Source: an optimization exercise on an open RTL-to-GDS flow (aim: small area and a short achievable clock period). Production flows keep margins and buffers that such runs may drop. RTL that was checked went through simulation tests only; none was proved equivalent to the original. The series may have gaps, and a smaller design here may also do less where the tests do not look. Function not checked in run 13: the RTL went through the layout flow alone.

## flow/design.v in outline (module list and top-level ports)
// module mu_square: 315 lines
// module add_sk: 46 lines
// module add_c3: 18 lines
// module interp_core: 399 lines
// module interp_btree: 273 lines
// module interp_chan: 58 lines
// module QPSK_Symbol_Timing_Sync_Top: 127 lines
module QPSK_Symbol_Timing_Sync_Top #(
    parameter DATA_WIDTH   = 16,
    parameter MU_WIDTH     = 10,
    parameter MU_FRAC      = 9,
    parameter COEFF_WIDTH  = 16,
    parameter ACC_WIDTH    = 32
)(
    input  wire                         clk,
    input  wire                         rst,
    input  wire signed [DATA_WIDTH-1:0] I_in,
    input  wire signed [DATA_WIDTH-1:0] Q_in,
    output wire signed [DATA_WIDTH-1:0] I_out,
    output wire signed [DATA_WIDTH-1:0] Q_out,
    output reg                          valid_out
);
  // ...
==> flow/flow/run.sh <==
#!/bin/bash
# Standard synthesis, then the standard layout with plain buffers on the
# ports and timing repair aimed at a shorter period than the clock (the
# constraints themselves are unchanged).
set -euo pipefail
bash standard.sh synth > synth.log 2>&1
export BUFFER_PORTS_ARGS="-buffer_cell sky130_fd_sc_hd__buf_2"
bash standard.sh SETUP_SLACK_MARGIN=9.8 SKIP_GATE_CLONING=1 finish > layout.log 2>&1
==> flow/standard.sh <==
#!/bin/bash
# synth_recipe.tcl (not shown) runs the flow's synth.tcl, then flattens the netlist and writes it again
# the make line also repeats each setting of config.mk as NAME=value (left out here)
make -C /OpenROAD-flow-scripts/flow DESIGN_CONFIG=/design/flow/config.mk WORK_HOME=/design/flow/orfs CLKGATE_MAP_FILE= SYNTH_SCRIPT=/design/flow/synth_recipe.tcl "${@:-finish}"
==> flow/config.mk <==
export PLATFORM = sky130hd
export DESIGN_NAME = QPSK_Symbol_Timing_Sync_Top
export DESIGN_NICKNAME = QPSK_Symbol_Timing_Sync_Top
export VERILOG_FILES = /design/flow/design.v
export SDC_FILE = /design/flow/constraint.sdc
export NUM_CORES = 4
export LEC_CHECK = 0
export ABC_AREA = 1
export CAP_MARGIN = 0
export CORE_MARGIN = 2
export CORE_UTILIZATION = 40
export SLEW_MARGIN = 0
==> flow/constraint.sdc <==
create_clock -name core_clock -period 14.0 [get_ports {clk}]
set_input_delay 2.8000 -clock core_clock [delete_from_list [all_inputs] [get_ports {clk}]]
set_output_delay 2.8000 -clock core_clock [all_outputs]
set_load 0.01 [all_outputs]
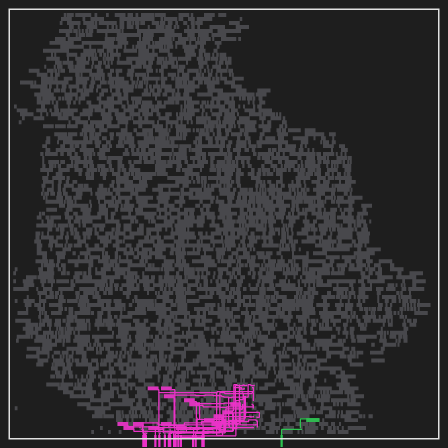
(run_1/port_trees.png)
colour	port	direction	edge	end cells	buffers	wire
green	`valid_out`	output	bottom	1	1	38.4 µm
magenta	`I_out`	output	bottom	16	16	1530 µm
port buffer count: 66
I/O Pins: 67

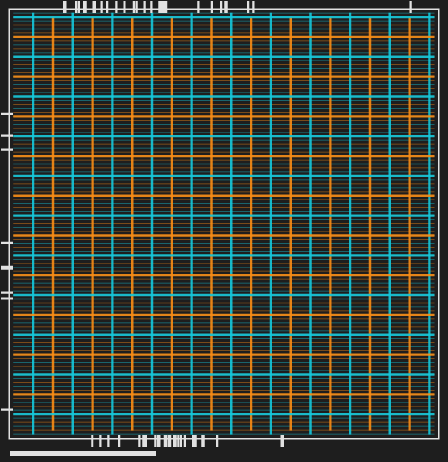
(run_1/floorplan.png)
Bar = 100 µm. Pins as bars on the die edge.
colour	net
orange	VDD
cyan	VSS
met4 straps	21
signal pins	67
rows	106
met5 straps	21
Die H: 293.2 µm
CORE AREA: 0.08316 mm²
Die Wd: 293.2 µm

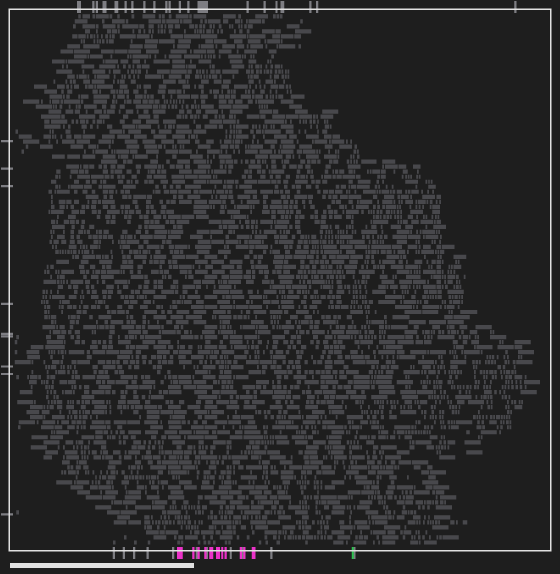
(run_1/pinout.png)
Bar = 100 µm. Pins as bars across the die edge, other pins in grey.
colour	port	pins	direction	edge
green	`valid_out`	1	output	bottom
magenta	`I_out`	16	output	bottom

==> impl_metrics.json, run 1 <==
{
  "cp_num_cells": 17,
  "fin_crit_ns": 4.084,
  "register_area_mm2": 0.008517,
  "design_area_mm2": 0.03800,
  "dp_hpwl_um": 62520,
  "worstSetupPathType": "reg -> reg",
  "hold_violations": 0,
  "status": "no timing/DRC/antenna violations",
  "finalSetupViolations": 0,
  "clk_pin_slew_worst_paths_ns": 0.06,
  "synth_edf_count": 0,
  "relSlewSlack": 0.2498,
  "place_congestion": 0.8651,
  "hold_depth": 0,
  "finalMaxSlewViolations": 0,
  "synth_top_area_share": 0.1790,
  "drv_cap": 0,
  "cts_buffers": 48,
  "nNetsFinal": 4656,
  "cp.arrival_ns": 4.55,
  "critPathBufInv": 4,
  "layout_commonest_cell": "inv_1",
  "dieArea_mm2": 0.08594,
  "cts_root_buf": "clkbuf_16",
  "place_inst": 4999,
  "ys_seq_elements": 398,
  "holdBufCountCts": 0,
  "yosysSeqAreaShare": 0.2532,
  "fin_crit_sh": 0.2917,
  "layout_common_cells": "inv_1, nand2_1, xor2_1",
  "clockBufferDepth": 3,
  "worst_pin_slew_ns": 1.124,
  "final_util": 0.4570,
  "overflow": 0,
  "max_freq_mhz": 244.9,
  "fin_ws_ns": 9.916,
  "synthToLayoutAreaGrowth_pct": 13.62,
  "dpl_cell_area_mm2": 0.03508,
  "async_flop_share": 0.2487,
  "setup.worst_path.end_class": "flop",
  "hold_path_class": "reg -> reg",
  "multi_input_area_mm2": 0.02209,
  "rr_worst_depth": 17,
  "antenna_found_initial": 1,
  "synth_area_leaders": "dfxtp_1, fa_1, xor2_1",
  "synth_warnings": 2,
  "synth_area_mm2": 0.03345,
  "pre_cts_ws_ns": 9.154
}
## run 1: per-layer routing
metal	share of wire	track usage
met4	0.026	0.06004
met1	0.45	0.2763
met5	0.00012	0
met3	0.067	0.03449
met2	0.46	0.3152
## run 1: worst reg2reg max path, cell delays in order, from the launching register on
cell and delay (ns):
dfxtp_4 0.36, clkinvlp_4 0.10, buf_4 0.18, o22ai_2 0.18
xor2_1 0.22, fa_1 0.47, fa_2 0.34, inv_1 0.07
fa_1 0.42, fa_1 0.50, inv_1 0.05, o21a_1 0.17
a31oi_1 0.20, o211ai_1 0.11, a41oi_2 0.28, nand2_1 0.15
nand2_1 0.08, nand2_1 0.05
## run 1: synthesized netlist by cell type (all sizes together), types with 67 or more instances
cell,n
inv,719
clkbuf,98
o22ai,322
nor2,152
fa,299
nand3,155
dfrtp,95
xnor2,67
dfxtp,299
a21oi,130
o21ai,109
ha,280
nand2,556
xor2,416
## run 1: repair_timing
action / in CTS / in global routing
gates resized for setup: 28 / 140
setup buffers: 22 / 52
pin swaps: 1 / 23
setup endpoints to repair: 12 / 23
## run 1: area by class of cell
class                           count  area share
Timing Repair Buffer              170     0.03273
Multi-Input combinational cell   2644      0.5813
Tap cell                         1080     0.03556
Clock buffer                       69     0.03773
Clock inverter                     19    0.007902
Sequential cell                   398      0.2241
Inverter                          781     0.08060
Antenna cell                        1  0.00006585
## run 1: cells by family (layout without fill, tap and decap cells)
family | count (synthesis) | in the layout | share of synthesized area
mux | 5 | 5 | 0.001609
fa+ha+maj | 579 | 579 | 0.2837
simple gates | 936 | 936 | 0.1171
xor+xnor | 483 | 483 | 0.1276
flops | 398 | 398 | 0.2532
buf+inv | 903 | 1039 | 0.1027
other cells | 0 | 1 | 0
compound gates | 641 | 641 | 0.1140
==> run 1 -> run 2 <==
--- a/flow/flow/run.sh
+++ b/flow/flow/run.sh
@@ -5,4 +5,4 @@
 set -euo pipefail
 bash standard.sh synth > synth.log 2>&1
 export BUFFER_PORTS_ARGS="-buffer_cell sky130_fd_sc_hd__buf_2"
-bash standard.sh SETUP_SLACK_MARGIN=9.8 SKIP_GATE_CLONING=1 finish > layout.log 2>&1
+bash standard.sh SETUP_SLACK_MARGIN=9.8 REMOVE_ABC_BUFFERS=1 finish > layout.log 2>&1
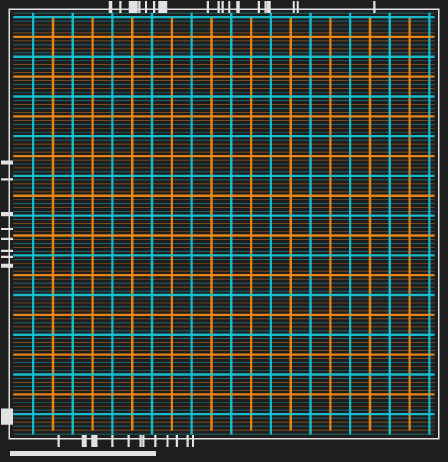
(run_2/floorplan.png)
Bar = 100 µm. Pins as bars on the die edge.

==> run 2 against run 1 <==
  * Via count up 0.81%
  * Die area stayed put
  * Global-route usage down 0.078 points
  * Fmax down 1.6%
  * First-iteration DRC count rose by 3.7%
  * Highest routed layer is now met4
  * Critical path type unchanged
==> impl_metrics.json, run 2 <==
{
  "ys_seq_elements": 398,
  "status": "no timing/DRC/antenna violations",
  "nNetsFinal": 4664,
  "synth_compound_gate_area_share": 0.1140,
  "die_h_um": 293.2,
  "dpl_cell_area_mm2": 0.03483,
  "dieArea_mm2": 0.08594,
  "yosysSeqAreaShare": 0.2532,
  "rr_worst_depth": 21,
  "synth_area_leaders": "dfxtp_1, fa_1, xor2_1",
  "fin_cells": 5170,
  "layout_commonest_cell": "inv_1",
  "overflow": 0,
  "clk_pin_slew_worst_paths_ns": 0.06,
  "place_congestion": 0.8697,
  "synth_top_family_by_area": "adder cells",
  "yosys.area_share.simple": 0.1171,
  "finalSetupViolations": 0,
  "worstSetupPathType": "reg -> reg",
  "final_util": 0.4545,
  "hold_path_class": "reg -> reg",
  "synth_warnings": 2,
  "antenna_found_initial": 1,
  "synth.most_common_cell": "inv_1",
  "synth-adder-area-share": 0.2837,
  "synthXorXnorAreaFrac": 0.1276,
  "first_pass_iters": 6,
  "synth_area_mm2": 0.03345,
  "io_pins": 67,
  "num_antenna_cells": 0,
  "hold_violations": 0,
  "cts_tree": "yes",
  "design_area_mm2": 0.03779,
  "dp_hpwl_um": 62920,
  "place_inst": 4996,
  "cts_buffers": 47,
  "io_buffers": 66,
  "fin_crit_sh": 0.2964,
  "synth_edf_count": 0,
  "synthMuxAreaShare": 0.001609,
  "synthToLayoutAreaGrowth_pct": 13.00,
  "clockBufferDepth": 3,
  "cts_root_buf": "clkbuf_16",
  "synth_top_area_share": 0.1790,
  "vias_per_cell": 5.072,
  "finalMaxSlewViolations": 0,
  "die_w_um": 293.2,
  "fin_crit_ns": 4.149,
  "finalSetupTns_ns": 0,
  "layout_common_cells": "inv_1, nand2_1, xor2_1",
  "max_freq_mhz": 241.0,
  "hold_depth": 0,
  "coreArea_mm2": 0.08316,
  "cp.arrival_ns": 4.63,
  "synthTopCellsByCount": "inv_1, nand2_1, xor2_1",
  "setup.worst_path.end_class": "flop",
  "async_flop_share": 0.2487
}
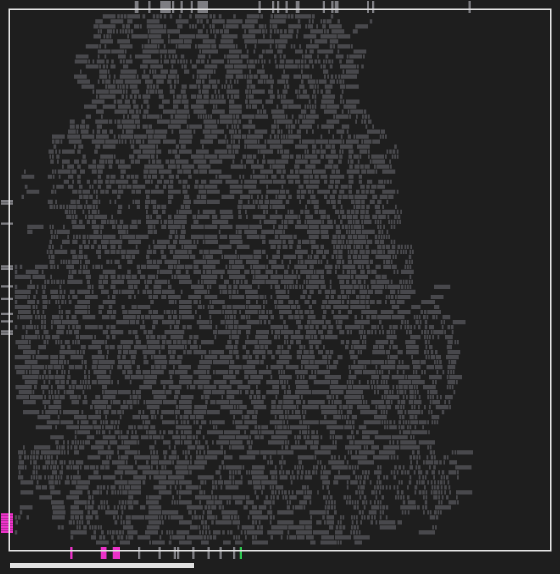
(run_2/pinout.png)
Bar = 100 µm. Pins as bars across the die edge, other pins in grey.

[run 2: timing repair]
action	CTS	global route
hold buffers	0	0
endpoints found under the setup margin	32	41
cloned	7	2
buffers inserted	24	53
pin swaps	2	40
gates resized for setup	58	142
[run 2: worst max-delay path, cell delays in order, from the launching register on]
cell	delay, ns
dfxtp_4	0.39
clkinvlp_4	0.13
buf_12	0.16
buf_6	0.12
o22ai_4	0.15
xor2_2	0.10
fa_1	0.53
inv_2	0.04
fa_1	0.51
inv_2	0.04
fa_1	0.48
fa_1	0.54
o21ai_1	0.14
inv_1	0.05
nand2_1	0.07
nand2_2	0.07
nand2_1	0.08
nand2_1	0.07
nand2_2	0.10
nand2_2	0.07
nand2_1	0.08
nand2_1	0.07
[run 2: cell type report]
class	count	area [µm²]	share of cell area
Clock buffer	65	1304	0.03450
Sequential cell	398	8521	0.2255
Inverter	781	3032	0.08022
Tap cell	1080	1351	0.03575
Timing Repair inverter	8	57.56	0.001523
Timing Repair Buffer	171	1257	0.03327
Multi-Input combinational cell	2644	21960	0.5810
Clock inverter	23	312.8	0.008277
[run 2: logic make-up after synthesis]
logic type                 after synthesis
AOI/OAI and AO/OA                      641
muxes                                    5
DFF                                    398
xor gates and xnor gates               483
adders and majority gates              579
and+or+nand+nor                        936
buffers and inverters                  903
[run 2: per-layer routing]
metal  global-route usage  part of all wire  vias up
li1                     -                 -    12800
met1               0.2849              0.48    12540
met2               0.3079              0.44      719
met3              0.02769             0.055      160
met4              0.05879             0.027        0
met5                    0                 0        -
[run 2: through the flow]
step                worst slack [ns]  hold WS [ns]
floorplan                      8.616        0.3311
CTS                            9.782        0.3570
finish                         9.851        0.3597
detailed placement             9.011        0.3437
global placement               9.071        0.3403
global route                   9.643        0.3689
==> run 2 -> run 3 <==
==> flow/flow/run.sh (replaced) <==
#!/bin/bash
# Standard synthesis; then full-adder polarities chosen so that fewer
# inverters sit between full adders (flow/polar.py, registers untouched);
# then the standard layout with plain buffers on the ports and timing repair
# aimed at a shorter period than the clock (the constraints themselves are
# unchanged).
set -euo pipefail
bash standard.sh synth > synth.log 2>&1
R=orfs/results/${FLOW_PLATFORM:-sky130hd}/QPSK_Symbol_Timing_Sync_Top/base
cp "$R/1_2_yosys.v" "$R/1_2_yosys.std.v"
python3 flow/polar.py "$R/1_2_yosys.std.v" "$R/1_2_yosys.v" > polar.log 2>&1
export BUFFER_PORTS_ARGS="-buffer_cell sky130_fd_sc_hd__buf_2"
bash standard.sh SETUP_SLACK_MARGIN=9.9 finish > layout.log 2>&1
==> flow/flow/polar.py (new file) <==
#!/usr/bin/env python3
"""Remove inverters between full adders by choosing each full adder's
polarity: a full adder is self-dual, FA(~a, ~b, ~c) = (~sum, ~carry), so a
full adder may take its three inputs inverted and hand on inverted outputs.
Reads a flat gate-level netlist of sky130_fd_sc_hd cells (as Yosys writes
it), picks polarities greedily so that fewer signals need an inverter,
rewires every input pin to the source signal or to one shared inverter of
it, and writes the netlist back.  Registers and all other cells keep their
names and types.

usage: polar.py NETLIST_IN NETLIST_OUT
"""
import re
import sys
import collections

CELL_RE = re.compile(r'^(\s*)(sky130_fd_sc_hd__\w+)\s+(\S+)\s*\((.*?)\);\s*$', re.S | re.M)
PIN_RE = re.compile(r'\.(\w+)\(([^()]*)\)')
OUT_PINS = {'X', 'Y', 'SUM', 'COUT', 'Q', 'Q_N', 'HI', 'LO'}


def is_inv(t):
    return re.match(r'sky130_fd_sc_hd__(inv|clkinv)_\d+$', t) is not None


def is_fa(t):
    return re.match(r'sky130_fd_sc_hd__fa_\d+$', t) is not None


def main():
    src, dst = sys.argv[1], sys.argv[2]
    txt = open(src).read()
    mod_start = txt.index('module ')
    mod_end = txt.index('endmodule', mod_start)
    header_end = txt.index(';', mod_start) + 1
    ports = set()
    for m in re.finditer(r'^\s*(input|output|inout)\s+(\[[^\]]*\]\s*)?(\w+)\s*;', txt[mod_start:mod_end], re.M):
        ports.add(m.group(3))

    cells = []
    for m in CELL_RE.finditer(txt, mod_start, mod_end):
        typ, name, conns = m.group(2), m.group(3), m.group(4)
        pins = [(p, n.strip()) for p, n in PIN_RE.findall(conns)]
        cells.append({'type': typ, 'name': name, 'pins': pins, 'span': m.span(), 'indent': m.group(1)})

    def base(net):
        return re.sub(r'\[\d+\]$', '', net).lstrip('\\').strip()

    drv = {}
    for i, c in enumerate(cells):
        for p, n in c['pins']:
            if p in OUT_PINS:
                assert n not in drv, n
                drv[n] = i
    # an inverter that drives a port must stay as it is
    for i, c in enumerate(cells):
        if is_inv(c['type']):
            y = dict(c['pins'])['Y']
            if base(y) in ports:
                sys.stderr.write(f"inverter {c['name']} drives port net {y}: leaving netlist unchanged\n")
                open(dst, 'w').write(txt)
                return

    def resolve(net):
        par = 0
        while net in drv and is_inv(cells[drv[net]]['type']):
            net = dict(cells[drv[net]]['pins'])['A']
            par ^= 1
        return net, par

    sinks = []          # (cell, pin index, source net, parity)
    for i, c in enumerate(cells):
        if is_inv(c['type']):
            continue
        for k, (p, n) in enumerate(c['pins']):
            if p in OUT_PINS or n == '':
                continue
            s, par = resolve(n)
            sinks.append((i, k, s, par))

    fas = [i for i, c in enumerate(cells) if is_fa(c['type'])]
    flip = [0] * len(cells)
    fa_src = {}
    for s in set(x[2] for x in sinks):
        d = drv.get(s)
        fa_src[s] = d if d is not None and is_fa(cells[d]['type']) else None

    # sinks grouped by source, and the sources each full adder touches
    by_src = collections.defaultdict(list)
    for x in sinks:
        by_src[x[2]].append(x)
    touch = collections.defaultdict(set)
    for x in sinks:
        if is_fa(cells[x[0]]['type']):
            touch[x[0]].add(x[2])
    for s, d in fa_src.items():
        if d is not None:
            touch[d].add(s)

    def needs(s):
        d = fa_src[s]
        sf = flip[d] if d is not None else 0
        for (i, k, _, par) in by_src[s]:
            if par ^ sf ^ (flip[i] if is_fa(cells[i]['type']) else 0):
                return True
        return False

    for _ in range(20):
        changed = False
        for f in fas:
            before = sum(needs(s) for s in touch[f])
            flip[f] ^= 1
            after = sum(needs(s) for s in touch[f])
            if after < before:
                changed = True
            else:
                flip[f] ^= 1
        if not changed:
            break

    n_old = sum(1 for c in cells if is_inv(c['type']))
    # rewire
    inv_of = {}
    new_cells = []
    new_wires = []
    for (i, k, s, par) in sinks:
        d = fa_src[s]
        q = par ^ (flip[d] if d is not None else 0) ^ (flip[i] if is_fa(cells[i]['type']) else 0)
        if q:
            if s not in inv_of:
                w = f"polnet_{len(inv_of)}"
                inv_of[s] = w
                new_wires.append(w)
                sa = s + (' ' if s.startswith(chr(92)) else '')
                new_cells.append(f"  sky130_fd_sc_hd__inv_1 polinv_{len(inv_of) - 1} (\n    .A({sa}),\n    .Y({w})\n  );\n")
            net = inv_of[s]
        else:
            net = s
        p, _ = cells[i]['pins'][k]
        cells[i]['pins'][k] = (p, net)

    out = []
    pos = 0
    for c in cells:
        a, b = c['span']
        out.append(txt[pos:a])
        if not is_inv(c['type']):
            body = ",\n".join(f"    .{p}({n}{' ' if n.startswith(chr(92)) else ''})" for p, n in c['pins'])
            out.append(f"{c['indent']}{c['type']} {c['name']} (\n{body}\n  );")
        pos = b
    out.append(txt[pos:mod_end])
    out.append("".join(new_cells))
    out.append(txt[mod_end:])
    res = "".join(out)
    # declare the new nets after the port list
    decl = "".join(f"  wire {w};\n" for w in new_wires)
    res = res[:header_end] + "\n" + decl + res[header_end:]
    open(dst, 'w').write(res)
    sys.stderr.write(f"polar: {len(fas)} full adders, {sum(flip[f] for f in fas)} flipped; "
                     f"inverters {n_old} -> {len(inv_of)}\n")


if __name__ == "__main__":
    main()
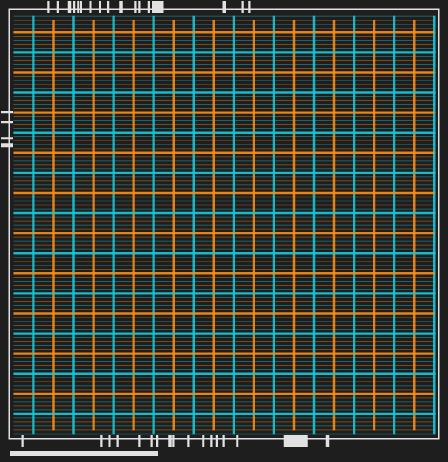
(run_3/floorplan.png)
Bar = 100 µm. Pins as bars on the die edge.
Die H: 289.8 µm
CORE AREA: 0.08068 mm²
Die Wd: 289.8 µm

==> run 3 against run 2 <==
  * Flip-flop and latch count unchanged
  * Critical path type unchanged
  * Still clean on timing, DRC and antenna
  * Register-to-register slack gained 0.08 ns
  * Die area is 2.3% lower
  * Largest cell class unchanged
  * Fmax grew 1.9%
  * Utilization grew 0.87 points
  * Routed wire length fell by 2.5%
  * Final cell count is 4.3% lower
  * Critical path depth decreased by 5
  * Worst hold slack got worse by 0.011 ns
==> impl_metrics.json, run 3 <==
{
  "first_pass_iters": 5,
  "holdBufCountCts": 0,
  "rr_worst_depth": 16,
  "relSlewSlack": 0.2052,
  "fin_crit_sh": 0.2910,
  "cp_num_cells": 16,
  "pre_cts_ws_ns": 9.388,
  "critPathBufInv": 2,
  "r2r_slack_ns": 9.93,
  "clk_pin_slew_worst_paths_ns": 0.06,
  "hold_violations": 0,
  "overflow": 0,
  "setup.worst_path.end_class": "flop",
  "nNetsFinal": 4460,
  "dieArea_mm2": 0.08399,
  "synth_area_mm2": 0.03268,
  "finalSetupViolations": 0,
  "hold_depth": 0,
  "cts_buffers": 48,
  "io_pins": 67,
  "synth_warnings": 2,
  "antenna_found_initial": 2,
  "vias_per_cell": 5.132,
  "cts_tree": "yes",
  "layout_commonest_cell": "inv_1",
  "fin_ws_ns": 9.926,
  "synthToLayoutAreaGrowth_pct": 14.37,
  "cts_root_buf": "clkbuf_16",
  "cp.arrival_ns": 4.57,
  "cpMostUsedCell": "fa_1",
  "crit_family": "adder cells",
  "io_buffers": 66,
  "dp_hpwl_um": 60920,
  "worst_pin_slew_ns": 1.191,
  "finalSetupTns_ns": 0,
  "status": "no timing/DRC/antenna violations",
  "place_congestion": 0.8740,
  "layout_common_cells": "inv_1, nand2_1, xor2_1",
  "design_area_mm2": 0.03737,
  "critical-path-max-stage-delay_ns": 0.51,
  "hold_path_class": "reg -> reg",
  "whs_ns": 0.3484
}
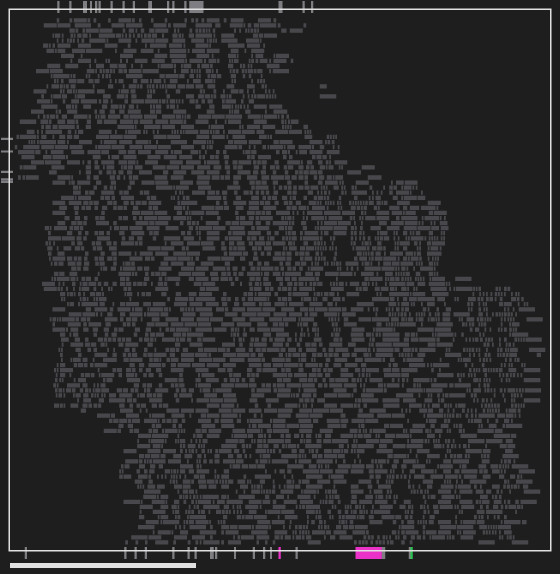
(run_3/pinout.png)
Bar = 100 µm. Pins as bars across the die edge, other pins in grey.
colour	port	pins	direction	edge
magenta	`I_out`	16	output	bottom
green	`valid_out`	1	output	bottom
all pins by edge	35 bottom, 27 top, 5 left

## run 3: repair_timing
item	4_1_cts	5_1_grt
endpoints found under the setup margin	13	34
gates cloned	1	3
gates resized for setup	43	142
pin swaps	2	45
buffers inserted	17	59
## run 3: final cells by class
class | instances | area (µm²) | area share
multi-input combinational | 2644 | 22340 | 0.5978
sequential | 398 | 8511 | 0.2277
inverter | 576 | 2207 | 0.05906
timing repair buffer | 178 | 1369 | 0.03663
clock buffer | 62 | 1355 | 0.03626
tap | 1060 | 1326 | 0.03549
clock inverter | 26 | 251.5 | 0.006730
timing repair inverter | 1 | 7.507 | 0.0002009
antenna | 1 | 2.502 | 0.00006696
## run 3: metrics by stage
stage,std cells,util
after floorplan,3740,-
after global placement,4777,0.4260
after detailed placement,4777,0.4260
after CTS,4883,0.4496
after global routing,4946,0.4632
final,4946,0.4632
## run 3: per-layer routing
metal | up-vias | wire [µm] | GRT usage
met3 | 158 | 5026 | 0.03431
li1 | 12410 | - | -
met4 | 0 | 2426 | 0.05653
met2 | 636 | 37590 | 0.3127
met5 | - | 0 | 0
met1 | 12180 | 37990 | 0.2694
==> run 3 -> run 4 <==
--- a/flow/flow/run.sh
+++ b/flow/flow/run.sh
@@ -10,4 +10,4 @@
 cp "$R/1_2_yosys.v" "$R/1_2_yosys.std.v"
 python3 flow/polar.py "$R/1_2_yosys.std.v" "$R/1_2_yosys.v" > polar.log 2>&1
 export BUFFER_PORTS_ARGS="-buffer_cell sky130_fd_sc_hd__buf_2"
-bash standard.sh SETUP_SLACK_MARGIN=9.9 finish > layout.log 2>&1
+bash standard.sh SETUP_SLACK_MARGIN=9.5 finish > layout.log 2>&1
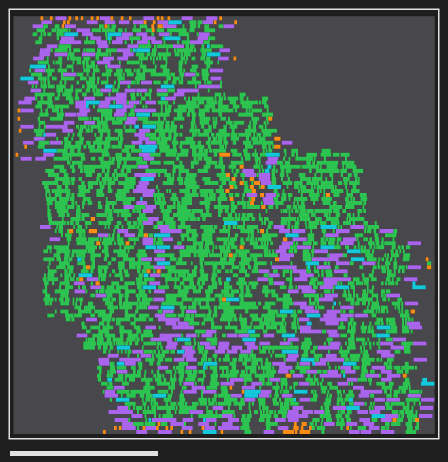
(run_4/class_map.png)
Bar = 100 µm. Fill, decap, tap and diode cells in grey.
colour	class	cells	share of their area
purple	sequential cells	398	25%
orange	remaining buffers and delay cells	110	2.0%
cyan	clock drivers and dummy loads	88	4.8%
green	remaining logic cells	3221	69%
Core Util, Final: 0.4456
Core Rows: 104
Design Area, Final: 0.03595 mm²
sequential cell area share: 0.2360

==> run 4 against run 3 <==
  * Area after synthesis stayed put
  * Final cell count fell by 1.4%
  * Cell area is 3.8% lower
  * Critical path depth up 2
  * Critical path type unchanged
==> impl_metrics.json, run 4 <==
{
  "overflow": 0,
  "layout_commonest_cell": "inv_1",
  "crit_slowest_cell": "fa_1",
  "cpMostUsedCell": "nand2_1",
  "io_buffers": 66,
  "hold_path_class": "reg -> reg",
  "critical-path-max-stage-delay_ns": 0.51,
  "cts_tree": "yes",
  "synth_area_mm2": 0.03268,
  "die_w_um": 289.8,
  "rr_worst_depth": 18,
  "fin_ws_ns": 9.677,
  "worst_pin_slew_ns": 1.213,
  "synth_warnings": 2,
  "num_antenna_cells": 0,
  "nNetsFinal": 4391,
  "die_h_um": 289.8,
  "synth.avg_cell_area_um2": 8.737,
  "synthToLayoutAreaGrowth_pct": 10.03,
  "cp.required_ns": 14.47,
  "hold_depth": 0,
  "place_congestion": 0.8393,
  "cts_buffers": 47,
  "dpl_cell_area_mm2": 0.03409,
  "clockBufferDepth": 3,
  "holdBufCountCts": 0,
  "finalSetupViolations": 0,
  "max_freq_mhz": 231.3,
  "layout_common_cells": "inv_1, nand2_1, xor2_1",
  "crit_chain": "clkinvlp_4 > buf_4 > o22ai_1 > xor2_1 > fa_1 > fa_1 > fa_1 > fa_1 > nor2_1 > a21oi_1 > inv_1 > nor2_1 > a221oi_1 > nand2_1 > nand2_1 > nand2_1 > nand2_1 > nand2_1",
  "relSlewSlack": 0.1902,
  "wl_um": 80250,
  "dp_hpwl_um": 60180,
  "cts_root_buf": "clkbuf_16",
  "fin_skew_ns": 0.03748,
  "io_pins": 67,
  "pre_cts_ws_ns": 9.028,
  "cp.arrival_ns": 4.79,
  "clk_pin_slew_worst_paths_ns": 0.06,
  "fin_crit_sh": 0.3088,
  "dieArea_mm2": 0.08399,
  "finalSetupTns_ns": 0,
  "finalMaxSlewViolations": 0,
  "syn_inst": 3740,
  "grt_pass1_wl_um": 132300,
  "vias_per_cell": 5.118,
  "hold_violations": 0,
  "fin_crit_ns": 4.323,
  "rsz0062_at_grt": "yes",
  "r2r_slack_ns": 9.68,
  "coreArea_mm2": 0.08068,
  "worstSetupPathType": "reg -> reg",
  "first_pass_iters": 5,
  "antenna_found_initial": 0,
  "drv_cap": 0,
  "setup.worst_path.end_class": "flop",
  "status": "no timing/DRC/antenna violations",
  "clock_latency_ns": 0.61,
  "route.detailed.drc": 0
}
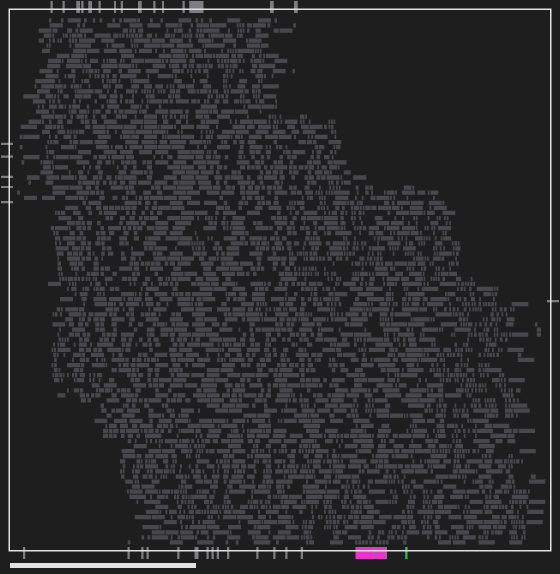
(run_4/pinout.png)
Bar = 100 µm. Pins as bars across the die edge, other pins in grey.
colour	port	pins	direction	edge
green	`valid_out`	1	output	bottom
magenta	`I_out`	16	output	bottom
all pins by edge	34 bottom, 27 top, 5 left, 1 right

-- run 4: changes by cell type in the layout (fill, tap and decap cells not counted), moves of 12 or more --
cell	delta
buf_4	-50
o22ai_1	+20
a21oi_1	+19
fa_1	+18
fa_2	-18
a21oi_2	-17
nand2_1	+17
nand2_2	-17
o22ai_2	-14
ha_1	+13
xor2_1	+12
xor2_2	-12
-- run 4: area by class of cell --
cell class | count | area, µm²
fill | 7965 | 44730
multi-input combinational | 2644 | 21580
sequential | 398 | 8484
inverter | 576 | 2188
tap | 1060 | 1326
clock buffer | 59 | 1325
timing repair buffer | 110 | 684.4
clock inverter | 29 | 351.6
timing repair inverter | 1 | 7.507
-- run 4: through the flow --
stage	cells	hold slack (ns)	utilization
6_report	4877	0.3427	0.4456
5_1_grt	4877	0.3525	0.4456
4_1_cts	4866	0.3424	0.4434
3_5_place_dp	4777	0.3360	0.4225
3_3_place_gp	4777	0.3340	0.4225
2_1_floorplan	3740	0.3308	-
-- run 4: worst max-delay path: cells and delay by family, from the launching register on --
kind / cells / cell delay, ns
AOI/OAI and AO/OA: 3 / 0.61
and+or+nand+nor: 7 / 0.77
adders and majority gates: 4 / 1.81
DFF: 1 / 0.41
buffers and inverters: 3 / 0.36
xor gates and xnor gates: 1 / 0.24
-- run 4: repair_timing --
item | CTS | global route
pin swaps | 0 | 0
hold endpoints to repair | 0 | 0
cloned | 1 | 0
buffers inserted | 0 | 11
gates resized for setup | 2 | 29
endpoints found under the setup margin | 6 | 27
-- run 4: per-layer routing --
metal,up-vias,track usage,routed length (µm)
li1,12280,-,-
met1,11950,0.2704,37270
met2,603,0.3056,36200
met3,129,0.03179,4839
met4,0,0.05310,1937
met5,-,0,0
==> run 4 -> run 5 <==
--- a/flow/flow/run.sh
+++ b/flow/flow/run.sh
@@ -10,4 +10,4 @@
 cp "$R/1_2_yosys.v" "$R/1_2_yosys.std.v"
 python3 flow/polar.py "$R/1_2_yosys.std.v" "$R/1_2_yosys.v" > polar.log 2>&1
 export BUFFER_PORTS_ARGS="-buffer_cell sky130_fd_sc_hd__buf_2"
-bash standard.sh SETUP_SLACK_MARGIN=9.5 finish > layout.log 2>&1
+bash standard.sh SETUP_SLACK_MARGIN=9.6 finish > layout.log 2>&1
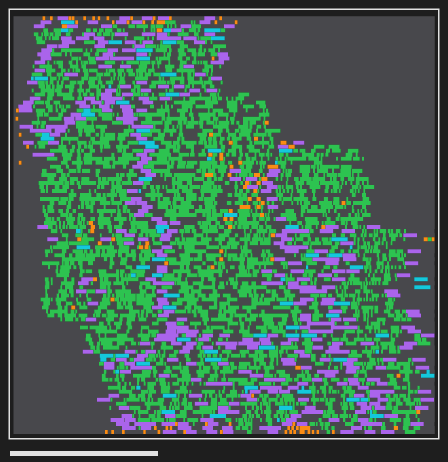
(run_5/class_map.png)
Bar = 100 µm. Fill, decap, tap and diode cells in grey.
colour	class	cells	share of their area
green	remaining logic cells	3221	68%
orange	remaining buffers and delay cells	121	2.2%
purple	sequential cells	398	24%
cyan	clock drivers and dummy loads	86	5.0%
Design Area, Final: 0.03615 mm²
sequential cell area share: 0.2348
Core Util, Final: 0.4481

==> run 5 against run 4 <==
  * Via count up 0.10%
  * Still clean on timing, DRC and antenna
  * Critical path depth is 2 higher
  * Worst hold slack better by 0.0031 ns
  * Setup slack improved by 0.13 ns
  * Highest routed layer unchanged
==> impl_metrics.json, run 5 <==
{
  "cp.required_ns": 14.49,
  "die_h_um": 289.8,
  "clk_pin_slew_worst_paths_ns": 0.07,
  "finalMaxSlewViolations": 0,
  "synthToLayoutAreaGrowth_pct": 10.64,
  "worst_pin_slew_ns": 1.237,
  "synth_area_mm2": 0.03268,
  "hold_depth": 0,
  "die_w_um": 289.8,
  "clock_latency_ns": 0.60,
  "pre_cts_ws_ns": 9.213,
  "drv_cap": 0,
  "status": "no timing/DRC/antenna violations",
  "dieArea_mm2": 0.08399,
  "place_congestion": 0.8551,
  "nNetsFinal": 4401,
  "io_pins": 67,
  "r2r_slack_ns": 9.81,
  "holdBufCountCts": 0,
  "clockBufferDepth": 3,
  "fin_crit_sh": 0.2996,
  "first_pass_iters": 5,
  "row_count": 104,
  "overflow": 0,
  "route.detailed.drc": 0,
  "antenna_found_initial": 1,
  "vias_per_cell": 5.113,
  "setup.worst_path.end_class": "flop",
  "layout_common_cells": "inv_1, nand2_1, xor2_1",
  "fin_ws_ns": 9.806,
  "coreArea_mm2": 0.08068,
  "cts_buffers": 46,
  "rr_worst_depth": 20,
  "whs_ns": 0.3458,
  "cp.arrival_ns": 4.68,
  "synth_warnings": 2,
  "hold_path_class": "reg -> reg",
  "place_inst": 4778,
  "dpl_cell_area_mm2": 0.03411,
  "worstSetupPathType": "reg -> reg",
  "layout_commonest_cell": "inv_1",
  "finalSetupTns_ns": 0,
  "fin_skew_ns": 0.04610,
  "rsz0062_at_grt": "no",
  "fin_crit_ns": 4.194,
  "fillers": 7896
}
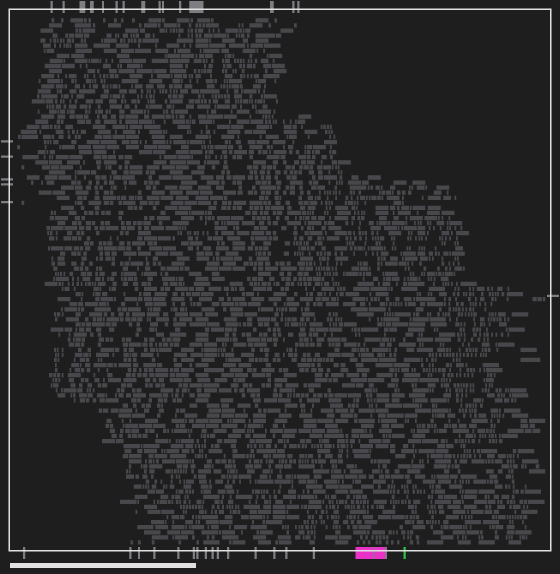
(run_5/pinout.png)
Bar = 100 µm. Pins as bars across the die edge, other pins in grey.
colour	port	pins	direction	edge
green	`valid_out`	1	output	bottom
magenta	`I_out`	16	output	bottom
all pins by edge	34 bottom, 27 top, 5 left, 1 right

## run 5: layout make-up
cell class | count | area, µm² | share of cell area
timing repair buffer | 121 | 783.3 | 0.02167
inverter | 576 | 2196 | 0.06074
clock buffer | 57 | 1295 | 0.03582
multi-input combinational | 2644 | 21610 | 0.5979
antenna | 1 | 2.502 | 0.00006922
clock inverter | 29 | 439.2 | 0.01215
sequential | 398 | 8487 | 0.2348
timing repair inverter | 1 | 7.507 | 0.0002077
tap | 1060 | 1326 | 0.03669
## run 5: routing by layer
| layer | GRT usage | wire (µm) | vias up |
|---|---|---|---|
| met5 | 0 | 0 | - |
| met4 | 0.05297 | 1617 | 0 |
| met3 | 0.03041 | 4536 | 111 |
| met2 | 0.3120 | 36620 | 627 |
| met1 | 0.2748 | 38130 | 11940 |
| li1 | - | - | 12310 |
## run 5: worst max-delay path: stages (launching register included)
cell and delay [ns]:
dfxtp_1 0.34, buf_6 0.32, clkinvlp_4 0.22, buf_4 0.20
xor2_1 0.18, fa_1 0.55, inv_1 0.05, fa_1 0.38
fa_1 0.53, fa_1 0.43, o21a_1 0.20, nand2_1 0.06
nand2_1 0.05, nand2_1 0.05, nand2_1 0.05, nand2_1 0.06
nand2_1 0.09, nand2_2 0.12, nand2_1 0.10, nand2_1 0.08
nand2_1 0.04
## run 5: repair_timing
item / 4_1_cts / 5_1_grt
setup buffers: 11 / 10
cloned: 1 / 0
gates resized for setup: 10 / 32
pin swaps: 0 / 1
setup endpoints to repair: 9 / 17
==> run 5 -> run 6 <==
--- a/flow/flow/run.sh
+++ b/flow/flow/run.sh
@@ -10,4 +10,4 @@
 cp "$R/1_2_yosys.v" "$R/1_2_yosys.std.v"
 python3 flow/polar.py "$R/1_2_yosys.std.v" "$R/1_2_yosys.v" > polar.log 2>&1
 export BUFFER_PORTS_ARGS="-buffer_cell sky130_fd_sc_hd__buf_2"
-bash standard.sh SETUP_SLACK_MARGIN=9.6 finish > layout.log 2>&1
+bash standard.sh SETUP_SLACK_MARGIN=9.8 finish > layout.log 2>&1
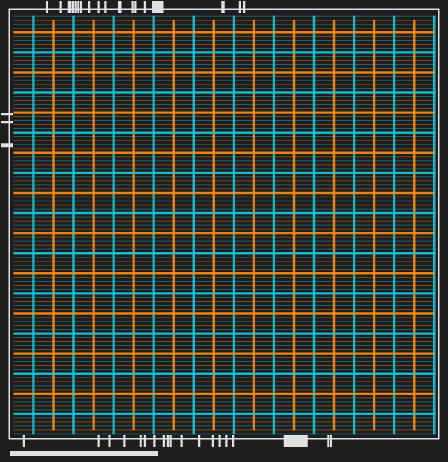
(run_6/floorplan.png)
Bar = 100 µm. Pins as bars on the die edge.
colour	net
cyan	VSS
orange	VDD
met1 rails	105
met4 straps	21

==> run 6 against run 5 <==
  * Critical path type unchanged
  * Count of clock-buffer cells in the layout grew 9
  * Largest cell class unchanged
  * Utilization increased by 1.1 points
  * Routed wire length rose by 2.6%
  * Worst hold slack lost 0.0013 ns
  * Fmax up 2.4%
  * Area after synthesis unchanged
  * Via count grew 1.3%
  * Still clean on timing, DRC and antenna
==> impl_metrics.json, run 6 <==
{
  "coreArea_mm2": 0.08068,
  "pre_cts_ws_ns": 9.334,
  "top_usage_layer": "met2",
  "rr_worst_depth": 18,
  "fin_crit_sh": 0.2927,
  "die_h_um": 289.8,
  "layout_common_cells": "inv_1, nand2_1, xor2_1",
  "setup.worst_path.end_class": "flop",
  "synth.avg_cell_area_um2": 8.737,
  "holdBufCountCts": 0,
  "vias": 25310,
  "drv_cap": 0,
  "max_freq_mhz": 244.1,
  "io_pins": 67,
  "hold_depth": 0,
  "synthToLayoutAreaGrowth_pct": 13.38,
  "grt_pass1_vias": 25110,
  "grt_pass1_wl_um": 134100,
  "hold_violations": 0,
  "cts_root_buf": "clkbuf_16",
  "clock_latency_ns": 0.61,
  "clock_sinks": 398,
  "finalSetupViolations": 0,
  "largest_register_ff_count": 29,
  "clk_pin_slew_worst_paths_ns": 0.06,
  "vias_per_cell": 5.127,
  "num_antenna_cells": 0,
  "r2r_slack_ns": 9.90,
  "io_buffers": 66,
  "rsz0062_at_grt": "yes",
  "dieArea_mm2": 0.08399,
  "nNetsFinal": 4450,
  "overflow": 0,
  "worstSetupPathType": "reg -> reg",
  "dpl_cell_area_mm2": 0.03429,
  "wire_per_inst_um": 16.81,
  "cpMostUsedCell": "nand2_2",
  "crit_fanout": 27,
  "cts_tree": "yes",
  "use_met1": 0.2696,
  "use_met3": 0.03493,
  "grt_usage": 0.1956,
  "synth_area_mm2": 0.03268,
  "cp.arrival_ns": 4.54,
  "hold_path_class": "reg -> reg",
  "fin_ws_ns": 9.903,
  "first_pass_iters": 6,
  "design_area_mm2": 0.03705,
  "crit_slowest_cell": "fa_1",
  "drive_gt1_frac": 0.1101,
  "critPathBufInv": 3,
  "relSlewSlack": 0.2508,
  "critPathLaunchType": "flop",
  "final_util": 0.4592,
  "status": "no timing/DRC/antenna violations",
  "layout_commonest_cell": "inv_1",
  "fin_skew_ns": 0.06143,
  "antenna_found_initial": 1,
  "row_count": 104,
  "cts_buffers": 48,
  "cp.required_ns": 14.45,
  "route.detailed.drc": 0,
  "synth_warnings": 2,
  "critical-path-max-stage-delay_ns": 0.57,
  "crit_chain": "buf_12 > clkinvlp_4 > xor2_1 > fa_1 > inv_1 > fa_1 > fa_1 > fa_1 > nand2_1 > o21ai_0 > o21ai_1 > nand2_2 > nand2_2 > nand2_2 > nand2_4 > nand2_2 > nand2_2 > nand2_1",
  "dp_hpwl_um": 60570,
  "syn_inst": 3740,
  "initial_core_util": 0.4050,
  "finalSetupTns_ns": 0,
  "clockBufferDepth": 3,
  "grt_max_degree": 68,
  "cp_num_cells": 18,
  "wl_um": 82980,
  "globalRouteMet2Util": 0.3114,
  "first_iter_violations": 1720,
  "cts_max_level": 2,
  "crit_family": "adder cells",
  "worst_pin_slew_ns": 1.123,
  "die_w_um": 289.8,
  "fin_crit_ns": 4.097,
  "finalMaxSlewViolations": 0,
  "antenna_left": 0,
  "place_congestion": 0.8818
}
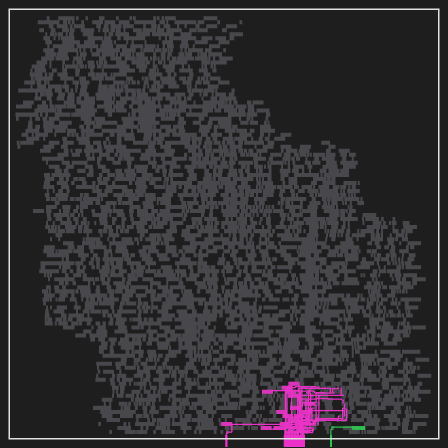
(run_6/port_trees.png)

run 6: changes by cell type in the layout (fill, tap and decap cells not counted), moves of 13 or more:
| cell | delta |
|---|---|
| buf_4 | +33 |
| nand2_1 | -15 |
| o22ai_2 | +13 |
| nand2_2 | +14 |
| o22ai_1 | -14 |
run 6: per-layer routing:
metal,share of wire,vias up
li1,-,12400
met1,0.46,12080
met2,0.45,702
met3,0.063,133
met4,0.026,0
met5,0,-
run 6: timing repair:
action,in CTS,in global routing
cloned,4,2
endpoints found under the setup margin,12,23
pin swaps,0,39
gates resized for setup,33,107
buffers inserted,15,51
run 6: cell type report:
class / count / area (µm²)
Tap cell: 1060 / 1326
Clock buffer: 66 / 1380
Multi-Input combinational cell: 2644 / 22080
Timing Repair inverter: 4 / 30.03
Timing Repair Buffer: 165 / 1241
Sequential cell: 398 / 8509
Fill cell: 7778 / 43630
Inverter: 576 / 2203
Clock inverter: 24 / 275.3
run 6: through the flow:
stage	hold slack, ns	std cells
2_1_floorplan	0.3308	3740
3_3_place_gp	0.3352	4775
3_5_place_dp	0.3363	4775
4_1_cts	0.3470	4884
5_1_grt	0.3537	4937
6_report	0.3446	4937
==> run 6 -> run 7 <==
--- a/flow/flow/run.sh
+++ b/flow/flow/run.sh
@@ -10,4 +10,4 @@
 cp "$R/1_2_yosys.v" "$R/1_2_yosys.std.v"
 python3 flow/polar.py "$R/1_2_yosys.std.v" "$R/1_2_yosys.v" > polar.log 2>&1
 export BUFFER_PORTS_ARGS="-buffer_cell sky130_fd_sc_hd__buf_2"
-bash standard.sh SETUP_SLACK_MARGIN=9.8 finish > layout.log 2>&1
+bash standard.sh SETUP_SLACK_MARGIN=9.7 finish > layout.log 2>&1
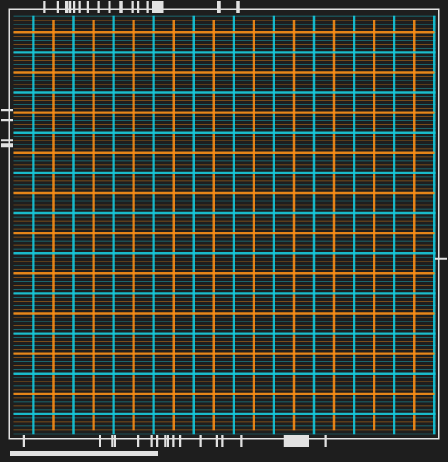
(run_7/floorplan.png)
Bar = 100 µm. Pins as bars on the die edge.
colour	net
cyan	VSS
orange	VDD
met5 straps	20
rows	104
met4 straps	21
signal pins	67

==> run 7 against run 6 <==
  * Still clean
  * Via count is 1.0% lower
  * Count of clock-buffer cells in the layout stayed put
  * Final cell count down 0.97%
  * Setup slack worse by 0.048 ns
  * Worst hold slack lost 0.0066 ns
  * Register-to-register slack got worse by 0.05 ns
  * Fmax down 1.2%
  * Highest routed layer unchanged
==> impl_metrics.json, run 7 <==
{
  "syn_inst": 3740,
  "die_h_um": 289.8,
  "fin_crit_ns": 4.145,
  "globalRouteMet2Util": 0.3170,
  "num_antenna_cells": 0,
  "layout_commonest_cell": "inv_1",
  "grt_usage": 0.1956,
  "layout_common_cells": "inv_1, nand2_1, xor2_1",
  "first_pass_iters": 7,
  "die_w_um": 289.8,
  "hold_violations": 0,
  "drv_cap": 0,
  "finalSetupViolations": 0,
  "synth_area_mm2": 0.03268,
  "wl_um": 81620,
  "fin_ws_ns": 9.855,
  "critical-path-max-stage-delay_ns": 0.51,
  "use_met1": 0.2659,
  "cts_tree": "yes",
  "cp.arrival_ns": 4.63,
  "worst_pin_slew_ns": 1.118,
  "dp_hpwl_um": 60750,
  "drive_gt1_frac": 0.08174,
  "nNetsFinal": 4404,
  "fin_crit_sh": 0.2961,
  "top_usage_layer": "met2",
  "synthToLayoutAreaGrowth_pct": 10.86,
  "finalMaxSlewViolations": 0,
  "antenna_found_initial": 1,
  "dpl_cell_area_mm2": 0.03417,
  "place_inst": 4776,
  "status": "no timing/DRC/antenna violations",
  "dieArea_mm2": 0.08399,
  "hold_depth": 0,
  "rsz0062_at_grt": "yes",
  "clock_latency_ns": 0.62,
  "pre_cts_ws_ns": 9.362,
  "setup.worst_path.end_class": "flop",
  "critPathLaunchType": "flop",
  "cp.required_ns": 14.49,
  "cts_root_buf": "clkbuf_16",
  "vias": 25050,
  "first_iter_violations": 1574,
  "hold_path_class": "reg -> reg",
  "rr_worst_depth": 18,
  "r2r_slack_ns": 9.85,
  "finalSetupTns_ns": 0,
  "use_met3": 0.03738,
  "route.detailed.drc": 0,
  "place_congestion": 0.8600,
  "initial_core_util": 0.4050,
  "coreArea_mm2": 0.08068,
  "fin_skew_ns": 0.06620,
  "max_freq_mhz": 241.2,
  "clockBufferDepth": 3,
  "fin_cells": 4889,
  "whs_ns": 0.3380,
  "overflow": 0,
  "synth.avg_cell_area_um2": 8.737,
  "grt_pass1_wl_um": 134700,
  "worstSetupPathType": "reg -> reg",
  "synth_warnings": 2,
  "antenna_left": 0,
  "crit_chain": "inv_1 > buf_8 > o22ai_1 > xor2_1 > fa_1 > fa_1 > fa_1 > fa_1 > nor2_1 > a21oi_1 > inv_1 > nor2_1 > a221oi_2 > nand2_1 > nand2_1 > nand2_1 > nand2_1 > nand2_1",
  "grt_max_degree": 55,
  "row_count": 104,
  "crit_slowest_cell": "fa_1",
  "largest_register_ff_count": 29,
  "holdBufCountCts": 0,
  "relSlewSlack": 0.2540,
  "clk_pin_slew_worst_paths_ns": 0.06,
  "vias_per_cell": 5.124,
  "cts_buffers": 46,
  "crit_fanout": 32
}
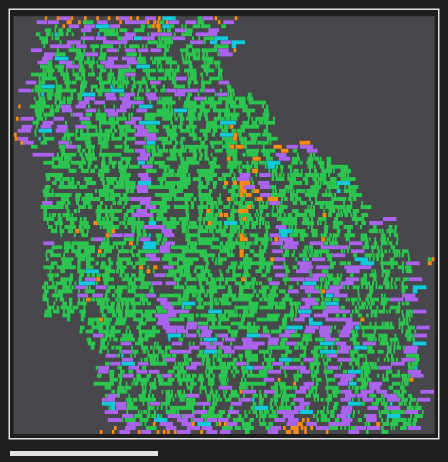
(run_7/class_map.png)
Bar = 100 µm. Fill, decap, tap and diode cells in grey.
sequential cell area share: 0.2347
Design Area, Final: 0.03622 mm²
Core Util, Final: 0.4490

run 7: repair_timing:
item | in CTS | in global routing
hold endpoints to repair | 0 | 0
pin swaps | 0 | 1
resized for setup | 16 | 57
setup endpoints to repair | 11 | 20
cloned | 2 | 0
setup buffers | 8 | 17
run 7: area by class of cell:
cell class | count | area [µm²]
Clock inverter | 20 | 247.7
Tap cell | 1060 | 1326
Clock buffer | 66 | 1358
Timing Repair Buffer | 123 | 848.3
Sequential cell | 398 | 8501
Multi-Input combinational cell | 2644 | 21740
Inverter | 576 | 2192
Fill cell | 7900 | 44450
Timing Repair inverter | 2 | 15.01
run 7: worst max-delay path, delay by kind of cell (launching register included):
family	cells	cell delay [ns]
adder cells (fa/ha/maj)	4	1.83
AND/OR/NAND/NOR	7	0.75
AO/OA/AOI/OAI	3	0.59
flip-flops	1	0.39
buffers and inverters	3	0.31
XOR/XNOR	1	0.20
run 7: routing by layer:
metal,vias up,part of all wire
li1,12310,-
met1,11940,0.45
met2,669,0.46
met3,127,0.066
met4,0,0.025
met5,-,0
==> run 7 -> run 8 <==
--- a/flow/flow/polar.py
+++ b/flow/flow/polar.py
@@ -25,6 +25,10 @@
 
 def is_fa(t):
     return re.match(r'sky130_fd_sc_hd__fa_\d+$', t) is not None
+
+
+def is_xor(t):
+    return re.match(r'sky130_fd_sc_hd__x(n?)or2_\d+$', t) is not None
 
 
 def main():
@@ -101,6 +105,8 @@
         d = fa_src[s]
         sf = flip[d] if d is not None else 0
         for (i, k, _, par) in by_src[s]:
+            if is_xor(cells[i]['type']):
+                continue        # an xor2 / xnor2 takes either polarity
             if par ^ sf ^ (flip[i] if is_fa(cells[i]['type']) else 0):
                 return True
         return False
@@ -119,14 +125,47 @@
             break
 
     n_old = sum(1 for c in cells if is_inv(c['type']))
+    # polarity each sink pin needs of its source signal
+    qs = []
+    for (i, k, s, par) in sinks:
+        d = fa_src[s]
+        q = par ^ (flip[d] if d is not None else 0) ^ (flip[i] if is_fa(cells[i]['type']) else 0)
+        qs.append(q)
+    # a half adder whose two inputs are both inverted becomes xor2 + nor2
+    # (sum = a ^ b, carry = ~a & ~b) on the plain inputs
+    ha_pins = collections.defaultdict(list)
+    for j, (i, k, s, par) in enumerate(sinks):
+        if re.match(r'sky130_fd_sc_hd__ha_1$', cells[i]['type']):
+            ha_pins[i].append(j)
+    split_ha = set()
+    for i, js in ha_pins.items():
+        if len(js) == 2 and all(qs[j] for j in js):
+            split_ha.add(i)
+            for j in js:
+                qs[j] = 0
+    # an xor2 / xnor2 input takes either polarity: swap xor2 and xnor2
+    xpar = collections.defaultdict(int)
+    for j, (i, k, s, par) in enumerate(sinks):
+        if qs[j] and is_xor(cells[i]['type']):
+            xpar[i] ^= 1
+            qs[j] = 0
+    # a signal driven by an xor2 / xnor2 and wanted only inverted: swap
+    # its driver instead of adding an inverter
+    want = collections.defaultdict(set)
+    for j, (i, k, s, par) in enumerate(sinks):
+        want[s].add(qs[j])
+    for src, w in want.items():
+        d = drv.get(src)
+        if w == {1} and d is not None and is_xor(cells[d]['type']):
+            xpar[d] ^= 1
+            for j in [j for j, x in enumerate(sinks) if x[2] == src]:
+                qs[j] = 0
     # rewire
     inv_of = {}
     new_cells = []
     new_wires = []
-    for (i, k, s, par) in sinks:
-        d = fa_src[s]
-        q = par ^ (flip[d] if d is not None else 0) ^ (flip[i] if is_fa(cells[i]['type']) else 0)
-        if q:
+    for j, (i, k, s, par) in enumerate(sinks):
+        if qs[j]:
             if s not in inv_of:
                 w = f"polnet_{len(inv_of)}"
                 inv_of[s] = w
@@ -139,12 +178,39 @@
         p, _ = cells[i]['pins'][k]
         cells[i]['pins'][k] = (p, net)
 
+    for i, t in xpar.items():
+        if not t:
+            continue
+        c = cells[i]
+        m = re.match(r'sky130_fd_sc_hd__(x(n?)or2)_(\d+)$', c['type'])
+        if m.group(2):      # xnor2 (output Y) -> xor2 (output X)
+            c['type'] = f"sky130_fd_sc_hd__xor2_{m.group(3)}"
+            c['pins'] = [('X' if p == 'Y' else p, n) for p, n in c['pins']]
+        else:
+            c['type'] = f"sky130_fd_sc_hd__xnor2_{m.group(3)}"
+            c['pins'] = [('Y' if p == 'X' else p, n) for p, n in c['pins']]
+
+    def esc(n):
+        return n + (' ' if n.startswith(chr(92)) else '')
+
+    for i in split_ha:
+        c = cells[i]
+        pins = dict(c['pins'])
+        a, b = esc(pins['A']), esc(pins['B'])
+        body = []
+        if pins.get('SUM'):
+            body.append(f"  sky130_fd_sc_hd__xor2_1 polhx_{len(new_cells)} (\n    .A({a}),\n    .B({b}),\n    .X({esc(pins['SUM'])})\n  );\n")
+        if pins.get('COUT'):
+            body.append(f"  sky130_fd_sc_hd__nor2_1 polhn_{len(new_cells)} (\n    .A({a}),\n    .B({b}),\n    .Y({esc(pins['COUT'])})\n  );\n")
+        new_cells.extend(body)
+        c['type'] = 'REMOVED'
+
     out = []
     pos = 0
     for c in cells:
         a, b = c['span']
         out.append(txt[pos:a])
-        if not is_inv(c['type']):
+        if not is_inv(c['type']) and c['type'] != 'REMOVED':
             body = ",\n".join(f"    .{p}({n}{' ' if n.startswith(chr(92)) else ''})" for p, n in c['pins'])
             out.append(f"{c['indent']}{c['type']} {c['name']} (\n{body}\n  );")
         pos = b
@@ -157,7 +223,7 @@
     res = res[:header_end] + "\n" + decl + res[header_end:]
     open(dst, 'w').write(res)
     sys.stderr.write(f"polar: {len(fas)} full adders, {sum(flip[f] for f in fas)} flipped; "
-                     f"inverters {n_old} -> {len(inv_of)}\n")
+                     f"inverters {n_old} -> {len(inv_of)}; {len(split_ha)} half adders split\n")
 
 
 if __name__ == "__main__":
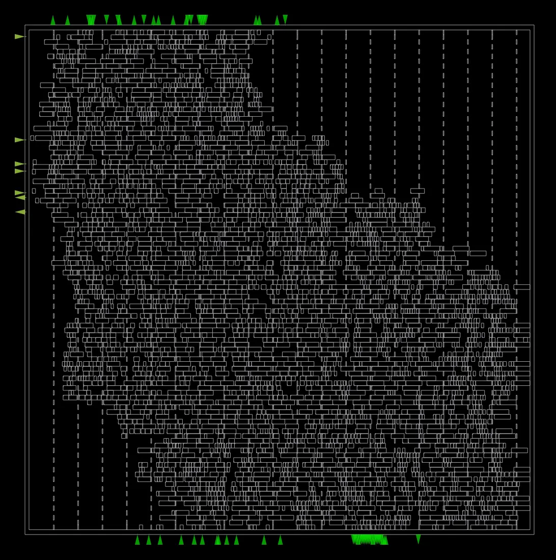
(run_8/placed.png)
Core Util, Final: 0.4461
fillcell total: 7783
CORE AREA: 0.08029 mm²
well tap count: 1060
Finished Layout Cells: 4819

==> run 8 against run 7 <==
  * Count of clock-buffer cells in the layout is 2 lower
  * Die area is 0.95% lower
  * Critical endpoint is now u_chi.Dn[15]
  * Critical path depth is 5 lower
  * Still clean
  * Via count is 0.95% lower
  * Sequential share of layout area is 0.28 points higher
  * Area after synthesis is 0.96% lower
==> impl_metrics.json, run 8 <==
{
  "antenna_left": 0,
  "initial_core_util": 0.4031,
  "clk_pin_slew_worst_paths_ns": 0.06,
  "cts_buffers": 49,
  "wl_um": 79820,
  "hold_path_class": "reg -> reg",
  "place_inst": 4715,
  "overflow": 0,
  "drv_cap": 0,
  "clock_latency_ns": 0.60,
  "relSlewSlack": 0.2197,
  "max_freq_mhz": 244.9,
  "grt_pass1_vias": 24750,
  "holdBufCountCts": 0,
  "grt_max_degree": 58,
  "synth_warnings": 2,
  "die_h_um": 288.4,
  "grt_pass1_wl_um": 130300,
  "grt_usage": 0.1943,
  "io_pins": 67,
  "whs_ns": 0.3488,
  "rr_worst_depth": 21,
  "io_buffers": 66,
  "cp.required_ns": 14.50,
  "wire_per_inst_um": 16.56,
  "synthToLayoutAreaGrowth_pct": 10.68,
  "synth_area_mm2": 0.03236,
  "worst_pin_slew_ns": 1.169,
  "cts_root_buf": "clkbuf_16",
  "crit_fanout": 8,
  "worstSetupPathType": "in -> reg",
  "fin_crit_sh": 0.2917,
  "rsz0062_at_grt": "yes",
  "fin_skew_ns": 0.02787,
  "antenna_found_initial": 3,
  "hold_violations": 0,
  "drive_gt1_frac": 0.08065,
  "nNetsFinal": 4309,
  "synth.avg_cell_area_um2": 8.801,
  "finalSetupTns_ns": 0,
  "setup.worst_path.end_class": "flop",
  "hold_depth": 0,
  "finalSetupViolations": 0,
  "cts_tree": "yes",
  "critPathLaunchType": "input port",
  "status": "no timing/DRC/antenna violations",
  "die_w_um": 288.4,
  "clock_sinks": 398,
  "route.detailed.drc": 0
}
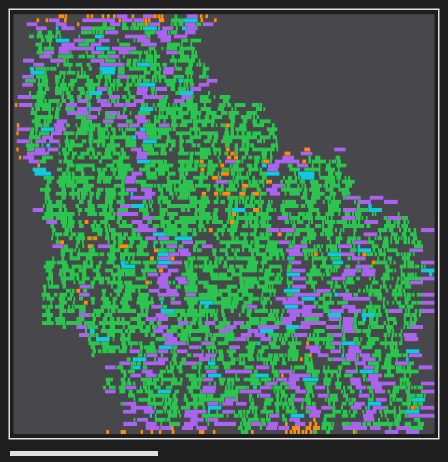
(run_8/class_map.png)
Bar = 100 µm. Fill, decap, tap and diode cells in grey.
colour	class	cells	share of their area
cyan	clock drivers and dummy loads	91	4.8%
green	remaining logic cells	3157	68%
purple	sequential cells	398	25%
orange	remaining buffers and delay cells	111	2.1%
Design Area, Final: 0.03582 mm²
sequential cell area share: 0.2374

[run 8: area by class of cell]
class | count | area, µm²
Fill cell | 7783 | 44470
Sequential cell | 398 | 8504
Multi-Input combinational cell | 2664 | 21730
Clock buffer | 64 | 1334
Tap cell | 1060 | 1326
Inverter | 493 | 1869
Timing Repair Buffer | 111 | 716.9
Antenna cell | 2 | 5.005
Clock inverter | 27 | 334.1
[run 8: timing repair]
item	in CTS	in global routing
buffers inserted	7	4
gates resized for setup	5	55
pin swaps	0	6
endpoints found under the setup margin	7	22
[run 8: layer usage]
metal  up-vias  GRT usage  routed length (µm)
met5         -          0                   0
met4         0    0.06334                2472
met3       141    0.03657                5284
met2       669     0.3075               35780
met1     11810     0.2676               36290
li1      12190          -                   -
[run 8: stage by stage]
step                setup slack, ns  instance area [µm²]  utilization
finish                        9.916                35820       0.4461
global route                  9.672                35810       0.4461
CTS                           9.725                35620       0.4436
detailed placement            9.365                33880       0.4220
global placement              9.373                33880       0.4220
floorplan                     9.718                32460            -
[run 8: critical path, cell delays in order]
cell	delay (ns)
buf_2	0.11
inv_1	0.06
ha_1	0.29
nand2_1	0.06
nand2_1	0.09
nand3_1	0.07
and2_4	0.15
o21ai_2	0.18
a21oi_2	0.12
o21bai_4	0.28
nand3_1	0.11
nand2_1	0.10
xor2_1	0.16
==> run 8 -> run 9 <==
--- a/flow/flow/run.sh
+++ b/flow/flow/run.sh
@@ -10,4 +10,4 @@
 cp "$R/1_2_yosys.v" "$R/1_2_yosys.std.v"
 python3 flow/polar.py "$R/1_2_yosys.std.v" "$R/1_2_yosys.v" > polar.log 2>&1
 export BUFFER_PORTS_ARGS="-buffer_cell sky130_fd_sc_hd__buf_2"
-bash standard.sh SETUP_SLACK_MARGIN=9.7 finish > layout.log 2>&1
+bash standard.sh SETUP_SLACK_MARGIN=9.8 finish > layout.log 2>&1
--- a/flow/flow/polar.py
+++ b/flow/flow/polar.py
@@ -5,8 +5,10 @@
 Reads a flat gate-level netlist of sky130_fd_sc_hd cells (as Yosys writes
 it), picks polarities greedily so that fewer signals need an inverter,
 rewires every input pin to the source signal or to one shared inverter of
-it, and writes the netlist back.  Registers and all other cells keep their
-names and types.
+it, and writes the netlist back.  Where it saves an inverter, an xor2 and an
+xnor2 trade places (an inverted xor2 input or output), and a half adder
+whose inputs are both inverted becomes an xor2 and a nor2 on the plain
+inputs.  Registers and all other cells keep their names and types.
 
 usage: polar.py NETLIST_IN NETLIST_OUT
 """
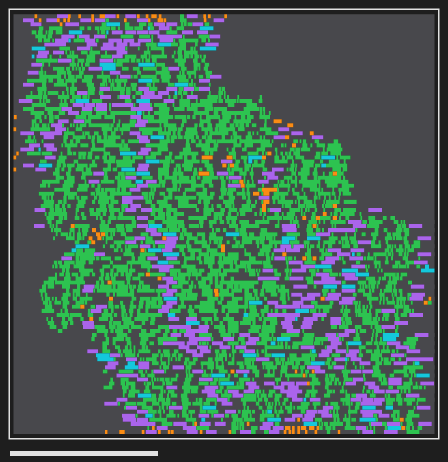
(run_9/class_map.png)
Bar = 100 µm. Fill, decap, tap and diode cells in grey.
Core Util, Final: 0.4517
sequential cell area share: 0.2346

==> run 9 against run 8 <==
  * Critical path depth rose by 6
  * Die area did not move
  * Setup slack got worse by 0.025 ns
  * Via count rose by 0.50%
==> impl_metrics.json, run 9 <==
{
  "row_count": 104,
  "rr_worst_depth": 19,
  "fin_crit_sh": 0.2935,
  "critical-path-max-stage-delay_ns": 0.55,
  "initial_core_util": 0.4031,
  "status": "no timing/DRC/antenna violations",
  "worst_pin_slew_ns": 0.8022,
  "setup.worst_path.end_class": "flop",
  "coreArea_mm2": 0.08029,
  "io_pins": 67,
  "cp.arrival_ns": 4.58,
  "first_iter_violations": 1431,
  "synth.avg_cell_area_um2": 8.801,
  "fin_cells": 4826,
  "first_pass_iters": 5,
  "wire_per_inst_um": 16.76,
  "vias": 24940,
  "finalSetupTns_ns": 0,
  "clockBufferDepth": 3,
  "place_inst": 4714,
  "crit_chain": "clkinvlp_4 > buf_12 > o22ai_4 > xor2_1 > fa_1 > fa_1 > fa_1 > fa_1 > o21a_1 > nand2_1 > nand2_1 > nand2_1 > nand2_2 > nand2_2 > nand2_2 > nand2_2 > nand2_2 > nand2_1 > nand2_1",
  "num_antenna_cells": 0,
  "overflow": 0,
  "worstSetupPathType": "reg -> reg",
  "crit_fanout": 7,
  "max_freq_mhz": 243.4,
  "finalSetupViolations": 0,
  "layout_commonest_cell": "nand2_1",
  "rsz0062_at_grt": "yes",
  "nNetsFinal": 4319,
  "synth_area_mm2": 0.03236,
  "crit_slowest_cell": "fa_1",
  "grt_max_degree": 48,
  "syn_inst": 3677,
  "holdBufCountCts": 0,
  "design_area_mm2": 0.03626,
  "dieArea_mm2": 0.08319,
  "cp.required_ns": 14.47,
  "fin_skew_ns": 0.04054,
  "drv_cap": 0,
  "drive_gt1_frac": 0.09373,
  "route.detailed.drc": 0
}
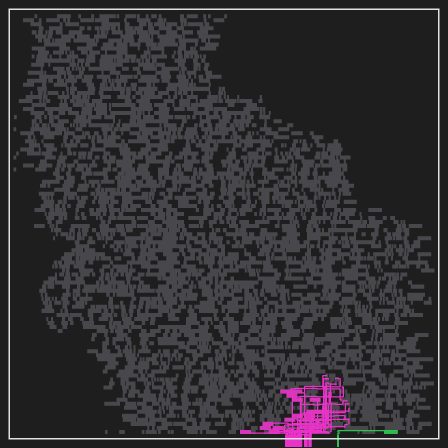
(run_9/port_trees.png)
colour	port	direction	edge	end cells	buffers	wire
magenta	`I_out`	output	bottom	16	16	1190 µm
green	`valid_out`	output	bottom	1	1	44.9 µm

## run 9: stage by stage
step	setup slack, ns	hold slack [ns]
global placement	9.364	0.3370
CTS	9.809	0.3504
finish	9.892	0.3489
floorplan	9.723	0.3308
detailed placement	9.339	0.3367
global route	9.693	0.3602
## run 9: worst max-delay path: cells and delay by family, from the launching register on
family | cells | cell delay [ns]
and+or+nand+nor | 10 | 0.71
adders and majority gates | 4 | 1.95
DFF | 1 | 0.39
xor gates and xnor gates | 1 | 0.21
buffers and inverters | 2 | 0.43
AOI/OAI and AO/OA | 2 | 0.29
## run 9: routing by layer
layer  vias to the layer above  GRT usage  wire [µm]
met5                         -          0          0
met4                         0    0.04598       1611
met3                       119    0.03870       5088
met2                       624     0.3159      36820
met1                     12020     0.2729      37360
li1                      12170          -          -
## run 9: area by class of cell
| class | instances | area, µm² | area share |
|---|---|---|---|
| Multi-Input combinational cell | 2664 | 21960 | 0.6057 |
| Sequential cell | 398 | 8507 | 0.2346 |
| Inverter | 493 | 1874 | 0.05169 |
| Clock buffer | 61 | 1331 | 0.03671 |
| Tap cell | 1060 | 1326 | 0.03657 |
| Timing Repair Buffer | 121 | 807.0 | 0.02226 |
| Clock inverter | 27 | 439.2 | 0.01211 |
| Timing Repair inverter | 2 | 15.01 | 0.0004140 |
## run 9: repair_timing
action | CTS | global route
resized for setup | 24 | 66
pin swaps | 1 | 26
cloned | 2 | 0
setup endpoints to repair | 11 | 22
setup buffers | 10 | 12
==> run 9 -> run 10 <==
--- a/flow/flow/run.sh
+++ b/flow/flow/run.sh
@@ -10,4 +10,4 @@
 cp "$R/1_2_yosys.v" "$R/1_2_yosys.std.v"
 python3 flow/polar.py "$R/1_2_yosys.std.v" "$R/1_2_yosys.v" > polar.log 2>&1
 export BUFFER_PORTS_ARGS="-buffer_cell sky130_fd_sc_hd__buf_2"
-bash standard.sh SETUP_SLACK_MARGIN=9.8 finish > layout.log 2>&1
+bash standard.sh SETUP_SLACK_MARGIN=9.6 finish > layout.log 2>&1
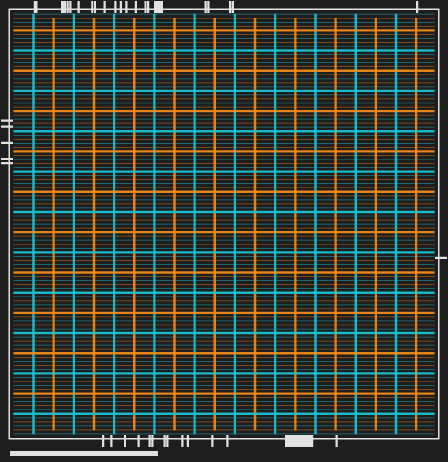
(run_10/floorplan.png)
Bar = 100 µm. Pins as bars on the die edge.
colour	net
cyan	VSS
orange	VDD
met5 straps	20
rows	104

==> run 10 against run 9 <==
  * Still clean
  * Flip-flop and latch count is the same
  * Global-route usage shrank 0.16 points
  * Critical path depth fell by 7
  * Routed wire length decreased by 1.5%
  * First-iteration DRC count up 10%
  * Synthesized cell count is the same
  * Register-to-register slack got worse by 0.09 ns
  * Sequential share of layout area rose by 0.33 points
  * Cell area fell by 1.6%
==> impl_metrics.json, run 10 <==
{
  "cp.required_ns": 14.45,
  "clock_latency_ns": 0.63,
  "crit_chain": "buf_2 > ha_1 > nand3_1 > nand2_1 > a31oi_2 > o21ai_1 > nand3_1 > nand2_1 > nand3_1 > nand2_1 > a21oi_1 > xnor2_1",
  "finalSetupTns_ns": 0,
  "clockBufferDepth": 3,
  "hold_violations": 0,
  "die_w_um": 288.4,
  "met1_length_um": 36930,
  "dp_hpwl_um": 59690,
  "relSlewSlack": 0.3911,
  "grt_usage": 0.1951,
  "status": "no timing/DRC/antenna violations",
  "clock_sinks": 398,
  "cts_buffers": 47,
  "dr_wl_met3_um": 4967,
  "layout_common_cells": "nand2_1, inv_1, xor2_1",
  "grt_pass1_vias": 24630,
  "fillers": 7743,
  "critPathBufInv": 1,
  "coreArea_mm2": 0.08029,
  "finalMaxSlewViolations": 0,
  "cp.arrival_ns": 4.68,
  "grt_max_degree": 59,
  "worstSetupPathType": "in -> reg",
  "hold_depth": 0,
  "first_pass_iters": 6,
  "cts_tree": "yes",
  "max_freq_mhz": 236.5,
  "die_h_um": 288.4,
  "crit_slowest_cell": "ha_1",
  "cts_max_level": 2,
  "synth_area_mm2": 0.03236,
  "route.met2.wl_um": 35950,
  "drive_gt1_frac": 0.07436,
  "crit_family": "simple AND/OR/NAND/NOR gates",
  "antenna_left": 0,
  "critical-path-max-stage-delay_ns": 0.36,
  "finalSetupViolations": 0,
  "vias_per_cell": 5.161,
  "io_pins": 67,
  "top_layer_used": "met4",
  "synth.avg_cell_area_um2": 8.801,
  "nNetsFinal": 4305,
  "dieArea_mm2": 0.08319,
  "design_area_mm2": 0.03570,
  "fin_crit_ns": 4.228,
  "overflow": 0,
  "layout_commonest_cell": "nand2_1",
  "fin_skew_ns": 0.07793,
  "row_count": 104,
  "largest_register_ff_count": 29,
  "first_iter_violations": 1579,
  "wl_um": 79660,
  "route.detailed.drc": 0,
  "cts_root_buf": "clkbuf_16"
}
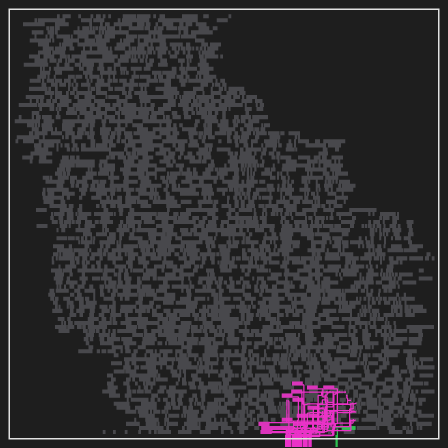
(run_10/port_trees.png)
colour	port	direction	edge	end cells	buffers	wire
magenta	`I_out`	output	bottom	16	16	1190 µm
green	`valid_out`	output	bottom	1	1	20.0 µm

[run 10: stage by stage]
stage,cells,hold slack (ns),utilization
after floorplan,3677,0.3308,-
final,4812,0.3391,0.4446
after detailed placement,4714,0.3373,0.4209
after global placement,4714,0.3367,0.4209
after CTS,4806,0.3281,0.4429
after global routing,4812,0.3343,0.4446
[run 10: cell type report]
class	count	area, µm²	share of cell area
tap	1060	1326	0.03715
multi-input combinational	2664	21600	0.6052
clock inverter	28	377.9	0.01058
clock buffer	60	1348	0.03775
inverter	493	1877	0.05257
timing repair inverter	2	15.01	0.0004206
sequential	398	8493	0.2379
timing repair buffer	107	658.1	0.01844
[run 10: worst reg2reg max path: cells and delay by family (launching register included)]
kind,cells,cell delay [ns]
adders and majority gates,4,1.83
buffers and inverters,4,0.86
and+or+nand+nor,10,0.79
DFF,1,0.31
AOI/OAI and AO/OA,1,0.20
xor gates and xnor gates,1,0.18
[run 10: repair_timing]
item / in CTS / in global routing
hold buffers: 0 / 0
endpoints found under the setup margin: 6 / 24
gates resized for setup: 4 / 29
pin swaps: 0 / 0
gates cloned: 2 / 0
setup buffers: 2 / 6
endpoints found under the hold margin: 0 / 0
[run 10: per-layer routing]
layer  up-vias  GRT usage
li1      12170          -
met1     11900     0.2761
met2       637     0.3100
met3       128    0.03009
met4         0    0.05285
met5         -          0
==> run 10 -> run 11 <==
--- a/flow/flow/run.sh
+++ b/flow/flow/run.sh
@@ -10,4 +10,4 @@
 cp "$R/1_2_yosys.v" "$R/1_2_yosys.std.v"
 python3 flow/polar.py "$R/1_2_yosys.std.v" "$R/1_2_yosys.v" > polar.log 2>&1
 export BUFFER_PORTS_ARGS="-buffer_cell sky130_fd_sc_hd__buf_2"
-bash standard.sh SETUP_SLACK_MARGIN=9.6 finish > layout.log 2>&1
+bash standard.sh SETUP_SLACK_MARGIN=9.7 finish > layout.log 2>&1
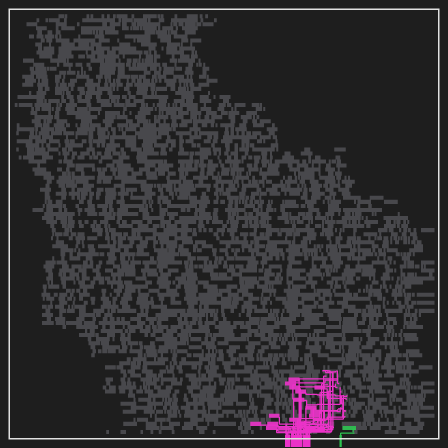
(run_11/port_trees.png)

==> run 11 against run 10 <==
  * Flip-flop and latch count is the same
  * Fmax is 3.5% higher
  * Global-route usage down 0.082 points
  * Still clean
  * First-iteration DRC count is 3.5% lower
  * Highest routed layer unchanged
  * Synthesized cell count unchanged
  * Count of clock-buffer cells in the layout rose by 4
  * Area after synthesis did not move
  * Final cell count increased by 0.15%
  * Cell area grew 0.33%
  * Utilization rose by 0.15 points
==> impl_metrics.json, run 11 <==
{
  "worstSetupPathType": "in -> reg",
  "layout_commonest_cell": "nand2_1",
  "critical-path-max-stage-delay_ns": 0.29,
  "antenna_left": 0,
  "cts_tree": "yes",
  "row_count": 104,
  "grt_pass1_vias": 24750,
  "nNetsFinal": 4309,
  "cpMostUsedCell": "nand2_1",
  "finalSetupViolations": 0,
  "wire_per_inst_um": 16.56,
  "cts_buffers": 49,
  "place_congestion": 0.8849,
  "largest_register_ff_count": 29,
  "io_buffers": 66,
  "fin_skew_ns": 0.02787,
  "layout_common_cells": "nand2_1, inv_1, xor2_1",
  "clockBufferDepth": 3,
  "crit_slowest_cell": "ha_1",
  "hold_path_class": "reg -> reg",
  "hold_violations": 0,
  "wl_um": 79820,
  "setup.worst_path.end_class": "flop",
  "drv_cap": 0,
  "fin_crit_sh": 0.2917,
  "cp.required_ns": 14.50,
  "rr_worst_depth": 21,
  "fin_crit_ns": 4.084,
  "initial_core_util": 0.4031,
  "relSlewSlack": 0.2197,
  "r2r_slack_ns": 9.92,
  "synth_warnings": 2,
  "final_util": 0.4461,
  "finalMaxSlewViolations": 0,
  "dieArea_mm2": 0.08319,
  "grt_usage": 0.1943,
  "cts_max_level": 2,
  "first_iter_violations": 1524,
  "clk_pin_slew_worst_paths_ns": 0.06,
  "crit_fanout": 8,
  "place_inst": 4715,
  "grt_pass1_wl_um": 130300,
  "max_freq_mhz": 244.9,
  "syn_inst": 3677,
  "crit_family": "compound AO/OA/AOI/OAI gates",
  "hold_depth": 0,
  "drive_gt1_frac": 0.08065,
  "dp_hpwl_um": 59800,
  "vias": 24810,
  "grt_max_degree": 58,
  "clock_sinks": 398,
  "synth.avg_cell_area_um2": 8.801,
  "critPathBufInv": 2,
  "crit_chain": "buf_2 > inv_1 > ha_1 > nand2_1 > nand2_1 > nand3_1 > and2_4 > o21ai_2 > a21oi_2 > o21bai_4 > nand3_1 > nand2_1 > xor2_1",
  "fin_cells": 4819,
  "synthToLayoutAreaGrowth_pct": 10.68,
  "cp.arrival_ns": 4.58,
  "coreArea_mm2": 0.08029,
  "finalSetupTns_ns": 0,
  "antenna_found_initial": 3,
  "whs_ns": 0.3488,
  "fillers": 7783,
  "holdBufCountCts": 0,
  "vias_per_cell": 5.148,
  "overflow": 0,
  "critPathLaunchType": "input port",
  "synth_area_mm2": 0.03236,
  "clock_latency_ns": 0.60,
  "route.detailed.drc": 0,
  "first_pass_iters": 5,
  "rsz0062_at_grt": "yes",
  "cts_root_buf": "clkbuf_16",
  "worst_pin_slew_ns": 1.169,
  "io_pins": 67,
  "cp_num_cells": 13,
  "status": "no timing/DRC/antenna violations"
}
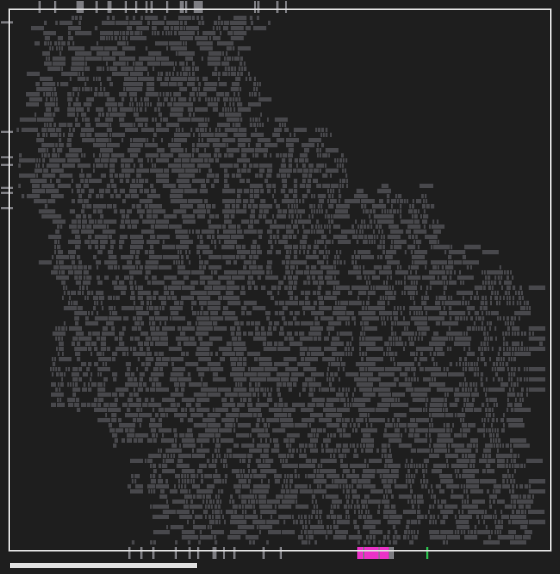
(run_11/pinout.png)
Bar = 100 µm. Pins as bars across the die edge, other pins in grey.
Die H: 288.4 µm
Die Wd: 288.4 µm

## run 11: final cells by class
| cell class | instances | area, µm² | area share |
|---|---|---|---|
| clock inverter | 27 | 334.1 | 0.009327 |
| sequential | 398 | 8504 | 0.2374 |
| antenna | 2 | 5.005 | 0.0001397 |
| inverter | 493 | 1869 | 0.05219 |
| multi-input combinational | 2664 | 21730 | 0.6066 |
| timing repair buffer | 111 | 716.9 | 0.02002 |
| tap | 1060 | 1326 | 0.03703 |
| clock buffer | 64 | 1334 | 0.03724 |
## run 11: per-layer routing
metal	track usage	routed length [µm]
met2	0.3075	35780
met1	0.2676	36290
met5	0	0
met4	0.06334	2472
met3	0.03657	5284
## run 11: metrics by stage
step | setup WS [ns] | area, µm²
6_report | 9.916 | 35820
5_1_grt | 9.672 | 35810
2_1_floorplan | 9.718 | 32460
3_5_place_dp | 9.365 | 33880
3_3_place_gp | 9.373 | 33880
4_1_cts | 9.725 | 35620
## run 11: timing repair
action                     in CTS  in global routing
setup endpoints to repair       7                 22
gates resized for setup         5                 55
cloned                          0                  0
pin swaps                       0                  6
setup buffers                   7                  4
==> run 11 -> run 12 <==
--- a/flow/config.mk
+++ b/flow/config.mk
@@ -8,5 +8,5 @@
 export ABC_AREA = 1
 export CAP_MARGIN = 0
 export CORE_MARGIN = 2
-export CORE_UTILIZATION = 40
+export CORE_UTILIZATION = 48
 export SLEW_MARGIN = 0
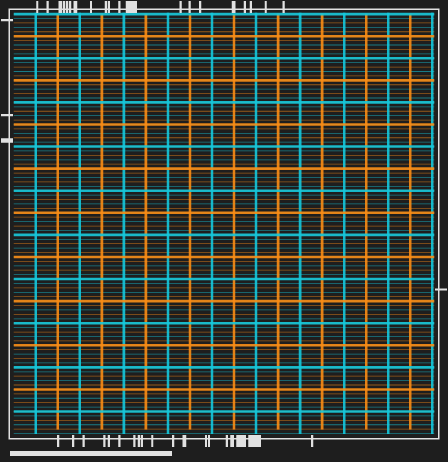
(run_12/floorplan.png)
Bar = 100 µm. Pins as bars on the die edge.
colour	net
cyan	VSS
orange	VDD
signal pins	67
rows	95
met1 rails	96
met5 straps	19

==> run 12 against run 11 <==
  * First-iteration DRC count up 18%
  * Routed wire length up 1.5%
  * Still clean on timing, DRC and antenna
  * Die area down 16%
  * Highest routed layer unchanged
  * Critical path depth up 5
  * Critical endpoint is now u_chi.c[0]
  * Count of clock-buffer cells in the layout down 2
  * Worst hold slack worse by 0.010 ns
  * Global-route usage up 4.3 points
  * Flip-flop and latch count unchanged
  * Fmax about the same
==> impl_metrics.json, run 12 <==
{
  "status": "no timing/DRC/antenna violations",
  "io_buffers": 66,
  "cp.required_ns": 14.49,
  "max_freq_mhz": 244.8,
  "crit_chain": "clkinvlp_4 > buf_4 > o22ai_1 > xor2_1 > fa_1 > fa_1 > fa_1 > fa_1 > nor2_1 > a21oi_1 > inv_1 > nor2_1 > a221oi_2 > nand2_1 > nand2_2 > nand2_1 > nand2_1 > nand2_1",
  "die_w_um": 263.6,
  "synth_warnings": 2,
  "vias": 24760,
  "synth_area_mm2": 0.03236,
  "syn_inst": 3677,
  "largest_register_ff_count": 29,
  "clockBufferDepth": 3,
  "wl_um": 81000,
  "crit_family": "adder cells",
  "fin_skew_ns": 0.03051,
  "finalSetupViolations": 0,
  "grt_usage": 0.2372,
  "route.detailed.drc": 0,
  "hold_violations": 0,
  "dieArea_mm2": 0.06951,
  "dpl_cell_area_mm2": 0.03362,
  "setup.worst_path.end_class": "flop",
  "grt_pass1_vias": 24630,
  "io_pins": 67,
  "holdBufCountCts": 0,
  "fin_ws_ns": 9.915,
  "coreArea_mm2": 0.06692,
  "fin_crit_sh": 0.2918,
  "cts_root_buf": "clkbuf_16",
  "multi_input_area_mm2": 0.02171,
  "rsz0062_at_grt": "yes",
  "vias_per_cell": 5.343,
  "antenna_found_initial": 0,
  "first_pass_iters": 5,
  "fin_crit_ns": 4.085,
  "die_h_um": 263.6,
  "relSlewSlack": 0.1384,
  "rr_worst_depth": 18,
  "finalSetupTns_ns": 0,
  "design_area_mm2": 0.03555,
  "clock_latency_ns": 0.60,
  "first_iter_violations": 1794,
  "worstSetupPathType": "reg -> reg",
  "drive_gt1_frac": 0.08059,
  "critPathLaunchType": "flop",
  "r2r_slack_ns": 9.91,
  "clock_sinks": 398,
  "crit_slowest_cell": "fa_1",
  "nNetsFinal": 4315,
  "critPathBufInv": 3,
  "finalMaxSlewViolations": 0,
  "wire_per_inst_um": 17.48,
  "synth.avg_cell_area_um2": 8.801,
  "cp.arrival_ns": 4.57,
  "overflow": 0,
  "crit_fanout": 16,
  "layout_common_cells": "nand2_1, inv_1, xor2_1",
  "hold_depth": 0,
  "cts_max_level": 2,
  "grt_pass1_wl_um": 132700,
  "drv_cap": 0,
  "initial_core_util": 0.4836,
  "register_area_mm2": 0.008504,
  "layout_commonest_cell": "nand2_1",
  "cts_buffers": 47,
  "place_congestion": 0.8734,
  "hold_path_class": "reg -> reg",
  "num_antenna_cells": 0,
  "cts_tree": "yes",
  "critical-path-max-stage-delay_ns": 0.51,
  "cp_num_cells": 18,
  "worst_pin_slew_ns": 1.291,
  "whs_ns": 0.3384
}
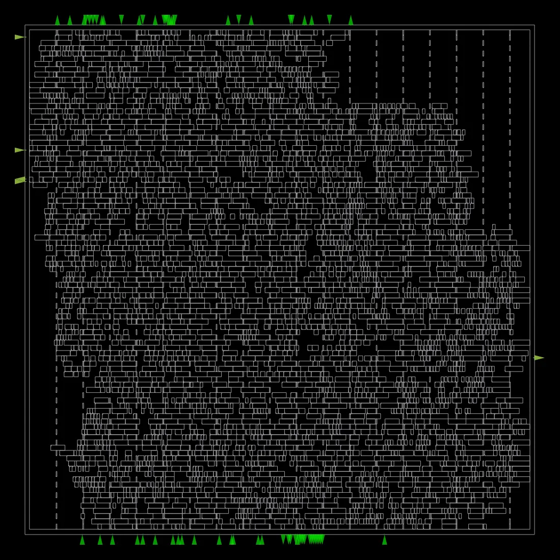
(run_12/placed.png)
Core Rows: 95
Core Util, Final: 0.5312
well tap count: 873
final sequential cell count: 398
fillcell total: 6234

-- run 12: metrics by stage --
| step | cells | utilization |
|---|---|---|
| 6_report | 4633 | 0.5312 |
| 2_1_floorplan | 3677 | - |
| 4_1_cts | 4623 | 0.5282 |
| 3_5_place_dp | 4525 | 0.5024 |
| 5_1_grt | 4633 | 0.5312 |
| 3_3_place_gp | 4525 | 0.5024 |
-- run 12: final cells by class --
type,count,share of cell area
clock buffer,62,0.03667
clock inverter,24,0.008271
inverter,493,0.05279
multi-input combinational,2664,0.6106
sequential,398,0.2392
tap,873,0.03073
timing repair buffer,117,0.02129
timing repair inverter,2,0.0004223
-- run 12: timing repair --
action | CTS | global route
gates resized for setup | 17 | 39
pin swaps | 0 | 3
setup endpoints to repair | 10 | 18
cloned | 2 | 0
buffers inserted | 10 | 10
-- run 12: routing by layer --
metal	up-vias	routed length, µm	track usage
met3	103	5540	0.05229
li1	12160	-	-
met2	599	35660	0.3619
met4	0	1845	0.06610
met1	11900	37950	0.3383
met5	-	0	0
--- run 13: outline of the changes from run 12 ---
flow/design.v: 1239 -> 1240 lines; modules unchanged: 6
  interp_core: edited, 399 -> 400 lines
==> flow/flow/run.sh (replaced) <==
#!/bin/bash
# Standard synthesis, then the standard layout with plain buffers on the
# ports and timing repair aimed at a shorter period than the clock (the
# constraints themselves are unchanged).
set -euo pipefail
bash standard.sh synth > synth.log 2>&1
export BUFFER_PORTS_ARGS="-buffer_cell sky130_fd_sc_hd__buf_2"
bash standard.sh SETUP_SLACK_MARGIN=9.8 finish > layout.log 2>&1
--- a/flow/config.mk
+++ b/flow/config.mk
@@ -9,4 +9,4 @@
 export CAP_MARGIN = 0
 export CORE_MARGIN = 2
-export CORE_UTILIZATION = 48
+export CORE_UTILIZATION = 40
 export SLEW_MARGIN = 0
removed: flow/flow/polar.py
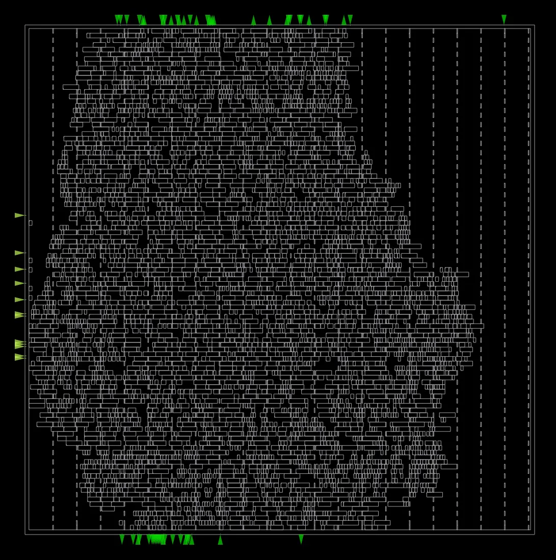
(run_13/placed.png)
well tap count: 1144
CORE AREA: 0.08475 mm²
Finished Layout Cells: 5396
Core Util, Final: 0.4513

==> run 13 against run 12 <==
  * Clock skew fell by 0.015 ns
  * Largest cell class unchanged
  * Synthesized cell count rose by 12%
==> impl_metrics.json, run 13 <==
{
  "status": "no timing/DRC/antenna violations",
  "nNetsFinal": 4825,
  "fin_crit_sh": 0.2910,
  "initial_core_util": 0.4020,
  "die_w_um": 295.8,
  "grt_max_degree": 58,
  "cp.required_ns": 14.46,
  "fillers": 8334,
  "rr_worst_depth": 17,
  "r2r_slack_ns": 9.93,
  "dieArea_mm2": 0.08752,
  "synth.avg_cell_area_um2": 8.237,
  "holdBufCountCts": 0,
  "multi_input_area_mm2": 0.02237,
  "first_pass_iters": 6,
  "worstSetupPathType": "reg -> reg",
  "hold_violations": 0,
  "worst_pin_slew_ns": 1.163,
  "synth_edf_count": 0,
  "hold_depth": 0,
  "die_h_um": 295.8,
  "io_pins": 67,
  "antenna_left": 0,
  "row_count": 107,
  "rsz0062_at_grt": "yes",
  "io_buffers": 66,
  "layout_common_cells": "inv_1, nand2_1, xor2_1",
  "drive_gt1_frac": 0.09033,
  "cts_tree": "yes",
  "route.detailed.drc": 0,
  "cts_root_buf": "clkbuf_16",
  "synthToLayoutAreaGrowth_pct": 12.26,
  "clk_pin_slew_worst_paths_ns": 0.06,
  "fin_skew_ns": 0.01510,
  "design_area_mm2": 0.03824,
  "drv_cap": 0,
  "register_area_mm2": 0.008523,
  "cp.arrival_ns": 4.53,
  "synthTopCellsByCount": "inv_1, nand2_1, xor2_1",
  "dp_hpwl_um": 64640,
  "synth_top_area_share": 0.1757,
  "synth_area_mm2": 0.03407,
  "finalSetupViolations": 0,
  "whs_ns": 0.3481,
  "cpMostUsedCell": "inv_1",
  "critPathLaunchType": "flop",
  "layout_commonest_cell": "inv_1",
  "ys_seq_elements": 398,
  "syn_inst": 4136,
  "yosysSeqAreaShare": 0.2486,
  "grt_pass1_wl_um": 141100,
  "finalMaxSlewViolations": 0,
  "crit_slowest_cell": "fa_2",
  "clock_sinks": 398,
  "grt_usage": 0.2022,
  "dpl_cell_area_mm2": 0.03559,
  "vias": 27070,
  "antenna_found_initial": 0
}
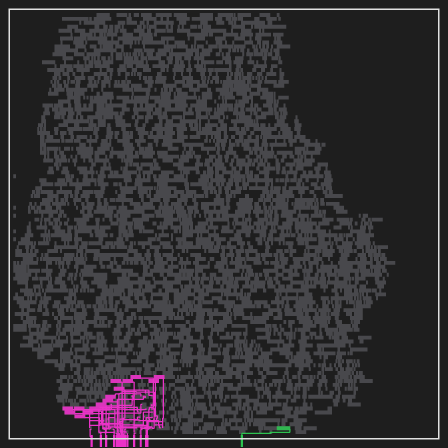
(run_13/port_trees.png)
colour	port	direction	edge	end cells	buffers	wire
green	`valid_out`	output	bottom	1	1	39.0 µm
magenta	`I_out`	output	bottom	16	16	1030 µm

[run 13: changes by cell type in the layout (fill, tap and decap cells not counted), moves of 30 or more]
cell      change
inv_1       +238
nand2_1     +118
xnor2_1      -79
nand3_1      +40
clkinv_1     +34
xor2_1       +30
[run 13: cells by family (layout without fill, tap and decap cells)]
group                    after synthesis  in the layout  synth area share
XOR/XNOR                             451            451            0.1160
AND/OR/NAND/NOR                     1108           1108            0.1373
AO/OA/AOI/OAI                        670            670            0.1153
buffers and inverters                924           1039            0.1029
flip-flops                           398            398            0.2486
other                                  0              1                 0
adder cells (fa/ha/maj)              579            579            0.2781
multiplexers                           6              6          0.001873
[run 13: layer usage]
| metal | wire length, µm | track usage | up-vias |
|---|---|---|---|
| met1 | 41240 | 0.2861 | 12860 |
| met2 | 38780 | 0.3164 | 715 |
| met3 | 5754 | 0.03590 | 123 |
| met5 | 0 | 0 | - |
| li1 | - | - | 13380 |
| met4 | 2149 | 0.05596 | 0 |
[run 13: worst max-delay path: cells and delay by family (launching register included)]
family	cells	cell delay [ns]
flip-flops	1	0.41
buffers and inverters	5	0.25
adder cells (fa/ha/maj)	6	2.57
AO/OA/AOI/OAI	4	0.55
AND/OR/NAND/NOR	2	0.14
[run 13: area by class of cell]
| cell class | count | area share |
|---|---|---|
| Multi-Input combinational cell | 2814 | 0.5848 |
| Sequential cell | 398 | 0.2229 |
| Inverter | 800 | 0.08133 |
| Tap cell | 1144 | 0.03743 |
| Clock buffer | 70 | 0.03622 |
| Timing Repair Buffer | 149 | 0.03118 |
| Clock inverter | 18 | 0.005791 |
| Timing Repair inverter | 2 | 0.0003272 |
| Antenna cell | 1 | 0.00006543 |
[run 13: what timing repair did]
item	CTS	global route
gates cloned	1	4
pin swaps	3	20
gates resized for setup	53	122
buffers inserted	11	39
endpoints found under the setup margin	13	20
[run 13: through the flow]
step | utilization | setup slack [ns]
2_1_floorplan | - | 9.801
3_3_place_gp | 0.4199 | 9.172
3_5_place_dp | 0.4199 | 9.095
4_1_cts | 0.4415 | 9.739
5_1_grt | 0.4513 | 9.744
6_report | 0.4513 | 9.927

==> layout pictures side by side <==
Pin placement.
Bar = 100 µm. Pins as bars across the die edge, other pins in grey.
Plate I
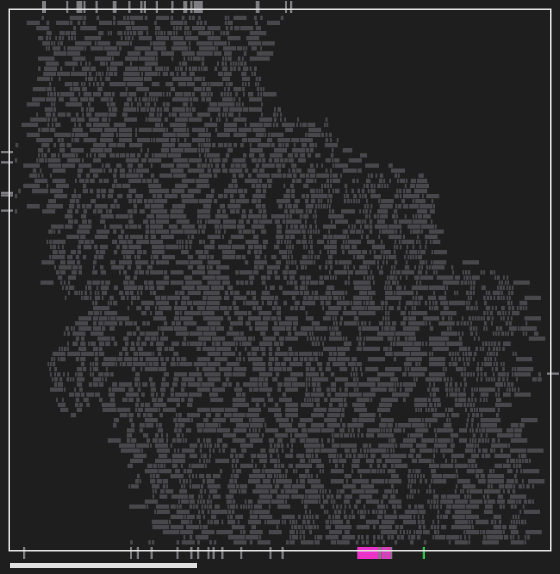
Plate II
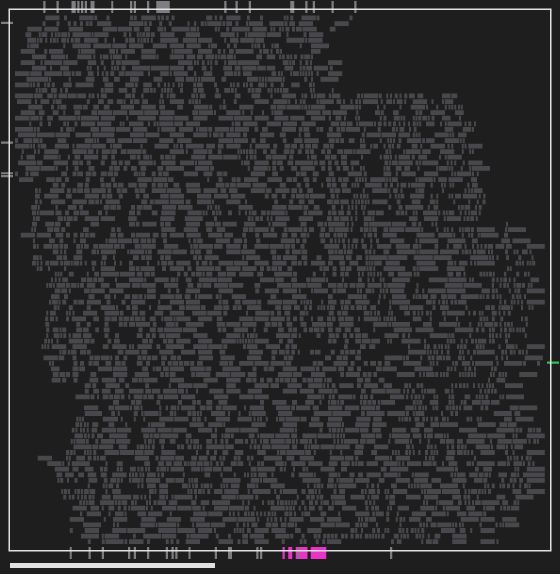
Plate III
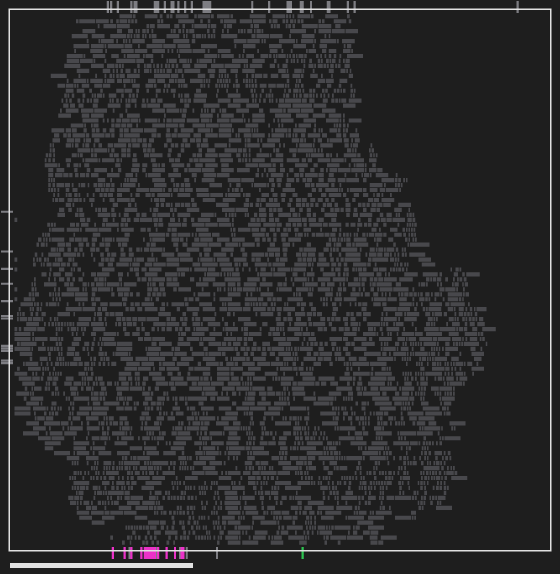
Plate III: run 13
Plate I: run 9
Plate II: run 12

Key to Plate II:
colour	port	pins	direction	edge
magenta	`I_out`	16	output	bottom
green	`valid_out`	1	output	right
all pins by edge	33 bottom, 29 top, 4 left, 1 right


==> layout pictures side by side <==
Placed cells, one colour a class.
Bar = 100 µm. Fill, decap, tap and diode cells in grey.
shot_01.png
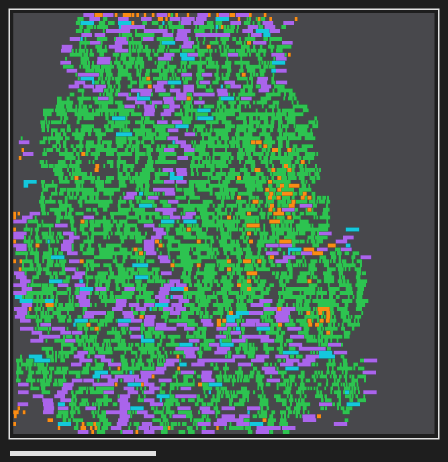
shot_02.png
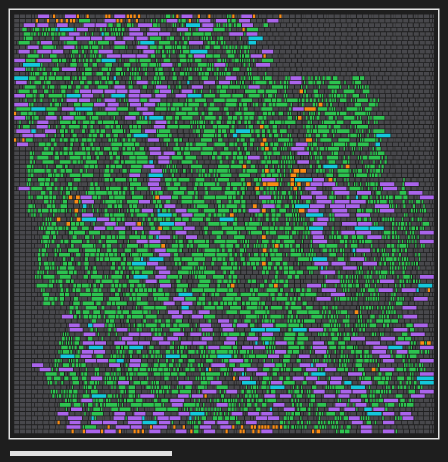
shot_03.png
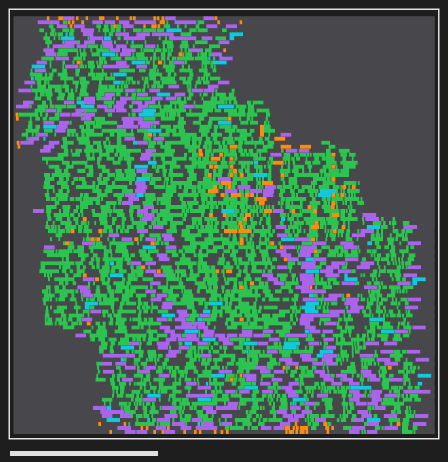
Run 2 is shot_01.png.
Run 6 is shot_03.png.
Run 12 is shot_02.png.
Of these, highest utilization: shot_02.png
Of these, smallest die: shot_02.png

Key to shot_02.png:
colour	class	cells	share of their area
purple	sequential cells	398	25%
green	remaining logic cells	3159	68%
orange	remaining buffers and delay cells	117	2.2%
cyan	clock drivers and dummy loads	86	4.6%

==> afterwards: timing with drivers on the ports <==
How much do the figures lean on ideal ports? The routed layouts below were timed once more, with nothing changed but the port constraints.
Step 1 sets driving cells, clkbuf_16 on the clock port and buf_2 on the other inputs (assumed; they add their load-dependent delay and slew).
Step 2 moves the port delays by t, midway between the first and last clock arrival at a register: inputs arrive t later, outputs are due t later. That takes back most of the time a late clock gives input paths.
a / b / c = ideal ports / drivers / drivers and shift; a / b = the first two.
| run | t (ns) | setup WS [ns] | worst register clock-pin slew, ns |
|---|---|---|---|
| run 1 | 0.649 | 9.916 / 9.866 / 9.369 | 0.07 / 0.07 |
| run 2 | 0.663 | 9.851 / 9.851 / 9.347 | 0.06 / 0.06 |
| run 3 | 0.652 | 9.926 / 9.907 / 9.361 | 0.06 / 0.06 |
| run 4 | 0.653 | 9.677 / 9.677 / 9.073 | 0.07 / 0.07 |
| run 5 | 0.645 | 9.806 / 9.806 / 9.189 | 0.07 / 0.07 |
| run 6 | 0.644 | 9.903 / 9.903 / 9.369 | 0.07 / 0.07 |
| run 7 | 0.645 | 9.855 / 9.855 / 9.360 | 0.07 / 0.07 |
| run 8 | 0.651 | 9.916 / 9.907 / 9.256 | 0.07 / 0.07 |
| run 9 | 0.645 | 9.892 / 9.892 / 9.295 | 0.07 / 0.07 |
| run 10 | 0.657 | 9.772 / 9.795 / 9.158 | 0.07 / 0.07 |
| run 11 | 0.651 | 9.916 / 9.907 / 9.256 | 0.07 / 0.07 |
| run 12 | 0.647 | 9.915 / 9.915 / 9.341 | 0.07 / 0.07 |
| run 13 | 0.672 | 9.927 / 9.875 / 9.380 | 0.07 / 0.07 |
After both steps setup and hold are still met in every run listed.
